What follows belongs to an exercise in optimizing a design on an open flow for small area; a production flow would make more cautious choices. In this exercise RTL edits were held to simulation tests only and were not proved equivalent to the original. Not every run is shown, and edits may drop behaviour that the tests do not exercise. Power is estimated from default activity; no workload was simulated.

## flow/run.sh

```bash
#!/bin/bash
# synth_recipe.tcl (not shown) runs the flow's synth.tcl, then flattens the netlist and writes it again
# the make line also repeats each setting of config.mk as NAME=value (left out here)
make -C /OpenROAD-flow-scripts/flow DESIGN_CONFIG=/design/flow/config.mk WORK_HOME=/design/flow/orfs CLKGATE_MAP_FILE= SYNTH_SCRIPT=/design/flow/synth_recipe.tcl finish
```

## flow/config.mk

```make
export PLATFORM = sky130hd
export DESIGN_NAME = color_run_finder
export DESIGN_NICKNAME = color_run_finder
export VERILOG_FILES = /design/flow/design.v
export SDC_FILE = /design/flow/constraint.sdc
export NUM_CORES = 4
export LEC_CHECK = 0
export CAP_MARGIN = 20
export CORE_MARGIN = 2
export CORE_UTILIZATION = 45
export PLACE_DENSITY = 0.6
export SLEW_MARGIN = 20
```

## flow/constraint.sdc

```tcl
create_clock -name core_clock -period 6.0 [get_ports {clk}]
set_input_delay 1.2000 -clock core_clock [delete_from_list [all_inputs] [get_ports {clk}]]
set_output_delay 1.2000 -clock core_clock [all_outputs]
set_load 0.01 [all_outputs]
```

## flow/design.v

```verilog
module pipeline #(
  parameter LENGTH = 1,
  parameter WIDTH = 1
)(
  input clk,
  input rst,
  input enable,
  input [WIDTH-1:0] in,
  output [WIDTH-1:0] out
);
reg [WIDTH-1:0] pipe_d [LENGTH-1:0];
reg [WIDTH-1:0] pipe_q [LENGTH-1:0];
integer i;
assign out = pipe_q[LENGTH-1];
always @(*) begin
  if (enable)
    pipe_d[0] = in;
  else 
    pipe_d[0] = pipe_q[0];
  for (i = 1; i < LENGTH; i = i + 1) begin
    if (enable)
      pipe_d[i] = pipe_q[i-1];
    else
      pipe_d[i] = pipe_q[i];
  end
end
always @(posedge clk) begin
  for (i = 0; i < LENGTH; i = i + 1) begin
    if (rst) 
      pipe_q[i] <= 1'd0;
    else
      pipe_q[i] <= pipe_d[i];
  end
end
endmodule
module hsv_div (
  output rfd,
  input clk,
  input [13:0] dividend,
  input [8:0] divisor,
  output [13:0] quotient,
  output [1:0] fractional
);
  localparam STEPS = 16;
  assign rfd = 1'b1;
  reg [15:0] num_q [0:STEPS];   
  reg [8:0]  rem_q [0:STEPS];
  reg [8:0]  den_q [0:STEPS];
  reg [15:0] out_q;
  reg [9:0] trial;
  reg [9:0] diff;
  integer i;
  always @(posedge clk) begin
    num_q[0] <= {dividend, 2'b00};
    rem_q[0] <= 9'd0;
    den_q[0] <= divisor;
    for (i = 0; i < STEPS; i = i + 1) begin
      trial = {rem_q[i], num_q[i][15]};
      diff = trial - {1'b0, den_q[i]};
      if (trial >= {1'b0, den_q[i]}) begin
        rem_q[i+1] <= diff[8:0];
        num_q[i+1] <= {num_q[i][14:0], 1'b1};
      end else begin
        rem_q[i+1] <= trial[8:0];
        num_q[i+1] <= {num_q[i][14:0], 1'b0};
      end
      den_q[i+1] <= den_q[i];
    end
    out_q <= num_q[STEPS];
  end
  assign quotient = out_q[15:2];
  assign fractional = out_q[1:0];
endmodule
module rgb_to_hsv(
    input clk,
    input rst,
    input [4:0] r,
    input [5:0] g,
    input [4:0] b,
    output reg [7:0] h,
    output reg [7:0] s,
    output [5:0] v,
    input in_valid,
    output out_valid
  );
  reg [5:0] r1,g1,b1;
  reg [5:0] max, min;
  reg [5:0] delta;
  reg [13:0] h_tmp;
  reg [13:0] h_top_d, h_top_q, s_top_d, s_top_q;
  reg [8:0] s_bottom_d, s_bottom_q, h_bottom_d, h_bottom_q;
  wire [15:0] h_div, s_div;
  reg [1:0] h_add;
  wire [1:0] h_add_delay;
  reg [7:0] h_add_tmp;
  reg h_neg;
  wire h_neg_delay;
  hsv_div h_divider (
      .clk(clk),  
      .rfd(),  
      .dividend(h_top_q),  
      .divisor(h_bottom_q),  
      .quotient(h_div),  
      .fractional()  
    );
  hsv_div s_divider (
      .clk(clk),  
      .rfd(),  
      .dividend(s_top_q),  
      .divisor(s_bottom_q),  
      .quotient(s_div),  
      .fractional()  
    );
  pipeline #(.LENGTH(19), .WIDTH(6+2+1+1)) v_pipe (
    .clk(clk),
    .rst(rst),
    .enable(1'b1),
    .in({max,h_add,h_neg,in_valid}),
    .out({v,h_add_delay,h_neg_delay,out_valid})
  );
  always @* begin
    max = 6'd0;
    h_add = 2'd0;
    h_top_d = h_top_q;
    h_bottom_d = h_bottom_q;
    s_top_d = s_top_q;
    s_bottom_d = s_bottom_q;
    h = 8'bx;
    s = 6'bx;
    h_neg = 1'bx;
    r1 = 6'd0;
    g1 = 6'd0;
    b1 = 6'd0;
    min = 6'd0;
    delta = 6'd0;
    h_tmp = 14'd0;
    h_add_tmp = 8'd0;
    if (in_valid) begin
      r1 = {r,r[4]};
      g1 = g;
      b1 = {b,b[4]};
      max = r1 > g1 ? (b1 > r1 ? b1 : r1) : (b1 > g1 ? b1 : g1);
      min = r1 < g1 ? (b1 < r1 ? b1 : r1) : (b1 < g1 ? b1 : g1);
      delta = max - min;
      s_top_d = {delta, 8'b0} - delta;  
      s_bottom_d = max > 0 ? max : 9'd1; 
      h_bottom_d = delta > 6'd0 ? delta * 6'd6 : 9'd6;
      if (r1 == max) begin
        h_tmp = (g1 >= b1 ? (g1 - b1) : (b1 - g1));
        h_neg = g1 >= b1 ? 1'b0 : 1'b1;
        h_add = 2'd0;
      end else if (g1 == max) begin
        h_tmp = (b1 >= r1 ? (b1 - r1) : (r1 - b1));
        h_neg = b1 >= r1 ? 1'b0 : 1'b1;
        h_add = 2'd1;
      end else begin
        h_tmp = (r1 >= g1 ? (r1 - g1) : (g1 - r1));
        h_neg = r1 >= g1 ? 1'b0 : 1'b1;
        h_add = 2'd2;
      end
      h_top_d = {h_tmp, 8'b0} - h_tmp;  
    end
    if (out_valid) begin
      h_add_tmp = {h_add_delay, 6'b0} + h_add_delay;  
      if (h_neg_delay && h_div > h_add_tmp) begin
        h = 8'd255 - h_div + h_add_tmp;
      end else if (h_neg_delay) begin
        h = h_add_tmp - h_div;
      end else begin
        h = h_div + h_add_tmp;
      end
      s = s_div[7:0];
    end
  end
  always @(posedge clk) begin
    h_top_q <= h_top_d;
    h_bottom_q <= h_bottom_d;
    s_top_q <= s_top_d;
    s_bottom_q <= s_bottom_d;
  end
endmodule
module color_threshold (
    input clk,
    input rst,
    input end_frame_in,
    input end_line_in,
    input new_pixel_in,
    input [15:0] pixel_in,
    output end_frame_out,
    output end_line_out,
    output new_pixel_out,
    output pixel_out
  );
  wire end_frame, end_line, new_pixel, pixel;
  pipeline #(.LENGTH(19), .WIDTH(2)) pixel_pipe (
    .clk(clk),
    .rst(rst),
    .enable(1'b1),
    .in({end_frame_in, end_line_in}),
    .out({end_frame, end_line})
  );
  pipeline #(.LENGTH(1), .WIDTH(4)) out_pipe (
    .clk(clk),
    .rst(rst),
    .enable(1'b1),
    .in({end_frame, end_line, new_pixel, pixel}),
    .out({end_frame_out, end_line_out, new_pixel_out, pixel_out})
  );
  wire [7:0] h,s;
  wire [5:0] v;
  rgb_to_hsv color_converter (
      .clk(clk),
      .rst(rst),
      .r(pixel_in[15:11]),
      .g(pixel_in[10:5]),
      .b(pixel_in[4:0]),
      .h(h),
      .s(s),
      .v(v),
      .in_valid(new_pixel_in),
      .out_valid(new_pixel)
    );
  assign pixel = (h < 5 || h > 245) && s > 115 && s < 210 && v > 30;
endmodule
module run_finder (
    input clk,
    input rst,
    input end_frame_in,
    input end_line_in,
    input new_pixel,
    input pixel,
    output reg [10:0] run_start,
    output reg [10:0] run_end,
    output reg new_run,
    output reg end_line_out,
    output reg end_frame_out
  );
  reg [10:0] row_d, row_q, col_d, col_q;
  reg [10:0] start_d, start_q;
  reg found_start_d, found_start_q;
  always @* begin
    row_d = row_q;
    col_d = col_q;
    found_start_d = found_start_q;
    start_d = start_q;
    run_start = 10'bx;
    run_end = 10'bx;
    new_run = 1'b0;
    end_line_out = 1'b0;
    end_frame_out = 1'b0;
    if (new_pixel) begin
      col_d = col_q + 1'b1;
      if (found_start_q) begin
        if (!pixel) begin
          run_start = start_q;
          run_end = col_q;
          new_run = 1'b1;
          found_start_d = 1'b0;
        end
      end else begin
        if (pixel) begin
          found_start_d = 1'b1;
          start_d = col_q;
        end
      end
    end
    if (end_line_in) begin
      col_d = 10'd0;
      row_d = row_q + 1'b1;
      found_start_d = 1'b0;
      if (found_start_q) begin
        run_start = start_q;
        run_end = col_q;
        new_run = 1'b1;
      end
      end_line_out = 1'b1;
    end
    if (end_frame_in) begin
      col_d = 10'd0;
      row_d = 10'd0;
      end_frame_out = 1'b1;
      found_start_d = 1'b0;
    end
  end
  always @(posedge clk) begin
    if (rst) begin
      row_q <= 10'd0;
      col_q <= 10'd0;
      found_start_q <= 1'b0;
    end else begin
      row_q <= row_d;
      col_q <= col_d;
      found_start_q <= found_start_d;
    end
    start_q <= start_d;
  end
endmodule
module color_run_finder (
    input clk,
    input rst,
    input end_frame_in,
    input end_line_in,
    input new_pixel_in,
    input [15:0] pixel_in,
    output [10:0] run_start,
    output [10:0] run_end,
    output new_run,
    output end_line_out,
    output end_frame_out
  );
  wire color_end_frame, color_end_line, color_new_pixel, color_pixel;
  color_threshold color_threshold (
      .clk(clk),
      .rst(rst),
      .end_frame_in(end_frame_in),
      .end_line_in(end_line_in),
      .new_pixel_in(new_pixel_in),
      .pixel_in(pixel_in),
      .end_frame_out(color_end_frame),
      .end_line_out(color_end_line),
      .new_pixel_out(color_new_pixel),
      .pixel_out(color_pixel)
    );
  run_finder run_finder (
      .clk(clk),
      .rst(rst),
      .end_frame_in(color_end_frame),
      .end_line_in(color_end_line),
      .new_pixel(color_new_pixel),
      .pixel(color_pixel),
      .run_start(run_start),
      .run_end(run_end),
      .new_run(new_run),
      .end_line_out(end_line_out),
      .end_frame_out(end_frame_out)
    );
endmodule
```

run_1/sizing.png
(1.5 px per um)
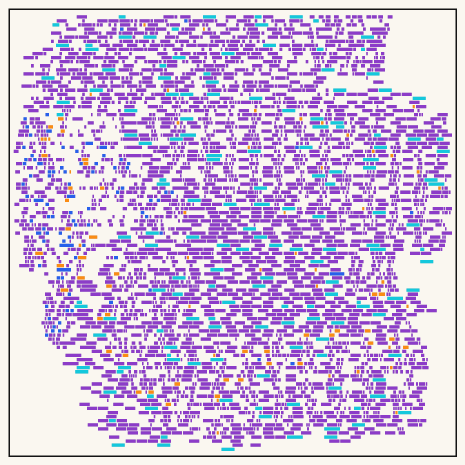
x6 and larger: shown in cyan, cells 154, most used clkbuf_16. x2: shown in orange, cells 82, most used mux2_2. x3 and x4: shown in blue, cells 86, most used buf_4. x1 and smaller: shown in purple, cells 3351, most used dfxtp_1.
fin worst setup slack: 0.674 ns
P&R area growth vs syn: 15.2%

run_1/port_trees.png
(1.5 px per um)
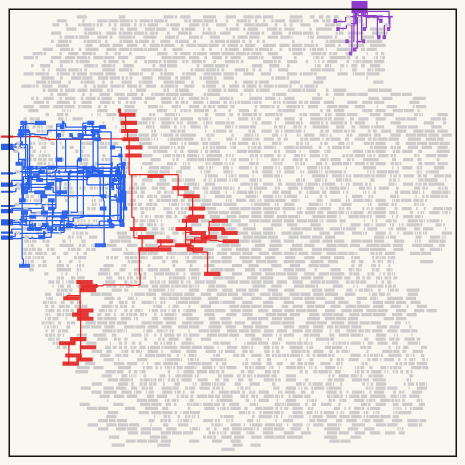
`run_start`: shown in purple, direction output, edge north, end cells 11, wire 284 um. `pixel_in`: shown in blue, direction input, edge west, end cells 98, wire 2480 um. `new_pixel_in`: shown in red, direction input, edge west, end cells 42, wire 592 um.
# port buffers: 45
I/O Pins: 46

==> run summary, run 1 <==
- Clock-cell share: 8.46%
- Repair and plain buffers: 114
- FF-to-FF setup slack: 2.53 ns
- Synth Area in Compound Gates: 9.29%
- Congestion Overflow GR: 0
- H-tree levels: 3
- First-pass GRT wire length: 106 mm
- Part of the power in registers: 41.6%
- Slew Viols, Final: 0
- Synth async-reset ratio: 0%
- Final period util: 88.8%
- Synth Area in Adders: 9.93%
- Most instantiated library cell after synthesis: dfxtp_1
- Sequential portion of the cell area: 51.1%
- Cell Area, Synth: 38600 um2
- Net Sw Frac: 30.9%
- Die Width: 297 um
- Antenna viol nets, final: 0
- CTS tree: built
- Largest net degree at the start of global routing: 92
- Status: finished clean
- Worst setup EP type: register
- P_clk: 6.86 mW
- Most frequent cells after synthesis: 1058 x dfxtp_1, 291 x inv_1, 289 x nor2b_1
- Initial antenna violation count: 0
- Max incr delay on CP: 0.55 ns
- Inserted Clock Buffers: 107
- Number of well taps: 1144
- Reg2Reg Capture Point: color_threshold.out_pipe.pipe_q[0][0]
- Top area cells in the synthesized netlist: dfxtp_1 55%, ha_1 8.2%, nor2b_1 4.7%
- Core ar.: 85100 um2
- Synth top area share: 54.9%
- Total of max-cap violations: 0
- Sequential power: 10.8 mW
- Clk_buf instances: 153
- Filler instances: 7609
- Biggest regs: color_threshold.color_converter.h_divider.num_q (238), color_threshold.color_converter.v_pipe.pipe_q (190), color_threshold.color_converter.s_divider.num_q (140)
- Multi-In Gates: 1955
- Yosys warnings: 17
- Register bank with the most flops: color_threshold.color_converter.h_divider.num_q
- Nonclk inv count: 292
- Most frequent cells in the layout: 1058 x dfxtp_1, 291 x inv_1, 289 x nor2b_1, 252 x ha_1, 209 x a21oi_1
- Post-route DRC: 0
run_1/gates.png
(1.5 px per um)
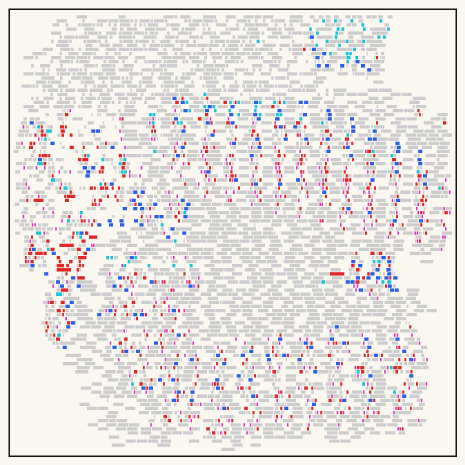
inv cells: shown in magenta, cells 292, most used inv_1. aoi and oai cells: shown in red, cells 420, most used a21oi_1. xor and xnor cells: shown in blue, cells 206, most used xnor2_1. and/or cells: shown in cyan, cells 101, most used and2_1.
commonest non-fill, non-tap cell in the layout: dfxtp_1
fin cells: 4817
fraction of area in multi-input gates: 32.6%

run_1/ir_map.png
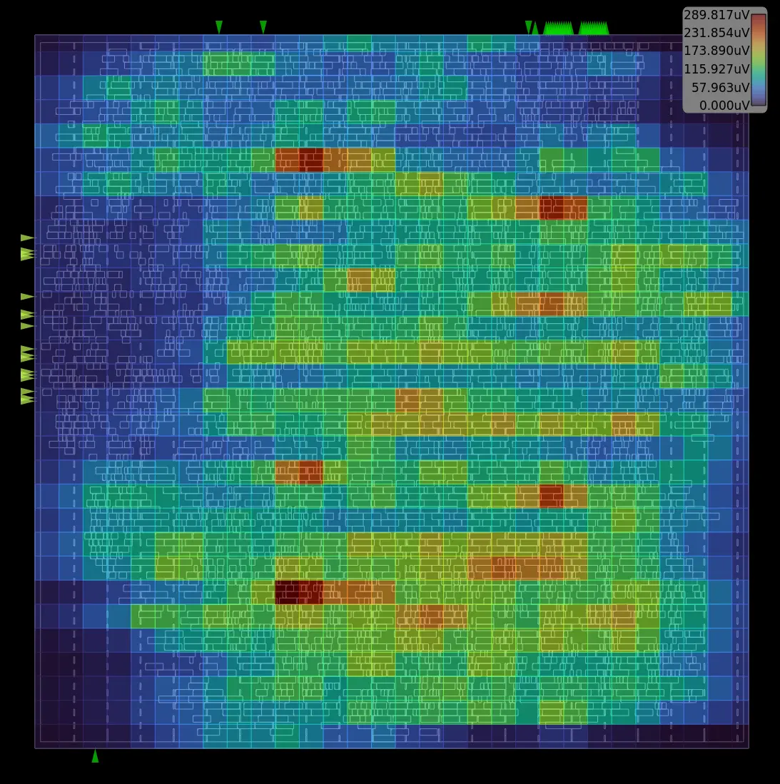
power per cell area: 584 nW/um2
PnR Total Power: 26.0 mW
Sw Pwr: 8.02 mW
Internal: 18.0 mW

## run 1: layer usage
| metal | global-route usage (%) | vias to the layer above | wire (um) |
|---|---|---|---|
| met2 | 25.5 | 226 | 30300 |
| met4 | 5.70 | 0 | 1890 |
| li1 | - | 11700 | - |
| met5 | 0 | - | 0 |
| met3 | 2.32 | 123 | 1990 |
| met1 | 17.2 | 10000 | 28000 |
## run 1: logic make-up after synthesis
group,after synthesis
and+or+nand+nor,861
buffers and inverters,363
xor gates and xnor gates,206
AOI/OAI and AO/OA,553
adders and majority gates,286
muxes,49
DFF,1110
## run 1: per-stage QoR
step | setup WS, ns | instance area, um2 | utilization (%) | hold WS [ns]
after floorplan | 0.441 | 38600 | - | 0.310
after global placement | 0.100 | 40700 | 47.8 | 0.310
after detailed placement | 0.0399 | 40700 | 47.8 | 0.312
after CTS | 0.707 | 44500 | 52.3 | 0.308
after global routing | 0.323 | 44500 | 52.3 | 0.310
final | 0.674 | 44500 | 52.3 | 0.310
## run 1: worst min path at each step
| stage | from | to | cells after the start |
|---|---|---|---|
| global placement | register | register | 0 |
| CTS | register | register | 0 |
| finish | register | register | 0 |
| floorplan | register | register | 0 |
| global route | register | register | 0 |
| detailed placement | register | register | 0 |
run_1/placed.png
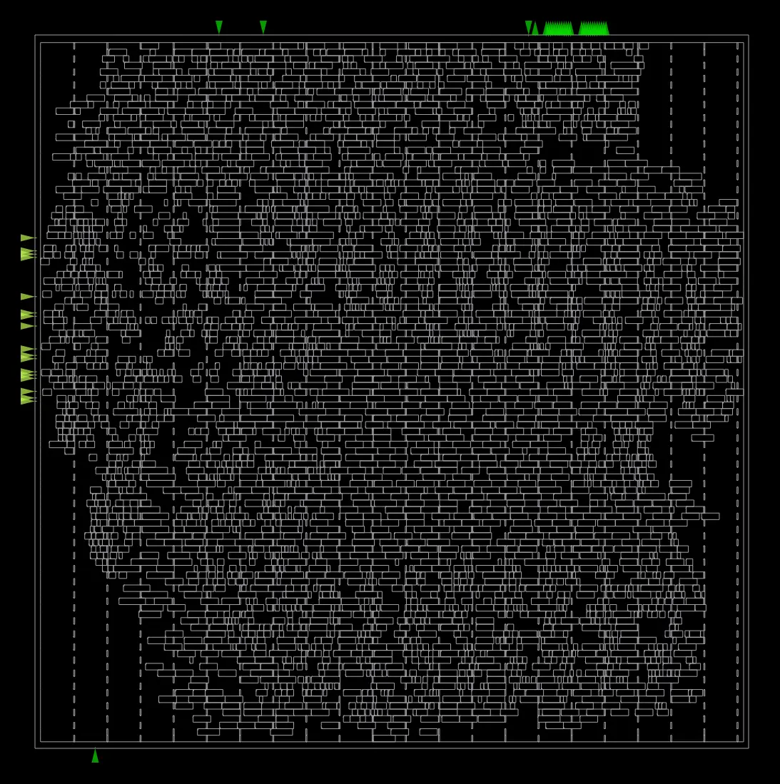

## Run 2: files that changed since run 1, shown whole
==> flow/design.v <==
module color_match(input [15:0] p, output m);
  wire [4:0] r5 = p[15:11]; wire [5:0] G = p[10:5]; wire [5:0] R = {r5, r5[4]}; wire [5:0] B = {p[4:0], p[4]};
  wire [6:0] D = {1'b0,G} - {1'b0,B}; wire gb = ~D[6];
  wire [5:0] t = gb ? D[5:0] : (~D[5:0] + 6'd1);
  wire [5:0] mn = gb ? B : G;
  wire [6:0] d7 = {1'b0,R} - {1'b0,mn}; wire [5:0] d = d7[5:0];
  reg [5:0] LO, HI; reg [3:0] TG, TB;
  always @* begin case (r5[3:0])
    4'd0: begin LO = 6'd16; HI = 6'd27; end
    4'd1: begin LO = 6'd16; HI = 6'd28; end
    4'd2: begin LO = 6'd17; HI = 6'd30; end
    4'd3: begin LO = 6'd18; HI = 6'd32; end
    4'd4: begin LO = 6'd19; HI = 6'd33; end
    4'd5: begin LO = 6'd20; HI = 6'd35; end
    4'd6: begin LO = 6'd21; HI = 6'd37; end
    4'd7: begin LO = 6'd22; HI = 6'd38; end
    4'd8: begin LO = 6'd23; HI = 6'd40; end
    4'd9: begin LO = 6'd24; HI = 6'd41; end
    4'd10: begin LO = 6'd25; HI = 6'd43; end
    4'd11: begin LO = 6'd26; HI = 6'd45; end
    4'd12: begin LO = 6'd26; HI = 6'd46; end
    4'd13: begin LO = 6'd27; HI = 6'd48; end
    4'd14: begin LO = 6'd28; HI = 6'd50; end
    4'd15: begin LO = 6'd29; HI = 6'd51; end
  endcase end
  always @* begin case (d)
    6'd1: begin TG = 4'd0; TB = 4'd0; end
    6'd2: begin TG = 4'd0; TB = 4'd0; end
    6'd3: begin TG = 4'd0; TB = 4'd0; end
    6'd4: begin TG = 4'd0; TB = 4'd0; end
    6'd5: begin TG = 4'd0; TB = 4'd1; end
    6'd6: begin TG = 4'd0; TB = 4'd1; end
    6'd7: begin TG = 4'd0; TB = 4'd1; end
    6'd8: begin TG = 4'd0; TB = 4'd1; end
    6'd9: begin TG = 4'd1; TB = 4'd2; end
    6'd10: begin TG = 4'd1; TB = 4'd2; end
    6'd11: begin TG = 4'd1; TB = 4'd2; end
    6'd12: begin TG = 4'd1; TB = 4'd2; end
    6'd13: begin TG = 4'd1; TB = 4'd3; end
    6'd14: begin TG = 4'd1; TB = 4'd3; end
    6'd15: begin TG = 4'd1; TB = 4'd3; end
    6'd16: begin TG = 4'd1; TB = 4'd3; end
    6'd17: begin TG = 4'd1; TB = 4'd3; end
    6'd18: begin TG = 4'd2; TB = 4'd4; end
    6'd19: begin TG = 4'd2; TB = 4'd4; end
    6'd20: begin TG = 4'd2; TB = 4'd4; end
    6'd21: begin TG = 4'd2; TB = 4'd4; end
    6'd22: begin TG = 4'd2; TB = 4'd5; end
    6'd23: begin TG = 4'd2; TB = 4'd5; end
    6'd24: begin TG = 4'd2; TB = 4'd5; end
    6'd25: begin TG = 4'd2; TB = 4'd5; end
    6'd26: begin TG = 4'd3; TB = 4'd6; end
    6'd27: begin TG = 4'd3; TB = 4'd6; end
    6'd28: begin TG = 4'd3; TB = 4'd6; end
    6'd29: begin TG = 4'd3; TB = 4'd6; end
    6'd30: begin TG = 4'd3; TB = 4'd7; end
    6'd31: begin TG = 4'd3; TB = 4'd7; end
    6'd32: begin TG = 4'd3; TB = 4'd7; end
    6'd33: begin TG = 4'd3; TB = 4'd7; end
    6'd34: begin TG = 4'd3; TB = 4'd7; end
    6'd35: begin TG = 4'd4; TB = 4'd8; end
    6'd36: begin TG = 4'd4; TB = 4'd8; end
    6'd37: begin TG = 4'd4; TB = 4'd8; end
    6'd38: begin TG = 4'd4; TB = 4'd8; end
    6'd39: begin TG = 4'd4; TB = 4'd9; end
    6'd40: begin TG = 4'd4; TB = 4'd9; end
    6'd41: begin TG = 4'd4; TB = 4'd9; end
    6'd42: begin TG = 4'd4; TB = 4'd9; end
    6'd43: begin TG = 4'd5; TB = 4'd10; end
    6'd44: begin TG = 4'd5; TB = 4'd10; end
    6'd45: begin TG = 4'd5; TB = 4'd10; end
    6'd46: begin TG = 4'd5; TB = 4'd10; end
    6'd47: begin TG = 4'd5; TB = 4'd11; end
    6'd48: begin TG = 4'd5; TB = 4'd11; end
    6'd49: begin TG = 4'd5; TB = 4'd11; end
    6'd50: begin TG = 4'd5; TB = 4'd11; end
    6'd51: begin TG = 4'd5; TB = 4'd11; end
    6'd52: begin TG = 4'd6; TB = 4'd12; end
    6'd53: begin TG = 4'd6; TB = 4'd12; end
    6'd54: begin TG = 4'd6; TB = 4'd12; end
    6'd55: begin TG = 4'd6; TB = 4'd12; end
    6'd56: begin TG = 4'd6; TB = 4'd13; end
    6'd57: begin TG = 4'd6; TB = 4'd13; end
    6'd58: begin TG = 4'd6; TB = 4'd13; end
    6'd59: begin TG = 4'd6; TB = 4'd13; end
    6'd60: begin TG = 4'd7; TB = 4'd14; end
    6'd61: begin TG = 4'd7; TB = 4'd14; end
    6'd62: begin TG = 4'd7; TB = 4'd14; end
    6'd63: begin TG = 4'd7; TB = 4'd14; end
    default: begin TG = 4'd0; TB = 4'd0; end
  endcase end
  wire s_ok = ~d7[6] && d >= LO && d <= HI;
  wire h_ok = t[5:4]==2'b00 && (gb ? t[3:0] <= TG : t[3:0] <= TB);
  assign m = r5[4] && (R >= G) && (R >= B) && s_ok && h_ok;
endmodule
module run_finder (
    input clk,
    input rst,
    input end_frame_in,
    input end_line_in,
    input new_pixel,
    input pixel,
    output [10:0] run_start,
    output [10:0] run_end,
    output new_run,
    output end_line_out,
    output end_frame_out
  );
  reg [10:0] col_q, start_q;
  reg found_q;
  assign run_start = start_q;
  assign run_end = col_q;
  assign new_run = found_q & (end_line_in | (new_pixel & ~pixel));
  assign end_line_out = end_line_in;
  assign end_frame_out = end_frame_in;
  always @(posedge clk) begin
    if (rst || end_line_in || end_frame_in) begin
      col_q <= 11'd0;
      found_q <= 1'b0;
    end else if (new_pixel) begin
      col_q <= col_q + 1'b1;
      found_q <= pixel;
    end
    if (new_pixel && pixel && !found_q)
      start_q <= col_q;
  end
endmodule
module color_run_finder (
    input clk,
    input rst,
    input end_frame_in,
    input end_line_in,
    input new_pixel_in,
    input [15:0] pixel_in,
    output [10:0] run_start,
    output [10:0] run_end,
    output new_run,
    output end_line_out,
    output end_frame_out
  );
  wire match;
  color_match color_match (
      .p(pixel_in),
      .m(match)
    );
  run_finder run_finder (
      .clk(clk),
      .rst(rst),
      .end_frame_in(end_frame_in),
      .end_line_in(end_line_in),
      .new_pixel(new_pixel_in),
      .pixel(match),
      .run_start(run_start),
      .run_end(run_end),
      .new_run(new_run),
      .end_line_out(end_line_out),
      .end_frame_out(end_frame_out)
    );
endmodule
run_2/placed.png
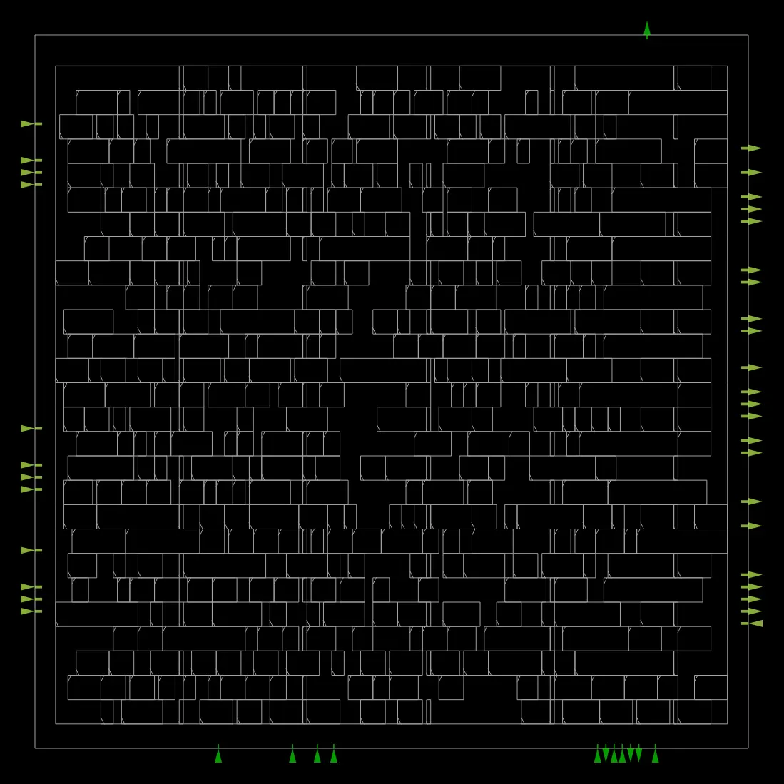
sequential portion of the cell area: 14.5%
# rows: 27
Final Core Density: 71.6%
number of well taps: 72
fin cells: 496

run_2/sizing.png
(6 px per um)
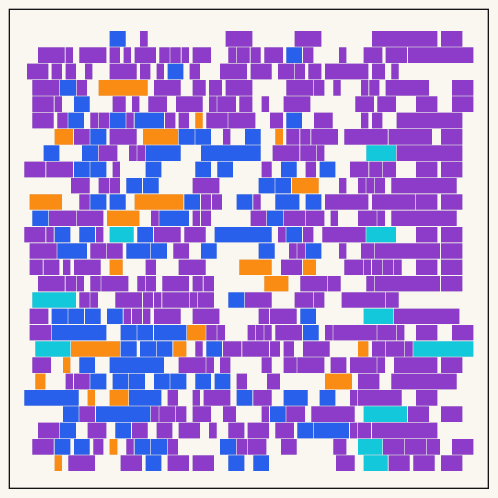
x3 and x4: shown in blue, cells 92, most used buf_4. x1 and smaller: shown in purple, cells 298, most used ha_1. x6 and larger: shown in cyan, cells 10. x2: shown in orange, cells 24, most used inv_2.
P&R area growth vs syn: 53.4%
fin area: 3950 um2
fin worst setup slack: -1.25 ns
Repair and plain buffers: 126

==> run summary, run 2 <==
- First-pass GRT wire length: 11.0 mm (-90%)
- Clk_buf instances: 4 (-97%)
- CTS tree: built
- Internal: 497 uW (-97%)
- Worst path top cell family by delay: simple AND/OR/NAND/NOR gates
- Sw Pwr: 303 uW (-96%)
- Most frequent cells in the layout: 76 x buf_4, 42 x ha_1, 38 x clkdlybuf4s50_1, 25 x nor2_1, 25 x a21oi_1
- Inserted Clock Buffers: 3 (-97%)
- Most frequent cells after synthesis: 48 x ha_1, 27 x nor2_1, 26 x a21oi_1
- Biggest regs: run_finder.col_q (11), run_finder.start_q (11), run_finder.found_q (1)
- Ratio of cells with drive above 1 in the final layout: 29.7%
- Die Width: 79.6 um (-73%)
- WS Path Type: in2out
- Bufs and invs on worst path: 3
- Clock-cell share: 1.14% (-7.3 points)
- Nonclk inv count: 27 (-91%)
- Initial antenna violation count: 0 (unchanged)
- CP cell instances: clkdlybuf4s50_1 -> ha_4 -> a21oi_2 -> o21a_4 -> buf_6 -> nor2_4 -> a21o_1 -> ha_2 -> fa_2 -> nand2b_4 -> a21oi_4 -> xnor2_4 -> or4_4 -> nand2_2 -> a22oi_2 -> ha_1 -> nor2b_1 -> o21ai_1 -> a32oi_1 -> nor4_1 -> a31oi_1 -> or4_4 -> a22o_1 -> buf_2
- Power per cell area: 203 nW/um2 (-65%)
- Via count: 2566
- Filler instances: 449 (-94%)
- Congestion Overflow GR: 0 (unchanged)
- DP Cell Count: 479
- Multi-input gate area: 2030 um2
- Slew margin rel.: 67.8%
- Synth async-reset ratio: 0% (unchanged)
- Hold slack: 0.494 ns (+0.184 ns)
- Largest net degree at the start of global routing: 17 (-82%)
- Top area cells in the synthesized netlist: ha_1 23%, edfxtp_1 13%, dfxtp_1 9.3%
- Final period util: 121% (+32 points)
- Met3 Use GR: 1.24% (-1.1 points)
- Setup violators final: 12
- Part of the power in registers: 20.5% (-21 points)
- Clock slew at reported path FFs: 0.07 ns
- Worst setup EP type: output pin
- Metal2 WL: 3.31 mm (-89%)
- CTS resizes: 32
- Net Sw Frac: 37.9% (+7.0 points)
- Fin worst setup slack: -1.25 ns (-1.92 ns)
- Fraction of area in multi-input gates: 51.3% (+19 points)
- CP required: 4.80 ns
- PnR Total Power: 800 uW (-97%)
- Root Driver: clkbuf_8
- Core ar.: 5510 um2 (-94%)
- H-tree levels: 1 (-2)
- FF-to-FF setup slack: 4.64 ns (+2.11 ns)
- Crit path depth: 24
- Synth top area share: 23.3% (-32 points)
- Total of max-cap violations: 0 (unchanged)
- Met3 routed WL: 177 um (-91%)
- Antenna viol nets, final: 0 (unchanged)
- Cell Area, Synth: 2570 um2 (-93%)
- Post-route DRC: 0 (unchanged)
- Storage cell area: 571 um2
- Peak Freq: 138 MHz
- Area after DPL: 3700 um2 (-91%)
- Slew Viols, Final: 0 (unchanged)
- Max layer used: met4
- M1 WL: 2.83 mm (-90%)
- Status: failed layout checks
- Gr busiest metal: met2
- Die Height: 79.6 um
- Leak Pwr: 1.76 nW
- Sequential element share of the synthesized area: 22.2%
- Layout check faults: negative setup slack
- # port buffers: 45 (unchanged)
- Grt met2 use: 39.5% (+14 points)
- Sequential power: 164 uW
- Max incr delay on CP: 0.54 ns (about the same)
- Reg2Reg Capture Point: run_finder.col_q[10]
- NumNets Final: 496
- Met1 Use GR: 26.5% (+9.3 points)
- Starting Density: 46.7%
- CTS Hold Bufs: 0
- Most instantiated library cell after synthesis: ha_1
- Gr usage total: 21.4%
- Yosys warnings: 2 (-15)
- I/O Pins: 46 (unchanged)
- R2R depth: 5
- P_clk: 91.3 uW
- Multi-In Gates: 244 (-88%)
- Commonest non-fill, non-tap cell in the layout: buf_4
- Crit path launch type: primary input
-- run 2: cells by family after synthesis --
logic type      count (synthesis)  synth area share (%)
compound gates                 74                  19.3
flops                          23                  22.2
mux                             6                  2.87
buf+inv                        35                  5.40
simple gates                   90                  17.5
fa+ha+maj                      51                  25.3
xor+xnor                       22                  7.49
-- run 2: worst min-delay path by stage --
stage | start | endpoint | slack, ns | cells after the start
2_1_floorplan | run_finder.col_q[10] | run_finder.start_q[10] | 0.52 | 0
3_3_place_gp | run_finder.col_q[10] | run_finder.start_q[10] | 0.46 | 0
3_5_place_dp | run_finder.col_q[10] | run_finder.start_q[10] | 0.48 | 0
4_1_cts | run_finder.col_q[10] | run_finder.start_q[10] | 0.50 | 0
5_1_grt | run_finder.col_q[10] | run_finder.start_q[10] | 0.52 | 0
6_report | run_finder.col_q[10] | run_finder.start_q[10] | 0.49 | 0
-- run 2: stage by stage --
step | TNS, ns | worst slack [ns]
after floorplan | -4.98 | -1.04
after global placement | -14.22 | -2.23
after detailed placement | -15.74 | -2.33
after CTS | -7.17 | -1.42
after global routing | -7.16 | -1.42
final | -4.88 | -1.25
run_2/gates.png
(6 px per um)
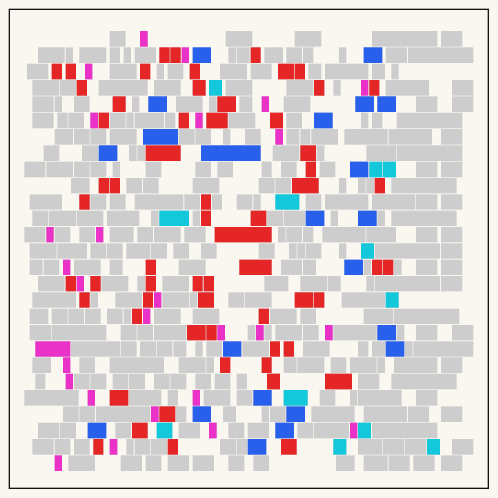

==> run 3: a larger rewrite; changed files in full <==
removed: flow/run.sh
==> flow/design.v <==
module color_match(input [15:0] p, output m);
  wire [4:0] r5 = p[15:11]; wire [5:0] G = p[10:5]; wire [5:0] R = {r5, r5[4]}; wire [5:0] B = {p[4:0], p[4]};
  reg [5:0] MLO, MHI; reg [5:0] DM;
  always @* begin case (r5[3:0])
    4'd0: begin MLO = 6'd16; MHI = 6'd27; end
    4'd1: begin MLO = 6'd16; MHI = 6'd28; end
    4'd2: begin MLO = 6'd17; MHI = 6'd30; end
    4'd3: begin MLO = 6'd18; MHI = 6'd32; end
    4'd4: begin MLO = 6'd19; MHI = 6'd33; end
    4'd5: begin MLO = 6'd20; MHI = 6'd35; end
    4'd6: begin MLO = 6'd21; MHI = 6'd37; end
    4'd7: begin MLO = 6'd22; MHI = 6'd38; end
    4'd8: begin MLO = 6'd23; MHI = 6'd40; end
    4'd9: begin MLO = 6'd24; MHI = 6'd41; end
    4'd10: begin MLO = 6'd25; MHI = 6'd43; end
    4'd11: begin MLO = 6'd26; MHI = 6'd45; end
    4'd12: begin MLO = 6'd26; MHI = 6'd46; end
    4'd13: begin MLO = 6'd27; MHI = 6'd48; end
    4'd14: begin MLO = 6'd28; MHI = 6'd50; end
    4'd15: begin MLO = 6'd29; MHI = 6'd51; end
  endcase end
  wire [6:0] D = {1'b0,G} - {1'b0,B}; wire gb = ~D[6];
  wire tsmall = gb ? (D[5:4] == 2'b00) : (D[5:4] == 2'b11);
  wire [5:0] mn = gb ? B : G;
  always @* begin case ({gb, D[3:0]})
    5'd0: DM = 6'd63;
    5'd1: DM = 6'd63;
    5'd2: DM = 6'd63;
    5'd3: DM = 6'd63;
    5'd4: DM = 6'd63;
    5'd5: DM = 6'd47;
    5'd6: DM = 6'd43;
    5'd7: DM = 6'd39;
    5'd8: DM = 6'd35;
    5'd9: DM = 6'd30;
    5'd10: DM = 6'd26;
    5'd11: DM = 6'd22;
    5'd12: DM = 6'd18;
    5'd13: DM = 6'd0;
    5'd14: DM = 6'd0;
    5'd15: DM = 6'd0;
    5'd16: DM = 6'd0;
    5'd17: DM = 6'd0;
    5'd18: DM = 6'd18;
    5'd19: DM = 6'd26;
    5'd20: DM = 6'd35;
    5'd21: DM = 6'd43;
    5'd22: DM = 6'd63;
    5'd23: DM = 6'd63;
    5'd24: DM = 6'd63;
    5'd25: DM = 6'd63;
    5'd26: DM = 6'd63;
    5'd27: DM = 6'd63;
    5'd28: DM = 6'd63;
    5'd29: DM = 6'd63;
    5'd30: DM = 6'd63;
    5'd31: DM = 6'd63;
  endcase end
  wire [6:0] d7 = {1'b0,R} - {1'b0,mn}; wire [5:0] d = d7[5:0];
  assign m = r5[4] && tsmall && !d7[6] && d >= MLO && d <= MHI && d >= DM;
endmodule
module run_finder (
    input clk,
    input rst,
    input end_frame_in,
    input end_line_in,
    input new_pixel,
    input pixel,
    output [10:0] run_start,
    output [10:0] run_end,
    output new_run,
    output end_line_out,
    output end_frame_out
  );
  reg np_q, x_q, ef_q;
  reg [10:0] col_q, start_q;
  reg found_q;
  always @(posedge clk) begin
    np_q <= ~rst & new_pixel;
    x_q <= ~rst & ((new_pixel & pixel) | end_line_in);
    ef_q <= ~rst & end_frame_in;
  end
  wire pm = np_q & x_q;
  wire pn = np_q & ~x_q;
  wire el = ~np_q & x_q;
  assign run_start = start_q;
  assign run_end = col_q;
  assign new_run = found_q & (pn | el);
  assign end_line_out = el;
  assign end_frame_out = ef_q;
  always @(posedge clk) begin
    if (rst || el || ef_q) begin
      col_q <= 11'd0;
      found_q <= 1'b0;
    end else if (np_q) begin
      col_q <= col_q + 1'b1;
      found_q <= x_q;
    end
    if (!found_q)
      start_q <= col_q;
  end
endmodule
module color_run_finder (
    input clk,
    input rst,
    input end_frame_in,
    input end_line_in,
    input new_pixel_in,
    input [15:0] pixel_in,
    output [10:0] run_start,
    output [10:0] run_end,
    output new_run,
    output end_line_out,
    output end_frame_out
  );
  wire match;
  color_match color_match (
      .p(pixel_in),
      .m(match)
    );
  run_finder run_finder (
      .clk(clk),
      .rst(rst),
      .end_frame_in(end_frame_in),
      .end_line_in(end_line_in),
      .new_pixel(new_pixel_in),
      .pixel(match),
      .run_start(run_start),
      .run_end(run_end),
      .new_run(new_run),
      .end_line_out(end_line_out),
      .end_frame_out(end_frame_out)
    );
endmodule
==> flow/flow/run.sh <==
#!/bin/bash
# Own layout flow: the standard synthesis, then the combinational cells of its netlist
# are re-synthesised for area with ABC (the flip-flop instances are kept as they are, with
# their names and cell types): deepsyn from several random seeds, each mapped with &nf, and
# the smallest result is kept. Then the standard layout from floorplan to finish, with
# the smallest buffer on the ports. Each tool's output goes to a log file in this folder.
set -euo pipefail
W=$(pwd)
FH=${FLOW_HOME:-/OpenROAD-flow-scripts/flow}
R=$W/orfs/results/${FLOW_PLATFORM:-sky130hd}/color_run_finder/base
YOSYS=yosys
if [[ -x $FH/../tools/install/yosys/bin/yosys ]]; then YOSYS=$FH/../tools/install/yosys/bin/yosys; fi
LIB=$FH/platforms/sky130hd/lib/sky130_fd_sc_hd__tt_025C_1v80.lib

bash standard.sh synth > $W/synth.log 2>&1
cp $R/1_2_yosys.v $W/synth_standard.v

DEEP_T=${DEEP_T:-30}
SEEDS=${SEEDS:-16}
PAR=${PAR:-4}
DU=$(grep -o 'sky130_fd_sc_hd__\(lpflow\|probe\)[a-z0-9_]*' $LIB | sort -u | sed 's/^/-dont_use /' | tr '\n' ' ')
mkdir -p $W/reopt
reopt() {
  local s=$1
  printf 'strash\ndc2\ndch\ndc2\n&get -n\n&deepsyn -T %s -S %s\n&put\n&get -n\n&nf -R 1000 -F 10 -A 10\n&put\ntopo\n' "$DEEP_T" "$s" > $W/reopt/r$s.abc
  $YOSYS -p "read_liberty -ignore_miss_func $LIB; read_verilog $W/synth_standard.v; hierarchy -top $FLOW_TOP; \
    blackbox sky130_fd_sc_hd__*df*; flatten; opt_clean; \
    opt -full; abc -liberty $LIB $DU -script $W/reopt/r$s.abc; opt_clean -purge; \
    hilomap -singleton -hicell sky130_fd_sc_hd__conb_1 HI -locell sky130_fd_sc_hd__conb_1 LO; \
    splitnets; opt_clean -purge; tee -o $W/reopt/r$s.txt stat -liberty $LIB; \
    write_verilog -noattr -nohex -nodec $W/reopt/r$s.v" > $W/reopt/r$s.log 2>&1 || true
}
s=1
while (( s <= SEEDS )); do
  for ((k = 0; k < PAR && s <= SEEDS; k++, s++)); do reopt $s & done
  wait
done
best=""; besta=""
for ((s = 1; s <= SEEDS; s++)); do
  [[ -f $W/reopt/r$s.v && -f $W/reopt/r$s.txt ]] || continue
  a=$(grep -o "Chip area for module .*: [0-9.]*" $W/reopt/r$s.txt | awk '{print $NF}' || true)
  [[ -n "$a" ]] || continue
  if [[ -z "$best" ]] || awk "BEGIN{exit !($a < $besta)}"; then best=$s; besta=$a; fi
done
echo "best seed $best area $besta" > $W/reopt_choice.txt
if [[ -n "$best" ]]; then cp $W/reopt/r$best.v $R/1_2_yosys.v; fi
rm -f $R/1_synth.odb $R/1_synth.sdc
bash standard.sh BUFFER_PORTS_ARGS="-buffer_cell sky130_fd_sc_hd__buf_1" finish > $W/finish.log 2>&1
==> flow/standard.sh <==
#!/bin/bash
# synth_recipe.tcl (not shown) runs the flow's synth.tcl, then flattens the netlist and writes it again
# the make line also repeats each setting of config.mk as NAME=value (left out here)
make -C /OpenROAD-flow-scripts/flow DESIGN_CONFIG=/design/flow/config.mk WORK_HOME=/design/flow/orfs CLKGATE_MAP_FILE= SYNTH_SCRIPT=/design/flow/synth_recipe.tcl "${@:-finish}"
==> flow/config.mk <==
export PLATFORM = sky130hd
export DESIGN_NAME = color_run_finder
export DESIGN_NICKNAME = color_run_finder
export VERILOG_FILES = /design/flow/design.v
export SDC_FILE = /design/flow/constraint.sdc
export NUM_CORES = 4
export LEC_CHECK = 0
export CAP_MARGIN = 20
export CORE_MARGIN = 2
export CORE_UTILIZATION = 45
export CTS_BUF_LIST = sky130_fd_sc_hd__clkbuf_8
export PLACE_DENSITY = 0.6
export SLEW_MARGIN = 20
run_3/gates.png
(8 px per um)
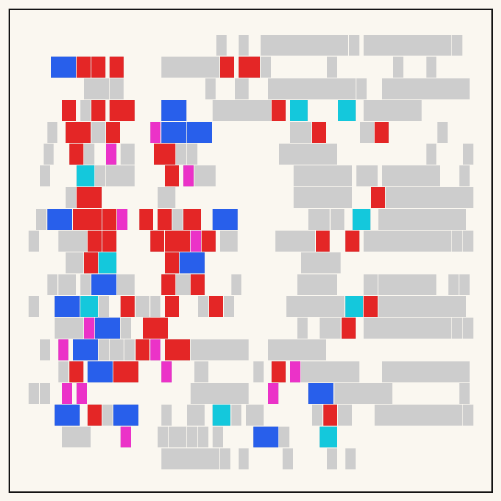
and/or cells: shown in cyan, cells 9, most used and3_1. inv cells: shown in magenta, cells 14, most used clkinv_1. aoi and oai cells: shown in red, cells 47, most used a21oi_1. xor and xnor cells: shown in blue, cells 16, most used xnor2_1.
fin cells: 254
fraction of area in multi-input gates: 43.6%
commonest non-fill, non-tap cell in the layout: buf_1

run_3/port_trees.png
(8 px per um)
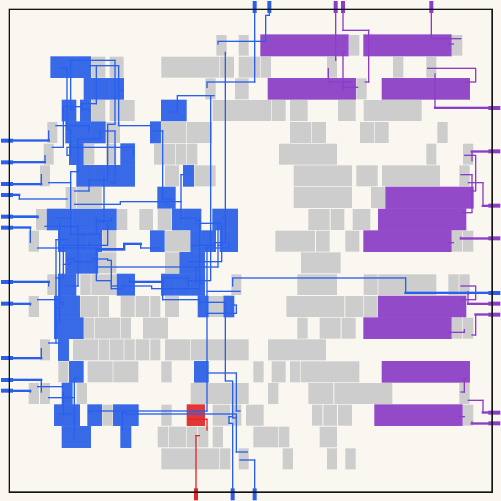
`run_start`: shown in purple, direction output, edge 8 east, 3 north, end cells 11, wire 110 um. `new_pixel_in`: shown in red, direction input, edge south, end cells 1, wire 10.8 um. `pixel_in`: shown in blue, direction input, edge 11 west, 2 north, 2 south, 1 east, end cells 50, wire 649 um.

==> run summary, run 3 <==
- Status: finished clean
- Clock slew at reported path FFs: 0.08 ns (about the same)
- M1 WL: 1.32 mm (-53%)
- R2R depth: 7 (+2)
- First-pass GRT wire length: 4.76 mm (-57%)
- Peak Freq: 207 MHz (+50%)
- Met3 routed WL: 113 um (-36%)
- Biggest regs: run_finder.col_q (11), run_finder.start_q (11)
- Largest net degree at the start of global routing: 15 (-2)
- Grt met2 use: 31.1% (-8.4 points)
- Final period util: 80.4% (-40 points)
- Placer Congestion: 0.847
- Met1 Use GR: 20.6% (-5.9 points)
- Inserted Clock Buffers: 3 (unchanged)
- Post-synthesis net count: 182
- Die Height: 60.2 um (-24%)
- Final Core Density: 55.8% (-16 points)
- Clock buffer depth: 2
- Crit path launch type: primary input
- CTS resizes: 0 (-100%)
- # rows: 20 (-26%)
- Hold Path Depth: 0 (unchanged)
- Via count: 1339 (-48%)
- CP cell instances: buf_1 -> nand2b_1 -> maj3_1 -> clkinv_1 -> maj3_1 -> nand2_1 -> o21ai_0 -> xor2_1 -> mux2i_1 -> nor2_1 -> clkinv_1 -> maj3_1 -> nor2_1 -> a21o_1 -> o22ai_1 -> a311oi_1 -> nor2_1 -> nor3_1 -> o32ai_1
- H-tree levels: 1 (unchanged)
- Slew margin rel.: 52.4% (-15 points)
- Final Skew: 0.00432 ns
- Slew Viols, Final: 0 (unchanged)
- I/O Pins: 46 (unchanged)
- Max layer used: met4
- Total of max-cap violations: 0 (unchanged)
- Most frequent cells in the layout: 45 x buf_1, 24 x a21oi_1, 15 x clkinv_1, 15 x dfxtp_1
- Antenna viol nets, final: 0 (unchanged)
- Power per cell area: 232 nW/um2 (+15%)
- # port buffers: 45 (unchanged)
- NumNets Final: 232 (-53%)
- Routed WL: 2.99 mm
- Core ar.: 3030 um2 (-45%)
- Starting Density: 46.9% (+0.18 points)
- Initial antenna violation count: 0 (unchanged)
- Gr busiest metal: met2
- Worst setup EP type: register
- Worst path top cell family by delay: adder cells
- DP Cell Count: 250 (-48%)
- Die Width: 60.2 um (-24%)
- Filler instances: 288 (-36%)
- Arrival time worst endpoint: 4.97 ns
- Leak Pwr: 0.596 nW (-66%)
- Yosys warnings: 2 (unchanged)
- Fin worst setup slack: 1.18 ns (+2.43 ns)
- Gr usage total: 16.8% (-4.6 points)
- Setup violators final: 0 (-12)
- CTS Hold Bufs: 0 (unchanged)
- Hold Vio Cnt, Final: 0
- CTS tree: built
- Crit Path Max Fanout: 9
- PnR Total Power: 392 uW (-51%)
- CP required: 6.14 ns (+1.34 ns)
- Root Driver: clkbuf_8
- Bufs and invs on worst path: 3 (unchanged)
- P&R area growth vs syn: 18.9%
- Setup TNS Final: 0 ns (+4.88 ns)
- Area after DPL: 1640 um2 (-56%)
- Cell Area, Synth: 1420 um2 (-45%)
- Slew of the pin with the lowest slew margin: 0.713 ns
- CTS sink count: 26
- Post-route DRC: 0 (unchanged)
- Vias in the first global route: 1121
- Metal2 WL: 1.53 mm (-54%)
- Congestion Overflow GR: 0 (unchanged)
- Critical-path top delay cell: xor2_1
- Hold slack: 0.483 ns (-0.0111 ns)
- Routed len/inst: 11.8 um
- WS Path Type: in2reg
- Ratio of cells with drive above 1 in the final layout: 1.43% (-28 points)
- Crit path depth: 19 (-21%)
- Max incr delay on CP: 0.52 ns (-0.02 ns)
- Pre-CTS setup slack: 0.919 ns (+3.25 ns)
- Fin area: 1690 um2 (-57%)
- Met3 Use GR: 0.649% (-0.59 points)
==> run 3: changes by cell type in the layout (fill, tap and decap cells not counted), sizes merged, moves of 4 or more <==
cell	delta
ha	-48
buf	-39
clkdlybuf4s50	-38
inv	-27
nand2	-16
clkinv	+15
nor2	-14
xor2	-7
a21oi	-4
a31oi	-4
and3	+4
==> run 3: worst paths after layout <==
path	from	slack, ns	to
setup / recovery	pixel_in[4]	1.18	run_finder.x_q
hold / removal	run_finder.col_q[3]	0.48	run_finder.start_q[3]
setup reg to reg	run_finder.np_q	4.01	run_finder.col_q[10]
hold reg to reg	run_finder.col_q[3]	0.48	run_finder.start_q[3]
==> run 3: area by class of cell <==
class | count | area, um2 | share of cell area [%]
Multi-Input combinational cell | 121 | 737 | 43.6
Sequential cell | 26 | 631 | 37.3
Timing Repair Buffer | 45 | 169 | 10.0
Tap cell | 44 | 55.1 | 3.26
Inverter | 14 | 52.6 | 3.11
Clock buffer | 3 | 41.3 | 2.44
Clock inverter | 1 | 3.75 | 0.222
==> run 3: where the power goes <==
part	internal, mW	switching, mW
registers	0.190	0.00271
clock network	0.0456	0.0476
logic	0.0403	0.0662
run_3/ir_map.png
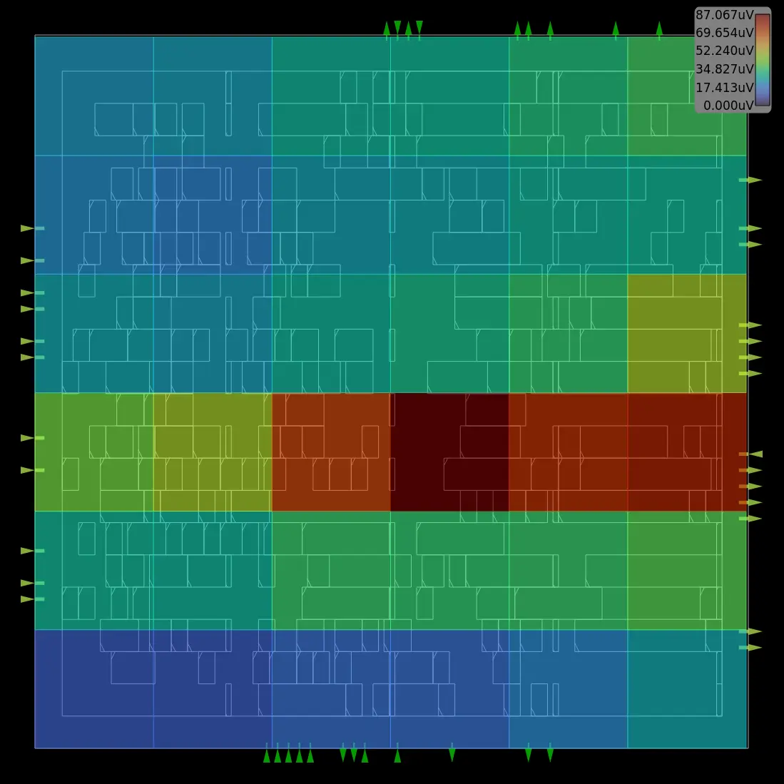

==> run 4: a larger rewrite; changed files in full <==
removed: flow/flow/run.sh
removed: flow/standard.sh
==> flow/design.v <==
module color_match(p, m);
  input [15:0] p;
  wire [15:0] p;
  output m;
  wire m;
  wire [5:0] B;
  wire [5:0] DM;
  wire [5:0] G;
  wire [5:0] MLO;
  wire [5:0] R;
  wire _0_;
  wire _100_;
  wire _101_;
  wire _102_;
  wire _103_;
  wire _104_;
  wire _105_;
  wire _106_;
  wire _107_;
  wire _108_;
  wire _109_;
  wire _10_;
  wire _110_;
  wire _111_;
  wire _112_;
  wire _113_;
  wire _114_;
  wire _115_;
  wire _116_;
  wire _117_;
  wire _118_;
  wire _119_;
  wire _11_;
  wire _120_;
  wire _121_;
  wire _122_;
  wire _123_;
  wire _124_;
  wire _125_;
  wire _126_;
  wire _127_;
  wire _128_;
  wire _129_;
  wire _12_;
  wire _130_;
  wire _131_;
  wire _132_;
  wire _133_;
  wire _134_;
  wire _135_;
  wire _136_;
  wire _137_;
  wire _138_;
  wire _139_;
  wire _13_;
  wire _140_;
  wire _141_;
  wire _142_;
  wire _143_;
  wire _144_;
  wire _145_;
  wire _146_;
  wire _147_;
  wire _148_;
  wire _149_;
  wire _14_;
  wire _150_;
  wire _151_;
  wire _152_;
  wire _153_;
  wire _154_;
  wire _155_;
  wire _156_;
  wire _157_;
  wire _158_;
  wire _159_;
  wire _15_;
  wire _160_;
  wire _161_;
  wire _162_;
  wire _163_;
  wire _164_;
  wire _165_;
  wire _166_;
  wire _167_;
  wire _168_;
  wire _169_;
  wire _16_;
  wire _170_;
  wire _171_;
  wire _172_;
  wire _173_;
  wire _174_;
  wire _175_;
  wire _176_;
  wire _177_;
  wire _178_;
  wire _179_;
  wire _17_;
  wire _180_;
  wire _181_;
  wire _182_;
  wire _183_;
  wire _184_;
  wire _185_;
  wire _186_;
  wire _187_;
  wire _188_;
  wire _189_;
  wire _18_;
  wire _190_;
  wire _191_;
  wire _192_;
  wire _193_;
  wire _194_;
  wire _195_;
  wire _196_;
  wire _197_;
  wire _198_;
  wire _199_;
  wire _19_;
  wire _1_;
  wire _200_;
  wire _201_;
  wire _202_;
  wire _203_;
  wire _204_;
  wire _205_;
  wire _206_;
  wire _207_;
  wire _208_;
  wire _209_;
  wire _20_;
  wire _210_;
  wire _211_;
  wire _212_;
  wire _213_;
  wire _214_;
  wire _215_;
  wire _216_;
  wire _217_;
  wire _218_;
  wire _219_;
  wire _21_;
  wire _220_;
  wire _221_;
  wire _222_;
  wire _223_;
  wire _224_;
  wire _225_;
  wire _226_;
  wire _227_;
  wire _228_;
  wire _229_;
  wire _22_;
  wire _230_;
  wire _231_;
  wire _232_;
  wire _233_;
  wire _234_;
  wire _235_;
  wire _236_;
  wire _237_;
  wire _238_;
  wire _239_;
  wire _23_;
  wire _240_;
  wire _241_;
  wire _242_;
  wire _243_;
  wire _244_;
  wire _245_;
  wire _246_;
  wire _247_;
  wire _248_;
  wire _249_;
  wire _24_;
  wire _250_;
  wire _251_;
  wire _252_;
  wire _253_;
  wire _254_;
  wire _255_;
  wire _256_;
  wire _257_;
  wire _258_;
  wire _259_;
  wire _25_;
  wire _260_;
  wire _261_;
  wire _262_;
  wire _263_;
  wire _264_;
  wire _265_;
  wire _266_;
  wire _267_;
  wire _268_;
  wire _269_;
  wire _26_;
  wire _270_;
  wire _271_;
  wire _272_;
  wire _273_;
  wire _274_;
  wire _275_;
  wire _276_;
  wire _277_;
  wire _278_;
  wire _279_;
  wire _27_;
  wire _280_;
  wire _281_;
  wire _282_;
  wire _283_;
  wire _284_;
  wire _285_;
  wire _286_;
  wire _287_;
  wire _288_;
  wire _289_;
  wire _28_;
  wire _290_;
  wire _291_;
  wire _292_;
  wire _293_;
  wire _294_;
  wire _295_;
  wire _296_;
  wire _297_;
  wire _298_;
  wire _299_;
  wire _29_;
  wire _2_;
  wire _300_;
  wire _301_;
  wire _302_;
  wire _303_;
  wire _304_;
  wire _305_;
  wire _306_;
  wire _307_;
  wire _308_;
  wire _309_;
  wire _30_;
  wire _310_;
  wire _311_;
  wire _312_;
  wire _313_;
  wire _314_;
  wire _315_;
  wire _316_;
  wire _317_;
  wire _318_;
  wire _319_;
  wire _31_;
  wire _320_;
  wire _321_;
  wire _322_;
  wire _323_;
  wire _324_;
  wire _325_;
  wire _326_;
  wire _327_;
  wire _328_;
  wire _329_;
  wire _32_;
  wire _330_;
  wire _331_;
  wire _332_;
  wire _333_;
  wire _334_;
  wire _335_;
  wire _336_;
  wire _337_;
  wire _338_;
  wire _339_;
  wire _33_;
  wire _340_;
  wire _341_;
  wire _342_;
  wire _343_;
  wire _344_;
  wire _345_;
  wire _346_;
  wire _347_;
  wire _348_;
  wire _349_;
  wire _34_;
  wire _350_;
  wire _351_;
  wire _352_;
  wire _353_;
  wire _354_;
  wire _355_;
  wire _356_;
  wire _357_;
  wire _358_;
  wire _359_;
  wire _35_;
  wire _360_;
  wire _361_;
  wire _362_;
  wire _363_;
  wire _364_;
  wire _365_;
  wire _366_;
  wire _367_;
  wire _368_;
  wire _369_;
  wire _36_;
  wire _370_;
  wire _371_;
  wire _372_;
  wire _373_;
  wire _374_;
  wire _375_;
  wire _376_;
  wire _377_;
  wire _378_;
  wire _379_;
  wire _37_;
  wire _380_;
  wire _381_;
  wire _382_;
  wire _383_;
  wire _384_;
  wire _385_;
  wire _386_;
  wire _387_;
  wire _388_;
  wire _389_;
  wire _38_;
  wire _390_;
  wire _391_;
  wire _392_;
  wire _393_;
  wire _394_;
  wire _395_;
  wire _396_;
  wire _397_;
  wire _398_;
  wire _399_;
  wire _39_;
  wire _3_;
  wire _400_;
  wire _401_;
  wire _402_;
  wire _403_;
  wire _404_;
  wire _405_;
  wire _406_;
  wire _407_;
  wire _408_;
  wire _409_;
  wire _40_;
  wire _410_;
  wire _411_;
  wire _412_;
  wire _413_;
  wire _41_;
  wire _42_;
  wire _43_;
  wire _44_;
  wire _45_;
  wire _46_;
  wire _47_;
  wire _48_;
  wire _49_;
  wire _4_;
  wire _50_;
  wire _51_;
  wire _52_;
  wire _53_;
  wire _54_;
  wire _55_;
  wire _56_;
  wire _57_;
  wire _58_;
  wire _59_;
  wire _5_;
  wire _60_;
  wire _61_;
  wire _62_;
  wire _63_;
  wire _64_;
  wire _65_;
  wire _66_;
  wire _67_;
  wire _68_;
  wire _69_;
  wire _6_;
  wire _70_;
  wire _71_;
  wire _72_;
  wire _73_;
  wire _74_;
  wire _75_;
  wire _76_;
  wire _77_;
  wire _78_;
  wire _79_;
  wire _7_;
  wire _80_;
  wire _81_;
  wire _82_;
  wire _83_;
  wire _84_;
  wire _85_;
  wire _86_;
  wire _87_;
  wire _88_;
  wire _89_;
  wire _8_;
  wire _90_;
  wire _91_;
  wire _92_;
  wire _93_;
  wire _94_;
  wire _95_;
  wire _96_;
  wire _97_;
  wire _98_;
  wire _99_;
  wire _9_;
  wire [4:0] r5;
  assign _406_ = _410_ & p[13];
  assign _394_ = _413_ | _406_;
  assign _387_ = ~_394_;
  assign _386_ = _388_ & _387_;
  assign _142_ = ~p[14];
  assign _383_ = ~_401_;
  assign _381_ = _142_ & _383_;
  assign _230_ = _386_ | _381_;
  assign _340_ = _343_ & _342_;
  assign _231_ = _383_ | _142_;
  assign _2_ = _160_ | _157_;
  assign _314_ = _36_ & _2_;
  assign _309_ = ~_314_;
  assign _308_ = _407_ & _309_;
  assign _158_ = p[6] & _215_;
  assign _168_ = ~_158_;
  assign _303_ = _35_ & _309_;
  assign _300_ = _308_ | _303_;
  assign _172_ = _351_ & _168_;
  assign _330_ = _334_ & _340_;
  assign _295_ = _7_ & _309_;
  assign _204_ = _300_ | _295_;
  assign _409_ = ~p[10];
  assign _272_ = _360_ | _409_;
  assign _157_ = ~_163_;
  assign _245_ = _352_ & _272_;
  assign _348_ = _44_ & _70_;
  assign _163_ = _202_ | _275_;
  assign _229_ = _344_ & _272_;
  assign _199_ = _245_ | _229_;
  assign _179_ = _215_ & _168_;
  assign _198_ = _263_ & _320_;
  assign _191_ = ~_198_;
  assign _189_ = _192_ & _191_;
  assign _184_ = ~_199_;
  assign _212_ = _172_ | _179_;
  assign _180_ = _184_ & _191_;
  assign _232_ = _189_ | _180_;
  assign _149_ = ~p[13];
  assign _96_ = _142_ & _149_;
  assign _261_ = _360_ & p[10];
  assign _121_ = p[14] & p[13];
  assign _202_ = ~_215_;
  assign _108_ = _114_ | _323_;
  assign _53_ = ~_108_;
  assign _95_ = p[12] & _53_;
  assign _89_ = ~_95_;
  assign _297_ = _91_ & _89_;
  assign _290_ = p[4] & _202_;
  assign _73_ = _323_ & _110_;
  assign _390_ = _393_ | _392_;
  assign _41_ = _67_ | p[13];
  assign _312_ = ~_290_;
  assign _48_ = _149_ | _323_;
  assign _315_ = _111_ & _312_;
  assign _37_ = _48_ | _110_;
  assign _91_ = ~_96_;
  assign _19_ = _25_ & _91_;
  assign _265_ = ~_348_;
  assign _183_ = _202_ | _265_;
  assign _11_ = _142_ & _91_;
  assign _10_ = _19_ | _11_;
  assign _9_ = ~_37_;
  assign _328_ = _202_ & _312_;
  assign _5_ = _9_ & _91_;
  assign _0_ = _10_ | _5_;
  assign _403_ = _337_ & _336_;
  assign _23_ = _355_ & _212_;
  assign _67_ = ~_73_;
  assign _221_ = _149_ & _67_;
  assign _335_ = _315_ | _328_;
  assign _171_ = _221_ | _9_;
  assign _127_ = _142_ & _133_;
  assign _311_ = _302_ | _24_;
  assign _104_ = p[14] & _171_;
  assign _6_ = _127_ | _104_;
  assign _337_ = p[4] & _111_;
  assign _112_ = _212_ & _335_;
  assign _169_ = ~_6_;
  assign _222_ = _112_ & _169_;
  assign _355_ = ~_0_;
  assign _111_ = ~p[5];
  assign _209_ = _355_ & _335_;
  assign _215_ = _258_ & _249_;
  assign _247_ = _209_ & _169_;
  assign _29_ = _222_ | _247_;
  assign _12_ = ~_297_;
  assign _47_ = _167_ | _12_;
  assign _56_ = ~_29_;
  assign _63_ = _55_ & _56_;
  assign _66_ = ~_47_;
  assign _99_ = _63_ | _66_;
  assign _367_ = _54_ & _311_;
  assign _113_ = _167_ & _12_;
  assign _156_ = ~_367_;
  assign _370_ = _215_ | _156_;
  assign _137_ = _148_ & _91_;
  assign _141_ = _113_ | _137_;
  assign _151_ = ~_99_;
  assign _210_ = _141_ | _151_;
  assign _277_ = ~_79_;
  assign _239_ = _148_ | _91_;
  assign _24_ = ~_33_;
  assign _264_ = _246_ | _2_;
  assign _263_ = ~_272_;
  assign _267_ = _264_ | _263_;
  assign _271_ = ~_239_;
  assign _217_ = _267_ | _271_;
  assign _307_ = _313_ | _310_;
  assign _305_ = p[13] & p[12];
  assign _384_ = _202_ | _277_;
  assign _329_ = _305_ | _53_;
  assign _349_ = ~_329_;
  assign _354_ = p[13] & _349_;
  assign _302_ = _390_ & _304_;
  assign _260_ = _409_ & p[4];
  assign _358_ = p[12] & _349_;
  assign _26_ = _354_ | _358_;
  assign _281_ = _285_ | _284_;
  assign _368_ = _384_ | _311_;
  assign _344_ = ~_368_;
  assign _16_ = _121_ & _67_;
  assign _332_ = _352_ | _344_;
  assign _249_ = _252_ | _251_;
  assign _320_ = ~_332_;
  assign _273_ = _51_ & _320_;
  assign _14_ = _110_ & _142_;
  assign _17_ = _96_ | _14_;
  assign _21_ = ~_17_;
  assign _22_ = _20_ & _21_;
  assign _274_ = _279_ | _278_;
  assign _27_ = _22_ | _148_;
  assign _30_ = ~_26_;
  assign _31_ = _374_ & _30_;
  assign _32_ = ~_27_;
  assign _134_ = _31_ | _32_;
  assign _25_ = ~_41_;
  assign _45_ = _142_ & _25_;
  assign _114_ = ~_121_;
  assign _49_ = _323_ & _114_;
  assign _50_ = ~_45_;
  assign _71_ = _49_ & _50_;
  assign _324_ = _343_ & _327_;
  assign _61_ = _110_ & _108_;
  assign _64_ = ~_61_;
  assign _65_ = _89_ & _64_;
  assign _296_ = ~_207_;
  assign _268_ = _411_ | _296_;
  assign _405_ = _400_ & p[13];
  assign _72_ = _65_ | _45_;
  assign _256_ = ~_273_;
  assign _78_ = _76_ & _212_;
  assign _393_ = _395_ & _298_;
  assign _80_ = ~_71_;
  assign _81_ = _108_ & _80_;
  assign _82_ = _78_ | _81_;
  assign _131_ = ~_317_;
  assign _93_ = _82_ | _335_;
  assign _76_ = ~_72_;
  assign _94_ = _212_ | _76_;
  assign _97_ = ~_93_;
  assign _98_ = _374_ & _97_;
  assign _310_ = _380_ & _131_;
  assign _100_ = ~_94_;
  assign _101_ = _374_ & _100_;
  assign _102_ = _98_ | _101_;
  assign _253_ = _262_ | _256_;
  assign _234_ = ~_268_;
  assign _105_ = _30_ & _97_;
  assign _106_ = _102_ | _105_;
  assign _203_ = _253_ | _234_;
  assign _262_ = ~_276_;
  assign _109_ = _30_ & _100_;
  assign _135_ = _106_ | _109_;
  assign _275_ = ~p[9];
  assign _124_ = _21_ & _148_;
  assign _20_ = ~_16_;
  assign _125_ = _2_ | _20_;
  assign _128_ = ~_124_;
  assign _129_ = _20_ & _128_;
  assign _130_ = ~_125_;
  assign _136_ = _129_ | _130_;
  assign _139_ = ~_135_;
  assign _140_ = _138_ & _139_;
  assign _338_ = ~_2_;
  assign _270_ = _287_ & p[9];
  assign _143_ = _338_ & _272_;
  assign _144_ = _140_ | _143_;
  assign _145_ = ~_136_;
  assign _218_ = _144_ | _145_;
  assign _279_ = ~_282_;
  assign _152_ = _278_ & _279_;
  assign _153_ = _281_ & _282_;
  assign _170_ = _152_ | _153_;
  assign _252_ = ~_255_;
  assign _161_ = _251_ & _252_;
  assign _269_ = ~_274_;
  assign _188_ = _164_ & _249_;
  assign _8_ = _186_ | _262_;
  assign _174_ = _258_ & _202_;
  assign _258_ = ~_261_;
  assign _176_ = ~_170_;
  assign _177_ = _258_ & _176_;
  assign _178_ = _174_ | _177_;
  assign _380_ = ~p[7];
  assign _69_ = _202_ | _380_;
  assign _181_ = _252_ & _202_;
  assign _182_ = _178_ | _181_;
  assign _280_ = ~_311_;
  assign _43_ = p[1] & _202_;
  assign _185_ = _252_ & _176_;
  assign _190_ = _182_ | _185_;
  assign _193_ = ~_188_;
  assign _194_ = _176_ & _193_;
  assign _42_ = ~_69_;
  assign _196_ = _194_ | _283_;
  assign _197_ = ~_190_;
  assign _201_ = _196_ | _197_;
  assign _205_ = ~_201_;
  assign _206_ = _130_ & _205_;
  assign _374_ = _43_ | _42_;
  assign _208_ = _206_ & _191_;
  assign _294_ = _277_ & _280_;
  assign _77_ = _74_ & _165_;
  assign _211_ = _272_ & _205_;
  assign _54_ = _317_ | _119_;
  assign _213_ = _211_ & _191_;
  assign _219_ = _208_ | _213_;
  assign _192_ = ~_204_;
  assign _223_ = _184_ & _192_;
  assign _224_ = ~_217_;
  assign _225_ = _223_ | _224_;
  assign _226_ = ~_218_;
  assign _227_ = _225_ | _226_;
  assign _228_ = ~_219_;
  assign _233_ = _227_ | _228_;
  assign _236_ = ~_233_;
  assign _237_ = _235_ & _236_;
  assign _238_ = ~_231_;
  assign _299_ = _294_ & _215_;
  assign _240_ = _238_ & _236_;
  assign _241_ = _237_ | _240_;
  assign _242_ = ~_232_;
  assign _68_ = _70_ & _280_;
  assign _244_ = _242_ & _236_;
  assign m = _241_ | _244_;
  assign _220_ = _77_ | _68_;
  assign _360_ = ~p[4];
  assign _52_ = _340_ & _74_;
  assign _298_ = ~p[8];
  assign _395_ = ~p[2];
  assign _286_ = _331_ & _327_;
  assign _319_ = ~p[1];
  assign _292_ = _202_ | _367_;
  assign _207_ = _88_ | _107_;
  assign _369_ = ~p[6];
  assign _351_ = ~p[0];
  assign _333_ = ~_220_;
  assign _404_ = _292_ | _333_;
  assign _352_ = ~_370_;
  assign _316_ = _306_ | _352_;
  assign _343_ = ~_346_;
  assign _336_ = ~_340_;
  assign _334_ = ~_337_;
  assign _167_ = ~_374_;
  assign _379_ = _319_ & _380_;
  assign _346_ = _351_ & p[6];
  assign _376_ = _379_ | _378_;
  assign _413_ = _408_ | _412_;
  assign _214_ = _316_ | _167_;
  assign _287_ = ~p[3];
  assign _200_ = ~_404_;
  assign _118_ = _214_ | _200_;
  assign _306_ = ~_175_;
  assign _408_ = _402_ | _405_;
  assign _325_ = _299_ | _306_;
  assign _412_ = _410_ & _162_;
  assign _115_ = _316_ | _200_;
  assign _79_ = _70_ | _44_;
  assign _285_ = _287_ & _275_;
  assign _155_ = _339_ | _374_;
  assign _160_ = ~_166_;
  assign _373_ = ~_118_;
  assign _321_ = ~_324_;
  assign _342_ = ~_345_;
  assign _366_ = _187_ | _373_;
  assign _363_ = ~_155_;
  assign _289_ = _366_ | _363_;
  assign _62_ = ~_74_;
  assign _251_ = ~_254_;
  assign _293_ = _395_ & p[8];
  assign _304_ = ~_307_;
  assign _392_ = p[2] & p[8];
  assign _126_ = _321_ | _376_;
  assign _389_ = p[8] & _215_;
  assign _39_ = ~_389_;
  assign _243_ = ~_286_;
  assign _119_ = ~_126_;
  assign _60_ = _395_ & _39_;
  assign _282_ = _293_ | _302_;
  assign _357_ = ~_183_;
  assign _90_ = _215_ & _39_;
  assign _148_ = _60_ | _90_;
  assign _255_ = _270_ | _269_;
  assign _378_ = p[1] & p[7];
  assign _331_ = ~_403_;
  assign _276_ = _207_ | _212_;
  assign _317_ = _376_ & _321_;
  assign _301_ = _62_ & _331_;
  assign _327_ = ~_330_;
  assign _166_ = _215_ | _287_;
  assign _341_ = _301_ & _327_;
  assign _397_ = ~_341_;
  assign _398_ = _265_ & _397_;
  assign _411_ = ~_212_;
  assign _74_ = _334_ & _84_;
  assign _83_ = _398_ & _311_;
  assign _3_ = _325_ | _357_;
  assign _195_ = _367_ | _397_;
  assign _44_ = ~_52_;
  assign _254_ = _258_ & _257_;
  assign _248_ = _54_ & _44_;
  assign _257_ = ~_260_;
  assign _159_ = _248_ | _311_;
  assign _150_ = ~_195_;
  assign _339_ = ~_115_;
  assign _187_ = ~_8_;
  assign _410_ = ~_396_;
  assign _122_ = _202_ | _150_;
  assign _4_ = ~_148_;
  assign _120_ = ~_159_;
  assign _75_ = _122_ | _120_;
  assign _84_ = ~_87_;
  assign _87_ = _360_ & p[5];
  assign _59_ = ~_83_;
  assign _58_ = _202_ & _59_;
  assign _57_ = ~_75_;
  assign _86_ = ~_289_;
  assign _385_ = _1_ | _4_;
  assign _407_ = ~_322_;
  assign _28_ = ~_18_;
  assign _1_ = _58_ | _57_;
  assign _85_ = ~_1_;
  assign _13_ = _148_ | _85_;
  assign _123_ = ~_116_;
  assign _173_ = _243_ & _311_;
  assign _92_ = ~_13_;
  assign _103_ = _86_ | _92_;
  assign _36_ = ~_3_;
  assign _322_ = _103_ | _373_;
  assign _7_ = ~_385_;
  assign _18_ = _407_ | _7_;
  assign _34_ = _15_ & _28_;
  assign _35_ = ~_15_;
  assign _38_ = _35_ & _18_;
  assign _401_ = _34_ | _38_;
  assign _40_ = _338_ & _36_;
  assign _388_ = ~_399_;
  assign _116_ = _7_ | _92_;
  assign _46_ = _2_ & _3_;
  assign _117_ = _86_ | _373_;
  assign _132_ = ~_117_;
  assign _146_ = _123_ & _132_;
  assign _147_ = _116_ & _117_;
  assign _154_ = _146_ | _147_;
  assign _162_ = ~_154_;
  assign _399_ = p[13] & _162_;
  assign _15_ = _40_ | _46_;
  assign _216_ = _363_ | _373_;
  assign _165_ = ~_173_;
  assign _107_ = _280_ & _357_;
  assign _250_ = ~_216_;
  assign _259_ = _8_ | _250_;
  assign _266_ = ~_259_;
  assign _371_ = _86_ | _266_;
  assign _283_ = ~p[15];
  assign _288_ = _320_ & _283_;
  assign _51_ = ~_335_;
  assign _88_ = _54_ & _306_;
  assign _291_ = _51_ & _283_;
  assign _347_ = _288_ | _291_;
  assign _175_ = _215_ | _165_;
  assign _133_ = ~_171_;
  assign _318_ = _262_ | _234_;
  assign _326_ = ~_318_;
  assign _55_ = ~_23_;
  assign _350_ = _323_ & _326_;
  assign _33_ = _304_ | _390_;
  assign _246_ = ~_210_;
  assign _323_ = ~p[11];
  assign _353_ = _326_ | _323_;
  assign _278_ = ~_281_;
  assign _356_ = ~_347_;
  assign _359_ = _256_ & _356_;
  assign _345_ = _369_ & p[0];
  assign _361_ = ~_350_;
  assign _362_ = _359_ & _361_;
  assign _186_ = ~_203_;
  assign _364_ = _362_ | _186_;
  assign _365_ = ~_353_;
  assign _372_ = _364_ | _365_;
  assign _313_ = p[1] & _131_;
  assign _375_ = ~_371_;
  assign _377_ = _110_ & _375_;
  assign _284_ = p[3] & p[9];
  assign _382_ = ~_372_;
  assign _138_ = ~_134_;
  assign _391_ = _377_ | _382_;
  assign _110_ = ~p[12];
  assign _164_ = ~_161_;
  assign _396_ = _375_ | _110_;
  assign _70_ = ~_54_;
  assign _402_ = _400_ & _162_;
  assign _400_ = ~_391_;
  assign _235_ = ~_230_;
  assign DM = 6'hxx;
  assign MLO = 6'h0x;
  assign B = { p[4:0], p[4] };
  assign R = { p[15:11], p[15] };
  assign G = p[10:5];
  assign r5 = p[15:11];
endmodule
module run_finder (
    input clk,
    input rst,
    input end_frame_in,
    input end_line_in,
    input new_pixel,
    input pixel,
    output [10:0] run_start,
    output [10:0] run_end,
    output new_run,
    output end_line_out,
    output end_frame_out
  );
  reg np_q, x_q, ef_q;
  reg [10:0] col_q, start_q;
  reg found_q;
  always @(posedge clk) begin
    np_q <= ~rst & new_pixel;
    x_q <= ~rst & ((new_pixel & pixel) | end_line_in);
    ef_q <= ~rst & end_frame_in;
  end
  wire pm = np_q & x_q;
  wire pn = np_q & ~x_q;
  wire el = ~np_q & x_q;
  assign run_start = start_q;
  assign run_end = col_q;
  assign new_run = found_q & (pn | el);
  assign end_line_out = el;
  assign end_frame_out = ef_q;
  always @(posedge clk) begin
    if (rst || el || ef_q) begin
      col_q <= 11'd0;
      found_q <= 1'b0;
    end else if (np_q) begin
      col_q <= col_q + 1'b1;
      found_q <= x_q;
    end
    if (pm && !found_q)
      start_q <= col_q;
  end
endmodule
module color_run_finder (
    input clk,
    input rst,
    input end_frame_in,
    input end_line_in,
    input new_pixel_in,
    input [15:0] pixel_in,
    output [10:0] run_start,
    output [10:0] run_end,
    output new_run,
    output end_line_out,
    output end_frame_out
  );
  wire match;
  color_match color_match (
      .p(pixel_in),
      .m(match)
    );
  run_finder run_finder (
      .clk(clk),
      .rst(rst),
      .end_frame_in(end_frame_in),
      .end_line_in(end_line_in),
      .new_pixel(new_pixel_in),
      .pixel(match),
      .run_start(run_start),
      .run_end(run_end),
      .new_run(new_run),
      .end_line_out(end_line_out),
      .end_frame_out(end_frame_out)
    );
endmodule
==> flow/run.sh <==
#!/bin/bash
# synth_recipe.tcl (not shown) runs the flow's synth.tcl, then flattens the netlist and writes it again
# the make line also repeats each setting of config.mk as NAME=value (left out here)
make -C /OpenROAD-flow-scripts/flow DESIGN_CONFIG=/design/flow/config.mk WORK_HOME=/design/flow/orfs CLKGATE_MAP_FILE= SYNTH_SCRIPT=/design/flow/synth_recipe.tcl finish
==> flow/config.mk <==
export PLATFORM = sky130hd
export DESIGN_NAME = color_run_finder
export DESIGN_NICKNAME = color_run_finder
export VERILOG_FILES = /design/flow/design.v
export SDC_FILE = /design/flow/constraint.sdc
export NUM_CORES = 4
export LEC_CHECK = 0
export CAP_MARGIN = 20
export CORE_MARGIN = 2
export CORE_UTILIZATION = 45
export PLACE_DENSITY = 0.6
export SLEW_MARGIN = 20
run_4/ir_map.png
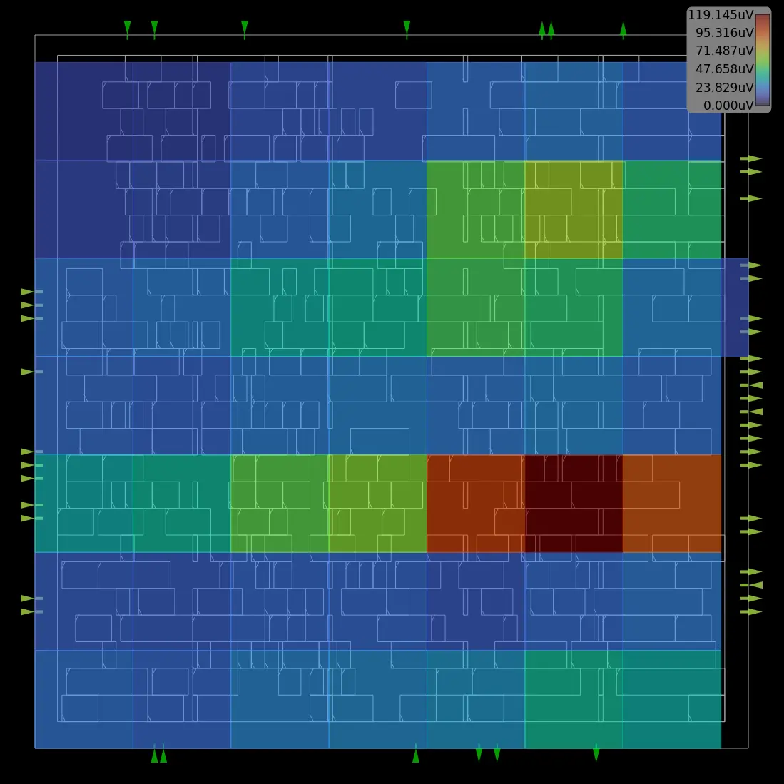
power per cell area: 204 nW/um2
Internal: 382 uW
Sw Pwr: 167 uW
PnR Total Power: 549 uW

run_4/placed.png
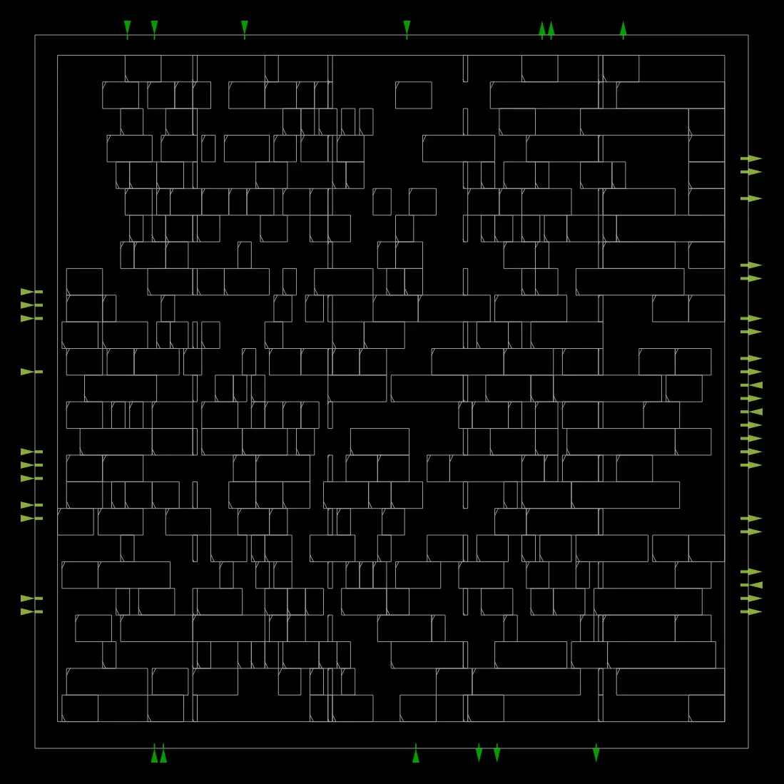
Core ar.: 4630 um2
number of well taps: 54
# rows: 25
filler instances: 431

==> run summary, run 4 <==
- Status: finished clean
- CTS Hold Bufs: 0 (unchanged)
- Pre-CTS setup slack: 0.172 ns (-0.746 ns)
- Clock Power Share: 25.8% (+2.0 points)
- Congestion Overflow GR: 0 (unchanged)
- CTS tree: built
- Worst Setup SP: pixel_in[5]
- Setup violators final: 0 (unchanged)
- Total of max-cap violations: 0 (unchanged)
- Met3 routed WL: 200 um (+77%)
- Max layer used: met4
- Worst Hold End: run_finder.start_q[10]
- M1 WL: 1.91 mm (+45%)
- CP cell instances: clkdlybuf4s50_1 -> inv_1 -> ha_1 -> inv_1 -> fa_1 -> fa_1 -> inv_1 -> fa_1 -> fa_1 -> fa_1 -> or3b_4 -> nor2_1 -> a21oi_1 -> ha_1 -> inv_1 -> a21oi_1 -> a2bb2oi_1 -> a2bb2oi_1 -> a21o_1 -> maj3_2 -> a211oi_2
- Biggest regs: run_finder.col_q (11), run_finder.start_q (11)
- Slew Viols, Final: 0 (unchanged)
- Starting Density: 46.0% (-0.90 points)
- CTS resizes: 0 (unchanged)
- DP Cell Count: 329 (+32%)
- Clock slew at reported path FFs: 0.09 ns (about the same)
- Min-delay src: run_finder.col_q[10]
- Part of the power in registers: 34.9% (-14 points)
- Gr busiest metal: met2
- Commonest non-fill, non-tap cell in the layout: clkdlybuf4s50_1
- Clock buffer depth: 2 (unchanged)
- Comb pwr share: 39.3% (+12 points)
- Routed len/inst: 13.2 um (+12%)
- RSZ-0062 raised after global routing: no
- Inserted Clock Buffers: 3 (unchanged)
- NumNets Final: 323 (+39%)
- WS Path Type: in2reg
- Crit Path Max Fanout: 7 (-2)
- Reg2Reg Capture Point: run_finder.start_q[2]
- P&R area growth vs syn: 26.6%
- First-pass GRT wire length: 7.29 mm (+53%)
- Worst reg2reg path startpoint: run_finder.np_q
- Grt met2 use: 31.9% (+0.86 points)
- # port buffers: 45 (unchanged)
- Critical-path top delay cell: fa_1
- Via count: 1785 (+33%)
- Ratio of cells with drive above 1 in the final layout: 10.0% (+8.6 points)
- R2R depth: 2 (-5)
- Largest net degree at the start of global routing: 19 (+4)
- Hold slack: 0.502 ns (+0.0195 ns)
- Placer Congestion: 0.780 (-7.8%)
- Final Core Density: 58.2% (+2.5 points)
- Vias in the first global route: 1615 (+44%)
- Syn Area/Cell: 9.14 um2
- Post-synthesis net count: 276 (+52%)
- Fin worst setup slack: 0.450 ns (-0.727 ns)
- Slew margin rel.: 37.0% (-15 points)
- CTS sink count: 26 (unchanged)
- Final period util: 92.5% (+12 points)
- Final Skew: 0.00798 ns (+0.00365 ns)
- Peak Freq: 180 MHz (-13%)
- Crit path launch type: primary input
- Yosys warnings: 1 (-1)
- Die Height: 72.8 um (+21%)
- Cell Area, Synth: 2130 um2 (+50%)
- Met1 Use GR: 21.1% (+0.47 points)
- Initial antenna violation count: 0 (unchanged)
- Most frequent cells in the layout: 45 x clkdlybuf4s50_1, 21 x inv_1, 21 x nor2_1
- I/O Pins: 46 (unchanged)
- Metal2 WL: 2.19 mm (+43%)
- Slew of the pin with the lowest slew margin: 0.942 ns (+0.229 ns)
- Routed WL: 4.40 mm (+47%)
- Area after DPL: 2630 um2 (+60%)
- Antenna viol nets, final: 0 (unchanged)
- Met3 Use GR: 1.80% (+1.1 points)
- Hold Path Depth: 0 (unchanged)
- Arrival time worst endpoint: 5.75 ns (+0.78 ns)
- Fin cells: 333 (+31%)
- Setup TNS Final: 0 ns (unchanged)
- Worst setup EP type: register
- Root Driver: clkbuf_8
- FF-to-FF setup slack: 4.18 ns (+0.17 ns)
- Critical Path Most Common Cell: fa_1
- Fin area: 2700 um2 (+60%)
- Netlist cell types: 60
- H-tree levels: 1 (unchanged)
- CP required: 6.20 ns (+0.06 ns)
- Max incr delay on CP: 0.51 ns (about the same)
- Net Sw Frac: 30.4% (+0.71 points)
- Die Width: 72.8 um (+21%)
- Post-route DRC: 0 (unchanged)
- Critical Path End: run_finder.x_q
- Leak Pwr: 1.10 nW (+84%)
run 4: critical path: cells and delay by family:
family,cells,cell delay [ns]
buf+inv,5,0.73
compound gates,6,0.82
fa+ha+maj,8,2.47
simple gates,2,0.53
run 4: kinds of logic after synthesis:
group / count (synthesis) / share of synthesized area, %
AND/OR/NAND/NOR: 77 / 18.9
buffers and inverters: 30 / 6.87
flip-flops: 26 / 29.6
multiplexers: 10 / 5.46
adder cells (fa/ha/maj): 24 / 15.7
AO/OA/AOI/OAI: 53 / 17.4
XOR/XNOR: 13 / 6.05
run 4: power by group through the flow:
stage	logic, mW	clock network (mW)	registers, mW
global route	0.240	0.151	0.193
floorplan	0.161	0	0.196
CTS	0.218	0.143	0.192
detailed placement	0.217	0	0.196
global placement	0.216	0	0.196
finish	0.216	0.142	0.192
run 4: layout make-up:
type | count | area, um2
clock inverters | 1 | 30.0
flip-flops and latches | 26 | 631
well taps | 54 | 67.6
fillers | 431 | 1930
repair buffers | 51 | 495
inverters | 21 | 78.8
clock buffers | 3 | 41.3
multi-input cells | 177 | 1350
run_4/sizing.png
(6 px per um)
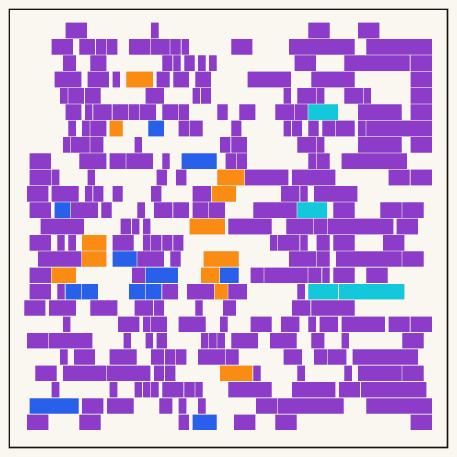

==> run 5: changes to the inputs <==
==> flow/flow/run.sh (new file) <==
#!/bin/bash
# Own layout flow: the standard synthesis, then the combinational cells of its netlist
# are re-synthesised for area with ABC (the flip-flop instances are kept as they are, with
# their names and cell types), then the standard layout from floorplan to finish, with
# the smallest buffer on the ports. Each tool's output goes to a log file in this folder.
set -euo pipefail
W=$(pwd)
R=$W/orfs/results/${FLOW_PLATFORM:-sky130hd}/color_run_finder/base
YOSYS=yosys
if [[ -x ${FLOW_HOME:-/OpenROAD-flow-scripts/flow}/../tools/install/yosys/bin/yosys ]]; then
  YOSYS=${FLOW_HOME:-/OpenROAD-flow-scripts/flow}/../tools/install/yosys/bin/yosys
fi
LIB=${FLOW_HOME:-/OpenROAD-flow-scripts/flow}/platforms/sky130hd/lib/sky130_fd_sc_hd__tt_025C_1v80.lib

bash standard.sh synth > $W/synth.log 2>&1
cp $R/1_2_yosys.v $W/synth_standard.v

DEEP_T=${DEEP_T:-60}
printf 'strash\ndc2\ndch\ndc2\n&get -n\n&deepsyn -T %s\n&put\nmap -a\ntopo\n' "$DEEP_T" > $W/reopt.abc
DU=$(grep -o 'sky130_fd_sc_hd__\(lpflow\|probe\)[a-z0-9_]*' $LIB | sort -u | sed 's/^/-dont_use /' | tr '\n' ' ')
$YOSYS -p "read_liberty -ignore_miss_func $LIB; read_verilog $W/synth_standard.v; hierarchy -top $FLOW_TOP; \
  blackbox sky130_fd_sc_hd__*df*; flatten; opt_clean; tee -o $W/reopt_before.txt stat -liberty $LIB; \
  opt -full; abc -liberty $LIB $DU -script $W/reopt.abc; opt_clean -purge; \
  hilomap -singleton -hicell sky130_fd_sc_hd__conb_1 HI -locell sky130_fd_sc_hd__conb_1 LO; \
  splitnets; opt_clean -purge; tee -o $W/reopt_after.txt stat -liberty $LIB; \
  write_verilog -noattr -nohex -nodec $W/synth_reopt.v" > $W/reopt.log 2>&1

cp $W/synth_reopt.v $R/1_2_yosys.v
rm -f $R/1_synth.odb $R/1_synth.sdc
bash standard.sh BUFFER_PORTS_ARGS="-buffer_cell sky130_fd_sc_hd__buf_1" finish > $W/finish.log 2>&1
==> flow/standard.sh (new file) <==
#!/bin/bash
# synth_recipe.tcl (not shown) runs the flow's synth.tcl, then flattens the netlist and writes it again
# the make line also repeats each setting of config.mk as NAME=value (left out here)
make -C /OpenROAD-flow-scripts/flow DESIGN_CONFIG=/design/flow/config.mk WORK_HOME=/design/flow/orfs CLKGATE_MAP_FILE= SYNTH_SCRIPT=/design/flow/synth_recipe.tcl "${@:-finish}"
removed: flow/run.sh
run_5/sizing.png
(8 px per um)
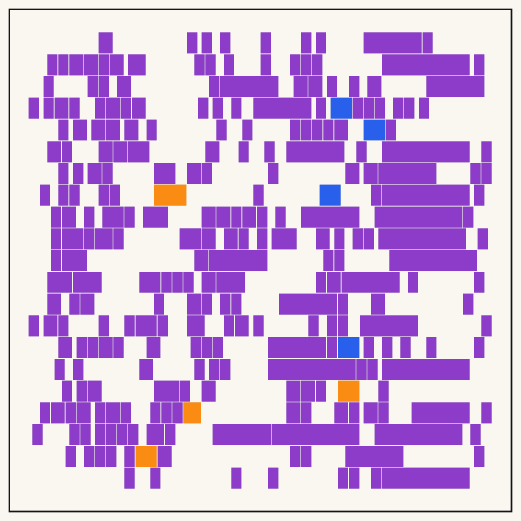
x1 and smaller: shown in purple, cells 269, most used nor2_1. x3 and x4: shown in blue, cells 4, most used clkbuf_4. x2: shown in orange, cells 4.
P&R area growth vs syn: 16.8%
Repair and plain buffers: 46
fin worst setup slack: 1.91 ns
fin area: 1810 um2

==> run summary, run 5 <==
- Status: finished clean
- Starting Density: 46.7% (+0.67 points)
- Largest net degree at the start of global routing: 15 (-4)
- I/O Pins: 46 (unchanged)
- NumNets Final: 299 (-7.4%)
- Critical-path top delay cell: a21boi_0
- Antenna viol nets, final: 0 (unchanged)
- R2R depth: 17 (+15)
- # port buffers: 45 (unchanged)
- CP required: 6.24 ns (+0.04 ns)
- Crit path launch type: primary input
- Filler instances: 350 (-19%)
- Inserted Clock Buffers: 3 (unchanged)
- Setup TNS Final: 0 ns (unchanged)
- Power per cell area: 201 nW/um2 (-1.5%)
- Post-route DRC: 0 (unchanged)
- Slew margin rel.: 64.4% (+27 points)
- Root Driver: clkbuf_4
- Max incr delay on CP: 0.43 ns (-0.08 ns)
- CTS tree: built
- First-pass GRT wire length: 5.83 mm (-20%)
- Met3 routed WL: 115 um (-43%)
- CP cell instances: buf_1 -> clkinv_1 -> o22ai_1 -> and3_2 -> nor2_1 -> nor2_1 -> a21oi_1 -> or2_2 -> nand2_1 -> clkinv_1 -> nor2_1 -> nand2_1 -> a21boi_0 -> nand2_1 -> o311ai_0 -> o211ai_1 -> a21oi_1 -> nand2_1 -> o21ai_0
- Die Width: 62.6 um (-14%)
- Arrival time worst endpoint: 4.34 ns (-1.41 ns)
- Leak Pwr: 0.637 nW (-42%)
- Slew Viols, Final: 0 (unchanged)
- Crit path depth: 19 (-9.5%)
- Worst setup EP type: register
- Post-synthesis net count: 248 (-10%)
- Final Skew: 0.00230 ns (-0.00568 ns)
- Metal2 WL: 1.78 mm (-19%)
- Hold slack: 0.475 ns (-0.0276 ns)
- Ratio of cells with drive above 1 in the final layout: 2.89% (-7.1 points)
- Congestion Overflow GR: 0 (unchanged)
- CTS sink count: 26 (unchanged)
- Bufs and invs on worst path: 3 (-2)
- Initial antenna violation count: 0 (unchanged)
- Yosys warnings: 1 (unchanged)
- CTS resizes: 0 (unchanged)
- Critical Path Most Common Cell: nand2_1
- Routed len/inst: 10.4 um (-22%)
- Gr busiest metal: met2
- Routed WL: 3.35 mm (-24%)
- Max layer used: met4
- Placer Congestion: 0.778 (-0.31%)
- Via count: 1568 (-12%)
- Clock buffer depth: 2 (unchanged)
- Grt met2 use: 36.2% (+4.2 points)
- Total of max-cap violations: 0 (unchanged)
- H-tree levels: 1 (unchanged)
- WS Path Type: in2reg
- Peak Freq: 244 MHz (+36%)
- Core ar.: 3310 um2 (-28%)
- Cell Area, Synth: 1550 um2 (-27%)
run_5/gates.png
(8 px per um)
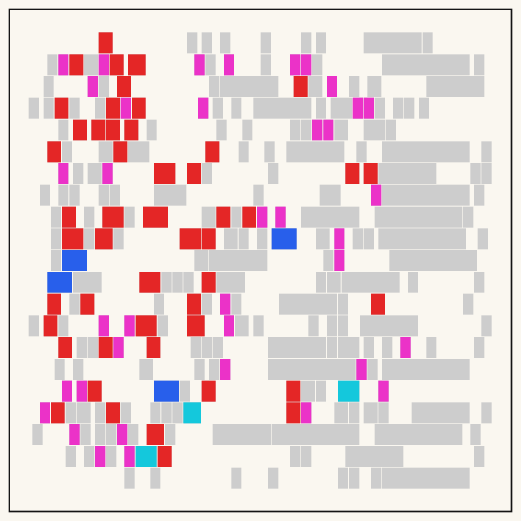
aoi and oai cells: shown in red, cells 49, most used a21oi_1. inv cells: shown in magenta, cells 38, most used clkinv_1. xor and xnor cells: shown in blue, cells 4. and/or cells: shown in cyan, cells 3.
fraction of area in multi-input gates: 42.8%
fin cells: 323
commonest non-fill, non-tap cell in the layout: nor2_1

==> run 5: layout make-up <==
cell class                 count  area, um2  area share (%)
tap                           46       57.6            3.19
sequential                    26        631            34.9
clock buffer                   4       26.3            1.46
inverter                      38        143            7.90
multi-input combinational    163        772            42.8
timing repair buffer          46        176            9.77
==> run 5: stage by stage <==
stage / total power [mW] / setup slack (ns) / area, um2 / instances
floorplan: 0.267 / 2.30 / 1550 / 227
global placement: 0.294 / 1.75 / 1780 / 319
detailed placement: 0.294 / 1.58 / 1780 / 319
CTS: 0.365 / 1.90 / 1810 / 323
global route: 0.390 / 1.48 / 1810 / 323
finish: 0.362 / 1.91 / 1810 / 323
==> run 5: worst paths after layout <==
kind	startpoint	end	slack, ns
min	run_finder.col_q[6]	run_finder.col_q[6]	0.47
max	pixel_in[4]	run_finder.x_q	1.91
max reg2reg	run_finder.np_q	run_finder.col_q[10]	3.72
min reg2reg	run_finder.col_q[6]	run_finder.col_q[6]	0.47
==> run 5: where the power goes <==
group / total (mW) / internal (mW) / switching [mW] / leakage, nW
Sequential: 0.188 / 0.186 / 0.00173 / 0.230
Clock: 0.0726 / 0.0260 / 0.0466 / 0.0150
Combinational: 0.102 / 0.0360 / 0.0659 / 0.392
run_5/ir_map.png
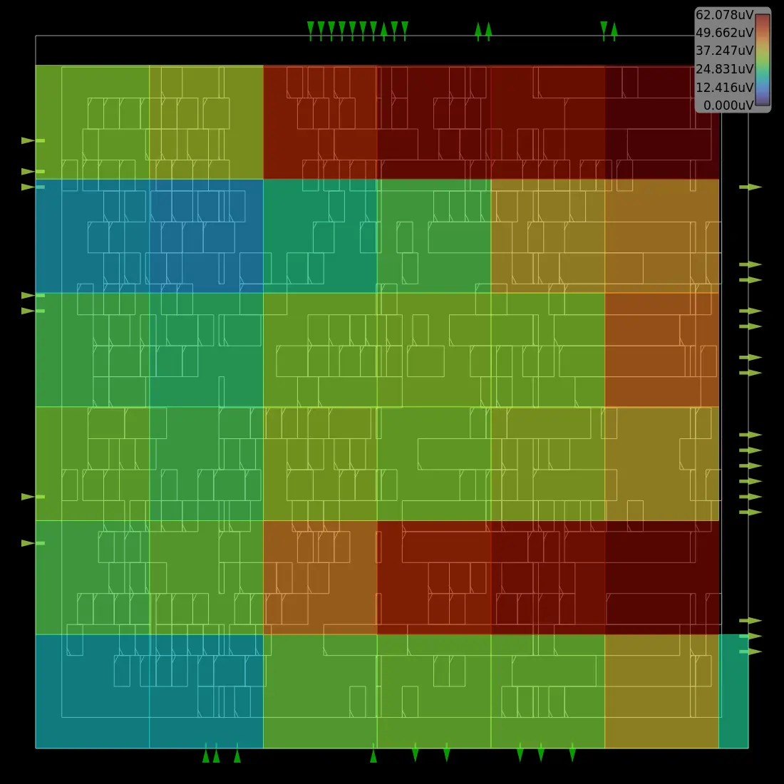

==> run 6: changes to the inputs <==
==> flow/flow/run.sh (replaced) <==
#!/bin/bash
# Own layout flow: the standard synthesis, then the combinational cells of its netlist
# are re-synthesised for area with ABC (the flip-flop instances are kept as they are, with
# their names and cell types; several ABC seeds run in parallel and the smallest result is
# kept), then the standard layout from floorplan to finish, with the smallest buffer on
# the ports. Each tool's output goes to a log file in this folder.
set -euo pipefail
W=$(pwd)
FH=${FLOW_HOME:-/OpenROAD-flow-scripts/flow}
R=$W/orfs/results/${FLOW_PLATFORM:-sky130hd}/color_run_finder/base
YOSYS=yosys
if [[ -x $FH/../tools/install/yosys/bin/yosys ]]; then YOSYS=$FH/../tools/install/yosys/bin/yosys; fi
LIB=$FH/platforms/sky130hd/lib/sky130_fd_sc_hd__tt_025C_1v80.lib

bash standard.sh synth > $W/synth.log 2>&1
cp $R/1_2_yosys.v $W/synth_standard.v

DEEP_T=${DEEP_T:-180}
DU=$(grep -o 'sky130_fd_sc_hd__\(lpflow\|probe\)[a-z0-9_]*' $LIB | sort -u | sed 's/^/-dont_use /' | tr '\n' ' ')
for s in 1 2 3 4; do
  printf 'strash\ndc2\ndch\ndc2\n&get -n\n&deepsyn -T %s -S %s\n&put\namap\ntopo\n' "$DEEP_T" "$s" > $W/reopt_$s.abc
  $YOSYS -p "read_liberty -ignore_miss_func $LIB; read_verilog $W/synth_standard.v; hierarchy -top $FLOW_TOP; \
    blackbox sky130_fd_sc_hd__*df*; flatten; opt_clean; \
    opt -full; abc -liberty $LIB $DU -script $W/reopt_$s.abc; opt_clean -purge; \
    hilomap -singleton -hicell sky130_fd_sc_hd__conb_1 HI -locell sky130_fd_sc_hd__conb_1 LO; \
    splitnets; opt_clean -purge; tee -o $W/reopt_$s.txt stat -liberty $LIB; \
    write_verilog -noattr -nohex -nodec $W/synth_reopt_$s.v" > $W/reopt_$s.log 2>&1 &
done
wait
best=""; besta=""
for s in 1 2 3 4; do
  a=$(grep -o "Chip area for module .*: [0-9.]*" $W/reopt_$s.txt | awk '{print $NF}') || continue
  [[ -n "$a" ]] || continue
  if [[ -z "$best" ]] || awk "BEGIN{exit !($a < $besta)}"; then best=$s; besta=$a; fi
done
echo "best seed $best area $besta" > $W/reopt_choice.txt
cp $W/synth_reopt_$best.v $R/1_2_yosys.v
rm -f $R/1_synth.odb $R/1_synth.sdc
bash standard.sh BUFFER_PORTS_ARGS="-buffer_cell sky130_fd_sc_hd__buf_1" finish > $W/finish.log 2>&1
--- a/flow/config.mk
+++ b/flow/config.mk
@@ -8,5 +8,6 @@
 export CAP_MARGIN = 20
 export CORE_MARGIN = 2
 export CORE_UTILIZATION = 45
+export CTS_BUF_LIST = sky130_fd_sc_hd__clkbuf_8
 export PLACE_DENSITY = 0.6
 export SLEW_MARGIN = 20
run_6/ir_map.png
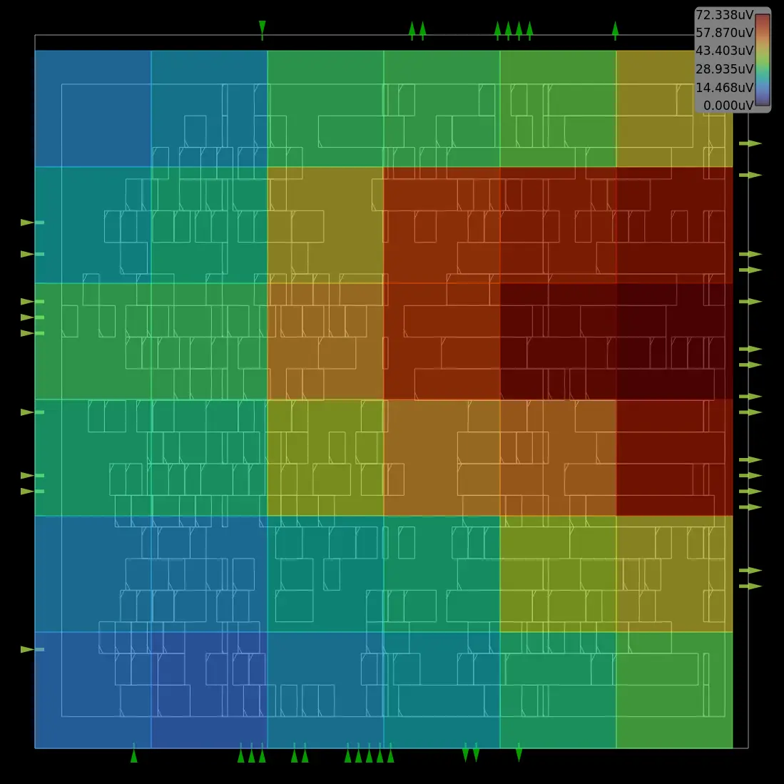
power per cell area: 207 nW/um2
PnR Total Power: 365 uW
Sw Pwr: 105 uW
Internal: 260 uW

run_6/gates.png
(8 px per um)
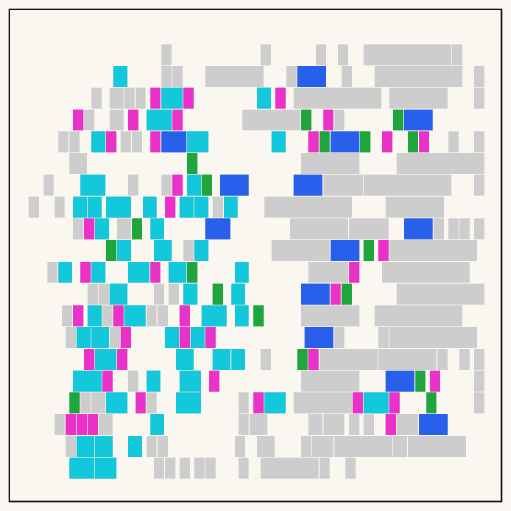
non-inverting ao/oa cells: shown in blue, cells 13, most used o211a_1. inv cells: shown in magenta, cells 40, most used clkinv_1. aoi and oai cells: shown in cyan, cells 54, most used o21ai_0. nand cells: shown in green, cells 18, most used nand2_1.
fin cells: 286
commonest non-fill, non-tap cell in the layout: buf_1
fraction of area in multi-input gates: 39.6%

==> run summary, run 6 <==
- Repair and plain buffers: 47 (+2.2%)
- Hold Path Depth: 1
- Hold slack: 0.446 ns (-0.0282 ns)
- Pre-CTS setup slack: 0.753 ns (-0.824 ns)
- Dpl hpwl: 2.91 mm
- Fin area: 1760 um2 (-2.3%)
- Root Driver: clkbuf_8
- First-pass GRT wire length: 5.55 mm (-4.7%)
- Die Width: 61.4 um (-2.0%)
- Largest net degree at the start of global routing: 15 (unchanged)
- Cell Area, Synth: 1480 um2 (-4.2%)
- P_clk: 93.2 uW (+28%)
- Die footprint: 3760 um2
- Total of max-cap violations: 0 (unchanged)
- Final Skew: 0.00379 ns (+0.00149 ns)
- Clk_buf instances: 3 (-1)
- # port buffers: 45 (unchanged)
- Worst setup EP type: register
- Post-synthesis net count: 212 (-15%)
- Sequential power: 187 uW (about the same)
- Placer Congestion: 0.895 (+15%)
- Core ar.: 3100 um2 (-6.3%)
- NumNets Final: 264 (-12%)
- Hold Vio Cnt, Final: 0
- Final period util: 83.5%
- Part of the power in registers: 51.2% (-0.6 points)
- Min-delay src: run_finder.ef_q
- Nonclk inv count: 40 (+5.3%)
- CP required: 6.15 ns (-0.09 ns)
- Worst Hold End: run_finder.found_q
- Slew margin rel.: 69.9% (+5.5 points)
- H-tree levels: 1 (unchanged)
- Syn Area/Cell: 7.75 um2
- Buffer share of cell area: 10.4% (+0.65 points)
- Multi-In Gates: 125 (-23%)
- Storage cell area: 631 um2 (unchanged)
- Filler instances: 318 (-9.1%)
- Starting Density: 47.7% (+1.0 points)
- Slew Viols, Final: 0 (unchanged)
- Area-dominant class: multi-input combinational cells
- Worst reg2reg path startpoint: run_finder.np_q
- DP Cell Count: 282 (-12%)
- Initial antenna violation count: 0 (unchanged)
- I/O Pins: 46 (unchanged)
- Clock-cell share: 2.55% (+1.1 points)
- Arrival time worst endpoint: 5.16 ns (+0.82 ns)
- Multi-input gate area: 699 um2 (-9.4%)
- Antenna viol nets, final: 0 (unchanged)
- VDD IR max: 0.0000899 V
- Setup violators final: 0
- P&R area growth vs syn: 19.2%
- Clock buffer depth: 2 (unchanged)
- Slew of the pin with the lowest slew margin: 0.450 ns
- Leak Pwr: 0.741 nW (+16%)
- Setup TNS Final: 0 ns (unchanged)
- Routed len/inst: 12.2 um (+17%)
- Post-route DRC: 0 (unchanged)
- Via count: 1503 (-4.1%)
- Status: finished clean
- Worst-Skew Late Latency: 0.26 ns
- Number of well taps: 44 (-4.3%)
- Crit path launch type: primary input
- CTS tree: built
- Crit Path Max Fanout: 7
- R2R depth: 22 (+5)
- Cells after Synth: 191
- FF-to-FF setup slack: 3.59 ns (-0.13 ns)
- Clock Power Share: 25.6% (+5.6 points)
- Sequential portion of the cell area: 35.7% (+0.82 points)
- RSZ-0062 raised after global routing: no
- Routed WL: 3.48 mm (+3.9%)
- CTS sink count: 26 (unchanged)
- Worst Setup SP: pixel_in[8]
- CTS resizes: 0 (unchanged)
- Setup Fix Bufs, Post-CTS: 0
- Critical Path End: run_finder.x_q
- Gr usage total: 19.5%
- Die Height: 61.4 um
- WS Path Type: in2reg
- Yosys warnings: 1 (unchanged)
- Area after DPL: 1720 um2 (-3.4%)
- Net Sw Frac: 28.7% (-2.8 points)
- Ratio of cells with drive above 1 in the final layout: 2.07% (-0.82 points)
- Inserted Clock Buffers: 3 (unchanged)
- Top power group: sequential cells
- Congestion Overflow GR: 0 (unchanged)
- Combinational power: 84.8 uW (-17%)
- Peak Freq: 200 MHz (-18%)
- Fin worst setup slack: 0.988 ns (-0.917 ns)
- 1st-iter DRT viols: 49
- Comb pwr share: 23.2% (-4.9 points)
- Final Core Density: 56.9%
- FFs & Latches: 26 (unchanged)
- Reg2Reg Capture Point: run_finder.col_q[10]
==> run 6: changes by cell type in the layout (fill, tap and decap cells not counted), moves of 3 or more <==
cell      delta
nor2_1      -25
nand2_1     -14
a21oi_1     -12
o211a_1     +10
nand3_1      -8
clkbuf_4     -3
clkbuf_8     +3
clkinv_1     +3
o21ai_0      +3
o32ai_1      +3
==> run 6: worst max-delay path: stages <==
cell,delay [ns]
buf_1,0.23
nor2_1,0.09
a21oi_1,0.31
nor3_1,0.11
a211oi_1,0.29
nor2_1,0.07
a21oi_1,0.26
clkinv_1,0.24
nand2_1,0.14
o21ai_0,0.15
clkinv_1,0.09
nand2_1,0.06
o21ai_0,0.16
clkinv_1,0.15
nor2_1,0.19
clkinv_1,0.12
o22ai_1,0.16
nor2_1,0.06
a21oi_1,0.22
nor2_1,0.09
a221o_1,0.26
o21ai_0,0.07
a21oi_1,0.06
o21ai_0,0.17
nor2_1,0.05
o21bai_1,0.14
==> run 6: metal layers <==
metal,share of wire (%),GRT usage (%),vias up,wire [um]
met5,0,0,-,0
met4,0,7.29,0,0
met3,4.7,2.52,0,162
met2,53,37.8,48,1860
met1,42,21.2,669,1460
li1,-,-,786,-
run_6/port_trees.png
(8 px per um)
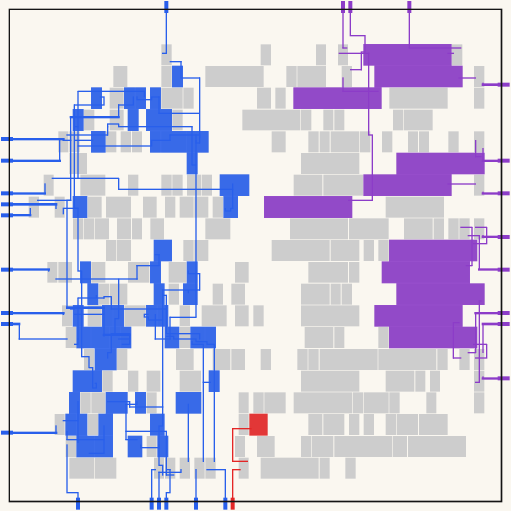

## Run 7: large edit since run 6, in outline
flow/design.v: 920 -> 704 lines; modules unchanged: 1
  color_match: edited, 847 -> 631 lines
  run_finder: edited, 41 -> 41 lines
==> module run_finder as of run 7 <==
module run_finder (
    input clk,
    input rst,
    input end_frame_in,
    input end_line_in,
    input new_pixel,
    input pixel,
    output [10:0] run_start,
    output [10:0] run_end,
    output new_run,
    output end_line_out,
    output end_frame_out
  );
  reg np_q, x_q, ef_q;
  reg [10:0] col_q, start_q;
  reg found_q;
  always @(posedge clk) begin
    np_q <= ~rst & new_pixel;
    x_q <= ~rst & ((new_pixel & pixel) | end_line_in);
    ef_q <= ~rst & end_frame_in;
  end
  wire pm = np_q & x_q;
  wire pn = np_q & ~x_q;
  wire el = ~np_q & x_q;
  assign run_start = start_q;
  assign run_end = col_q;
  assign new_run = found_q & (pn | el);
  assign end_line_out = el;
  assign end_frame_out = ef_q;
  always @(posedge clk) begin
    if (rst || el || ef_q) begin
      col_q <= 11'd0;
      found_q <= 1'b0;
    end else if (np_q) begin
      col_q <= col_q + 1'b1;
      found_q <= x_q;
    end
    if (!found_q)
      start_q <= col_q;
  end
endmodule
==> flow/flow/run.sh (replaced) <==
#!/bin/bash
# Own layout flow: the standard synthesis, then the combinational cells of its netlist
# are re-synthesised for area with ABC (the flip-flop instances are kept as they are, with
# their names and cell types): deepsyn from several random seeds, each mapped with &nf, and
# the smallest result is kept. Then the standard layout from floorplan to finish, with
# the smallest buffer on the ports. Each tool's output goes to a log file in this folder.
set -euo pipefail
W=$(pwd)
FH=${FLOW_HOME:-/OpenROAD-flow-scripts/flow}
R=$W/orfs/results/${FLOW_PLATFORM:-sky130hd}/color_run_finder/base
YOSYS=yosys
if [[ -x $FH/../tools/install/yosys/bin/yosys ]]; then YOSYS=$FH/../tools/install/yosys/bin/yosys; fi
LIB=$FH/platforms/sky130hd/lib/sky130_fd_sc_hd__tt_025C_1v80.lib

bash standard.sh synth > $W/synth.log 2>&1
cp $R/1_2_yosys.v $W/synth_standard.v

DEEP_T=${DEEP_T:-30}
SEEDS=${SEEDS:-16}
PAR=${PAR:-4}
DU=$(grep -o 'sky130_fd_sc_hd__\(lpflow\|probe\)[a-z0-9_]*' $LIB | sort -u | sed 's/^/-dont_use /' | tr '\n' ' ')
mkdir -p $W/reopt
reopt() {
  local s=$1
  printf 'strash\ndc2\ndch\ndc2\n&get -n\n&deepsyn -T %s -S %s\n&put\n&get -n\n&nf -R 1000 -F 10 -A 10\n&put\ntopo\n' "$DEEP_T" "$s" > $W/reopt/r$s.abc
  $YOSYS -p "read_liberty -ignore_miss_func $LIB; read_verilog $W/synth_standard.v; hierarchy -top $FLOW_TOP; \
    blackbox sky130_fd_sc_hd__*df*; flatten; opt_clean; \
    opt -full; abc -liberty $LIB $DU -script $W/reopt/r$s.abc; opt_clean -purge; \
    hilomap -singleton -hicell sky130_fd_sc_hd__conb_1 HI -locell sky130_fd_sc_hd__conb_1 LO; \
    splitnets; opt_clean -purge; tee -o $W/reopt/r$s.txt stat -liberty $LIB; \
    write_verilog -noattr -nohex -nodec $W/reopt/r$s.v" > $W/reopt/r$s.log 2>&1 || true
}
s=1
while (( s <= SEEDS )); do
  for ((k = 0; k < PAR && s <= SEEDS; k++, s++)); do reopt $s & done
  wait
done
best=""; besta=""
for ((s = 1; s <= SEEDS; s++)); do
  [[ -f $W/reopt/r$s.v && -f $W/reopt/r$s.txt ]] || continue
  a=$(grep -o "Chip area for module .*: [0-9.]*" $W/reopt/r$s.txt | awk '{print $NF}' || true)
  [[ -n "$a" ]] || continue
  if [[ -z "$best" ]] || awk "BEGIN{exit !($a < $besta)}"; then best=$s; besta=$a; fi
done
echo "best seed $best area $besta" > $W/reopt_choice.txt
if [[ -n "$best" ]]; then cp $W/reopt/r$best.v $R/1_2_yosys.v; fi
rm -f $R/1_synth.odb $R/1_synth.sdc
bash standard.sh BUFFER_PORTS_ARGS="-buffer_cell sky130_fd_sc_hd__buf_1" finish > $W/finish.log 2>&1
run_7/port_trees.png
(8 px per um)
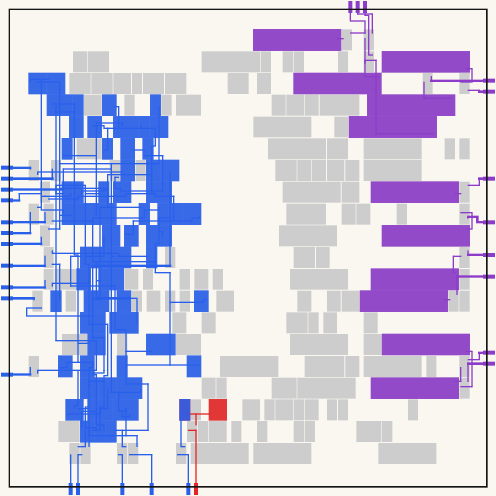
`run_start`: shown in purple, direction output, edge 8 east, 3 north, end cells 11, wire 99.7 um. `new_pixel_in`: shown in red, direction input, edge south, end cells 2, wire 12.0 um. `pixel_in`: shown in blue, direction input, edge 11 west, 5 south, end cells 59, wire 725 um.

run_7/gates.png
(8 px per um)
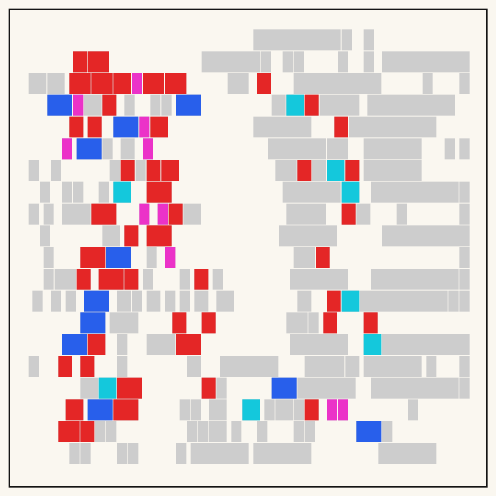
inv cells: shown in magenta, cells 10, most used clkinv_1. and/or cells: shown in cyan, cells 8, most used and3_1. aoi and oai cells: shown in red, cells 47, most used a21oi_1. xor and xnor cells: shown in blue, cells 11, most used xnor2_1.
fraction of area in multi-input gates: 43.8%
fin cells: 239

==> run summary, run 7 <==
- Largest net degree at the start of global routing: 15 (unchanged)
- Clock buffer depth: 2 (unchanged)
- Dpl hpwl: 2.37 mm (-19%)
- Arrival time worst endpoint: 4.57 ns (-0.59 ns)
- Root Driver: clkbuf_8
- Final Core Density: 54.7% (-2.2 points)
- 1st-iter DRT viols: 22 (-55%)
- Worst-Skew Late Latency: 0.26 ns (about the same)
- Setup violators final: 0 (unchanged)
- Peak Freq: 229 MHz (+15%)
- Total of max-cap violations: 0 (unchanged)
- Commonest non-fill, non-tap cell in the layout: buf_1
- Multi-input gate area: 718 um2 (+2.7%)
- Area after DPL: 1600 um2 (-7.1%)
- Via count: 1299 (-14%)
- Crit path launch type: primary input
- P&R area growth vs syn: 18.4%
- NumNets Final: 228 (-14%)
- Slew of the pin with the lowest slew margin: 0.688 ns (+0.237 ns)
- Slew Viols, Final: 0 (unchanged)
- Congestion Overflow GR: 0 (unchanged)
- Hold Vio Cnt, Final: 0 (unchanged)
- VDD IR max: 0.0000970 V (+7.9%)
- Grt met2 use: 31.4% (-6.4 points)
- Inserted Clock Buffers: 3 (unchanged)
- Yosys warnings: 1 (unchanged)
- CP required: 6.21 ns (+0.06 ns)
- Clock slew at reported path FFs: 0.08 ns
- FF-to-FF setup slack: 3.99 ns (+0.40 ns)
- Initial antenna violation count: 0 (unchanged)
- Hold slack: 0.483 ns (+0.0365 ns)
- Die footprint: 3540 um2 (-5.9%)
- Setup TNS Final: 0 ns (unchanged)
- DP Cell Count: 235 (-17%)
- Fin area: 1640 um2 (-7.0%)
- Final Skew: 0.00119 ns (-0.00260 ns)
- Final period util: 72.7% (-11 points)
- Leak Pwr: 0.592 nW (-20%)
- Worst Setup SP: pixel_in[6]
- Setup Fix Bufs, Post-CTS: 0 (unchanged)
- Pre-CTS setup slack: 1.39 ns (+0.635 ns)
- Gr usage total: 17.7% (-1.8 points)
- Gr busiest metal: met2
- R2R depth: 7 (-68%)
- RSZ-0062 raised after global routing: no
- Cells after Synth: 157 (-18%)
- Met1 Use GR: 21.5% (+0.28 points)
- Ratio of cells with drive above 1 in the final layout: 1.46% (-0.61 points)
- CTS sink count: 26 (unchanged)
- # port buffers: 45 (unchanged)
- Syn Area/Cell: 8.83 um2 (+14%)
- Slew margin rel.: 54.0% (-16 points)
- Post-route DRC: 0 (unchanged)
- Cell Area, Synth: 1390 um2 (-6.3%)
- Reg2Reg Capture Point: run_finder.col_q[10]
- Worst reg2reg path startpoint: run_finder.np_q
- Filler instances: 294 (-7.5%)
- Power per cell area: 229 nW/um2 (+11%)
- Die Height: 59.5 um (-3.0%)
- Hold Path Depth: 0 (-1)
- Die Width: 59.5 um (-3.0%)
- Starting Density: 46.2% (-1.5 points)
- First-pass GRT wire length: 4.86 mm (-12%)
- Routed WL: 2.97 mm (-15%)
- WS Path Type: in2reg
- Placer Congestion: 0.846 (-5.4%)
- Storage cell area: 631 um2 (unchanged)
- Critical Path End: run_finder.x_q
- CTS resizes: 0 (unchanged)
- PnR Total Power: 376 uW (+3.2%)
- CTS tree: built
- Min-delay src: run_finder.col_q[9]
- Routed len/inst: 12.4 um (+2.1%)
- Fin worst setup slack: 1.64 ns (+0.647 ns)
- Crit Path Max Fanout: 11 (+4)
- Met3 Use GR: 1.09% (-1.4 points)
- Core ar.: 3000 um2 (-3.2%)
- H-tree levels: 1 (unchanged)
- Worst Hold End: run_finder.start_q[9]
- Worst setup EP type: register
- I/O Pins: 46 (unchanged)
- Status: finished clean
==> run 7: where the power goes <==
part | leakage, nW | switching (mW) | internal, mW
logic | 0.317 | 0.0572 | 0.0330
clock network | 0.0231 | 0.0486 | 0.0457
registers | 0.252 | 0.00269 | 0.189
total | 0.592 | 0.108 | 0.268
==> run 7: worst max-delay path, stage by stage <==
cell,delay (ns)
buf_1,0.29
nor2_1,0.12
o211ai_1,0.20
o21ai_0,0.13
xor2_1,0.59
mux2i_1,0.46
xnor2_1,0.21
nor3_1,0.11
nor3_1,0.38
maj3_1,0.28
a21oi_1,0.07
a2111oi_0,0.33
a21oi_1,0.12
nor2_1,0.09
==> run 7: final cells by class <==
| cell class | instances | area share, % |
|---|---|---|
| Tap cell | 33 | 2.52 |
| Timing Repair Buffer | 45 | 10.3 |
| Clock buffer | 3 | 2.52 |
| Multi-Input combinational cell | 121 | 43.8 |
| Sequential cell | 26 | 38.4 |
| Clock inverter | 1 | 0.229 |
| Inverter | 10 | 2.29 |
==> run 7: per-layer routing <==
metal | wire length (um) | up-vias
met5 | 0 | -
met1 | 1280 | 572
met3 | 122 | 4
met2 | 1520 | 38
li1 | - | 685
met4 | 42 | 0

==> screenshots <==
Cell sizes after repair.
(8 px per um)
(a)
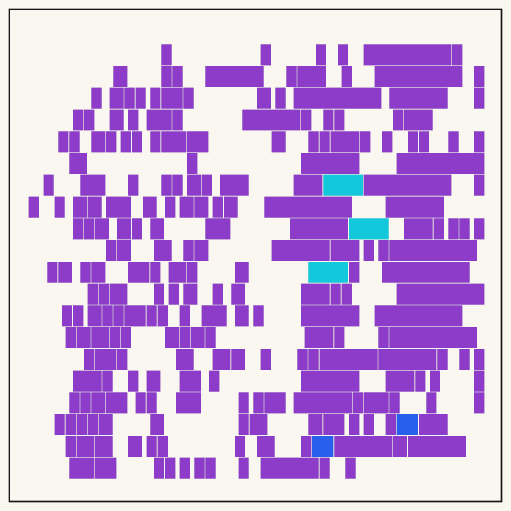
(b)
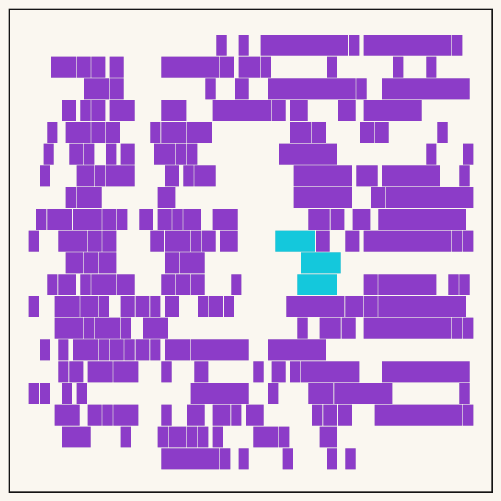
| picture | from |
|---|---|
| (a) | run 6 |
| (b) | run 3 |

Key to (a):
x3 and x4: shown in blue, cells 2, most used buf_4. x1 and smaller: shown in purple, cells 237, most used buf_1. x6 and larger: shown in cyan, cells 3, most used clkbuf_8.


==> layout pictures side by side <==
Port wiring.
picture 1
(6 px per um)
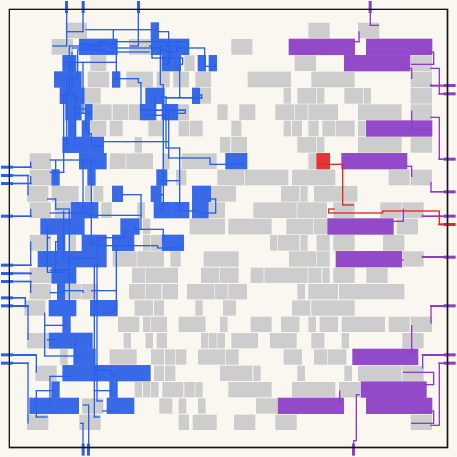
picture 2
(8 px per um)
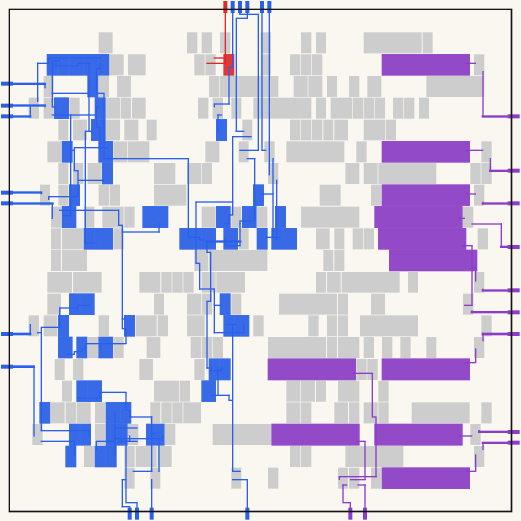
picture 3
(6 px per um)
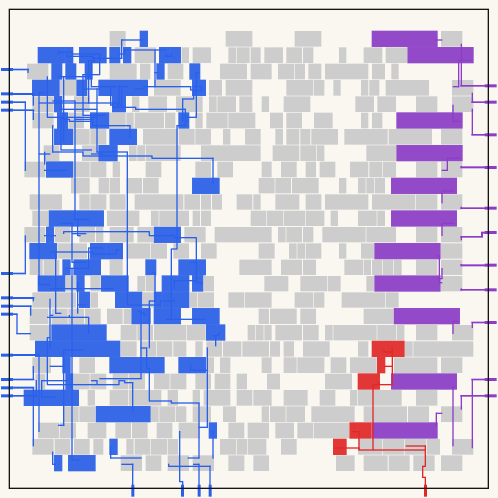
| from | picture |
|---|---|
| run 4 | picture 1 |
| run 5 | picture 2 |
| run 2 | picture 3 |

Key to picture 2:
`new_pixel_in`: shown in red, direction input, edge north, end cells 1, wire 10.0 um. `pixel_in`: shown in blue, direction input, edge 7 west, 5 north, 4 south, end cells 53, wire 542 um. `run_start`: shown in purple, direction output, edge 9 east, 2 south, end cells 11, wire 103 um.

==> afterwards: timing with drivers on the ports <==
The flow's constraints put no driver on any port. The routed layouts listed below were extracted and timed again, unchanged, in two steps.
Step 1, drivers: a clkbuf_16 drives clk and a buf_2 each remaining input, both assumed.
Step 2 also shifts input and output timing later by t, the mid clock arrival at the registers, as if the neighbouring blocks saw the same clock.
a / b / c = ideal ports / drivers / drivers and shift; a / b = the first two.
run | t, ns | setup WS [ns] | worst hold slack (ns)
run 1 | 0.708 | 0.674 / 0.711 / 0.003 | 0.310 / 0.310 / 0.310
run 2 | 0.281 | -1.249 / -1.276 / -1.276 | 0.494 / 0.494 / 0.494
run 3 | 0.278 | 1.177 / 1.181 / 0.903 | 0.483 / 0.483 / 0.483
run 4 | 0.291 | 0.450 / 0.451 / 0.160 | 0.502 / 0.502 / 0.502
run 5 | 0.332 | 1.905 / 1.902 / 1.570 | 0.475 / 0.475 / 0.475
run 6 | 0.277 | 0.988 / 0.989 / 0.712 | 0.446 / 0.446 / 0.446
run 7 | 0.282 | 1.635 / 1.636 / 1.354 | 0.483 / 0.483 / 0.483
The setup slack of run 1, which loses most, moves by +0.037 ns with the drivers and by -0.671 ns with both steps.
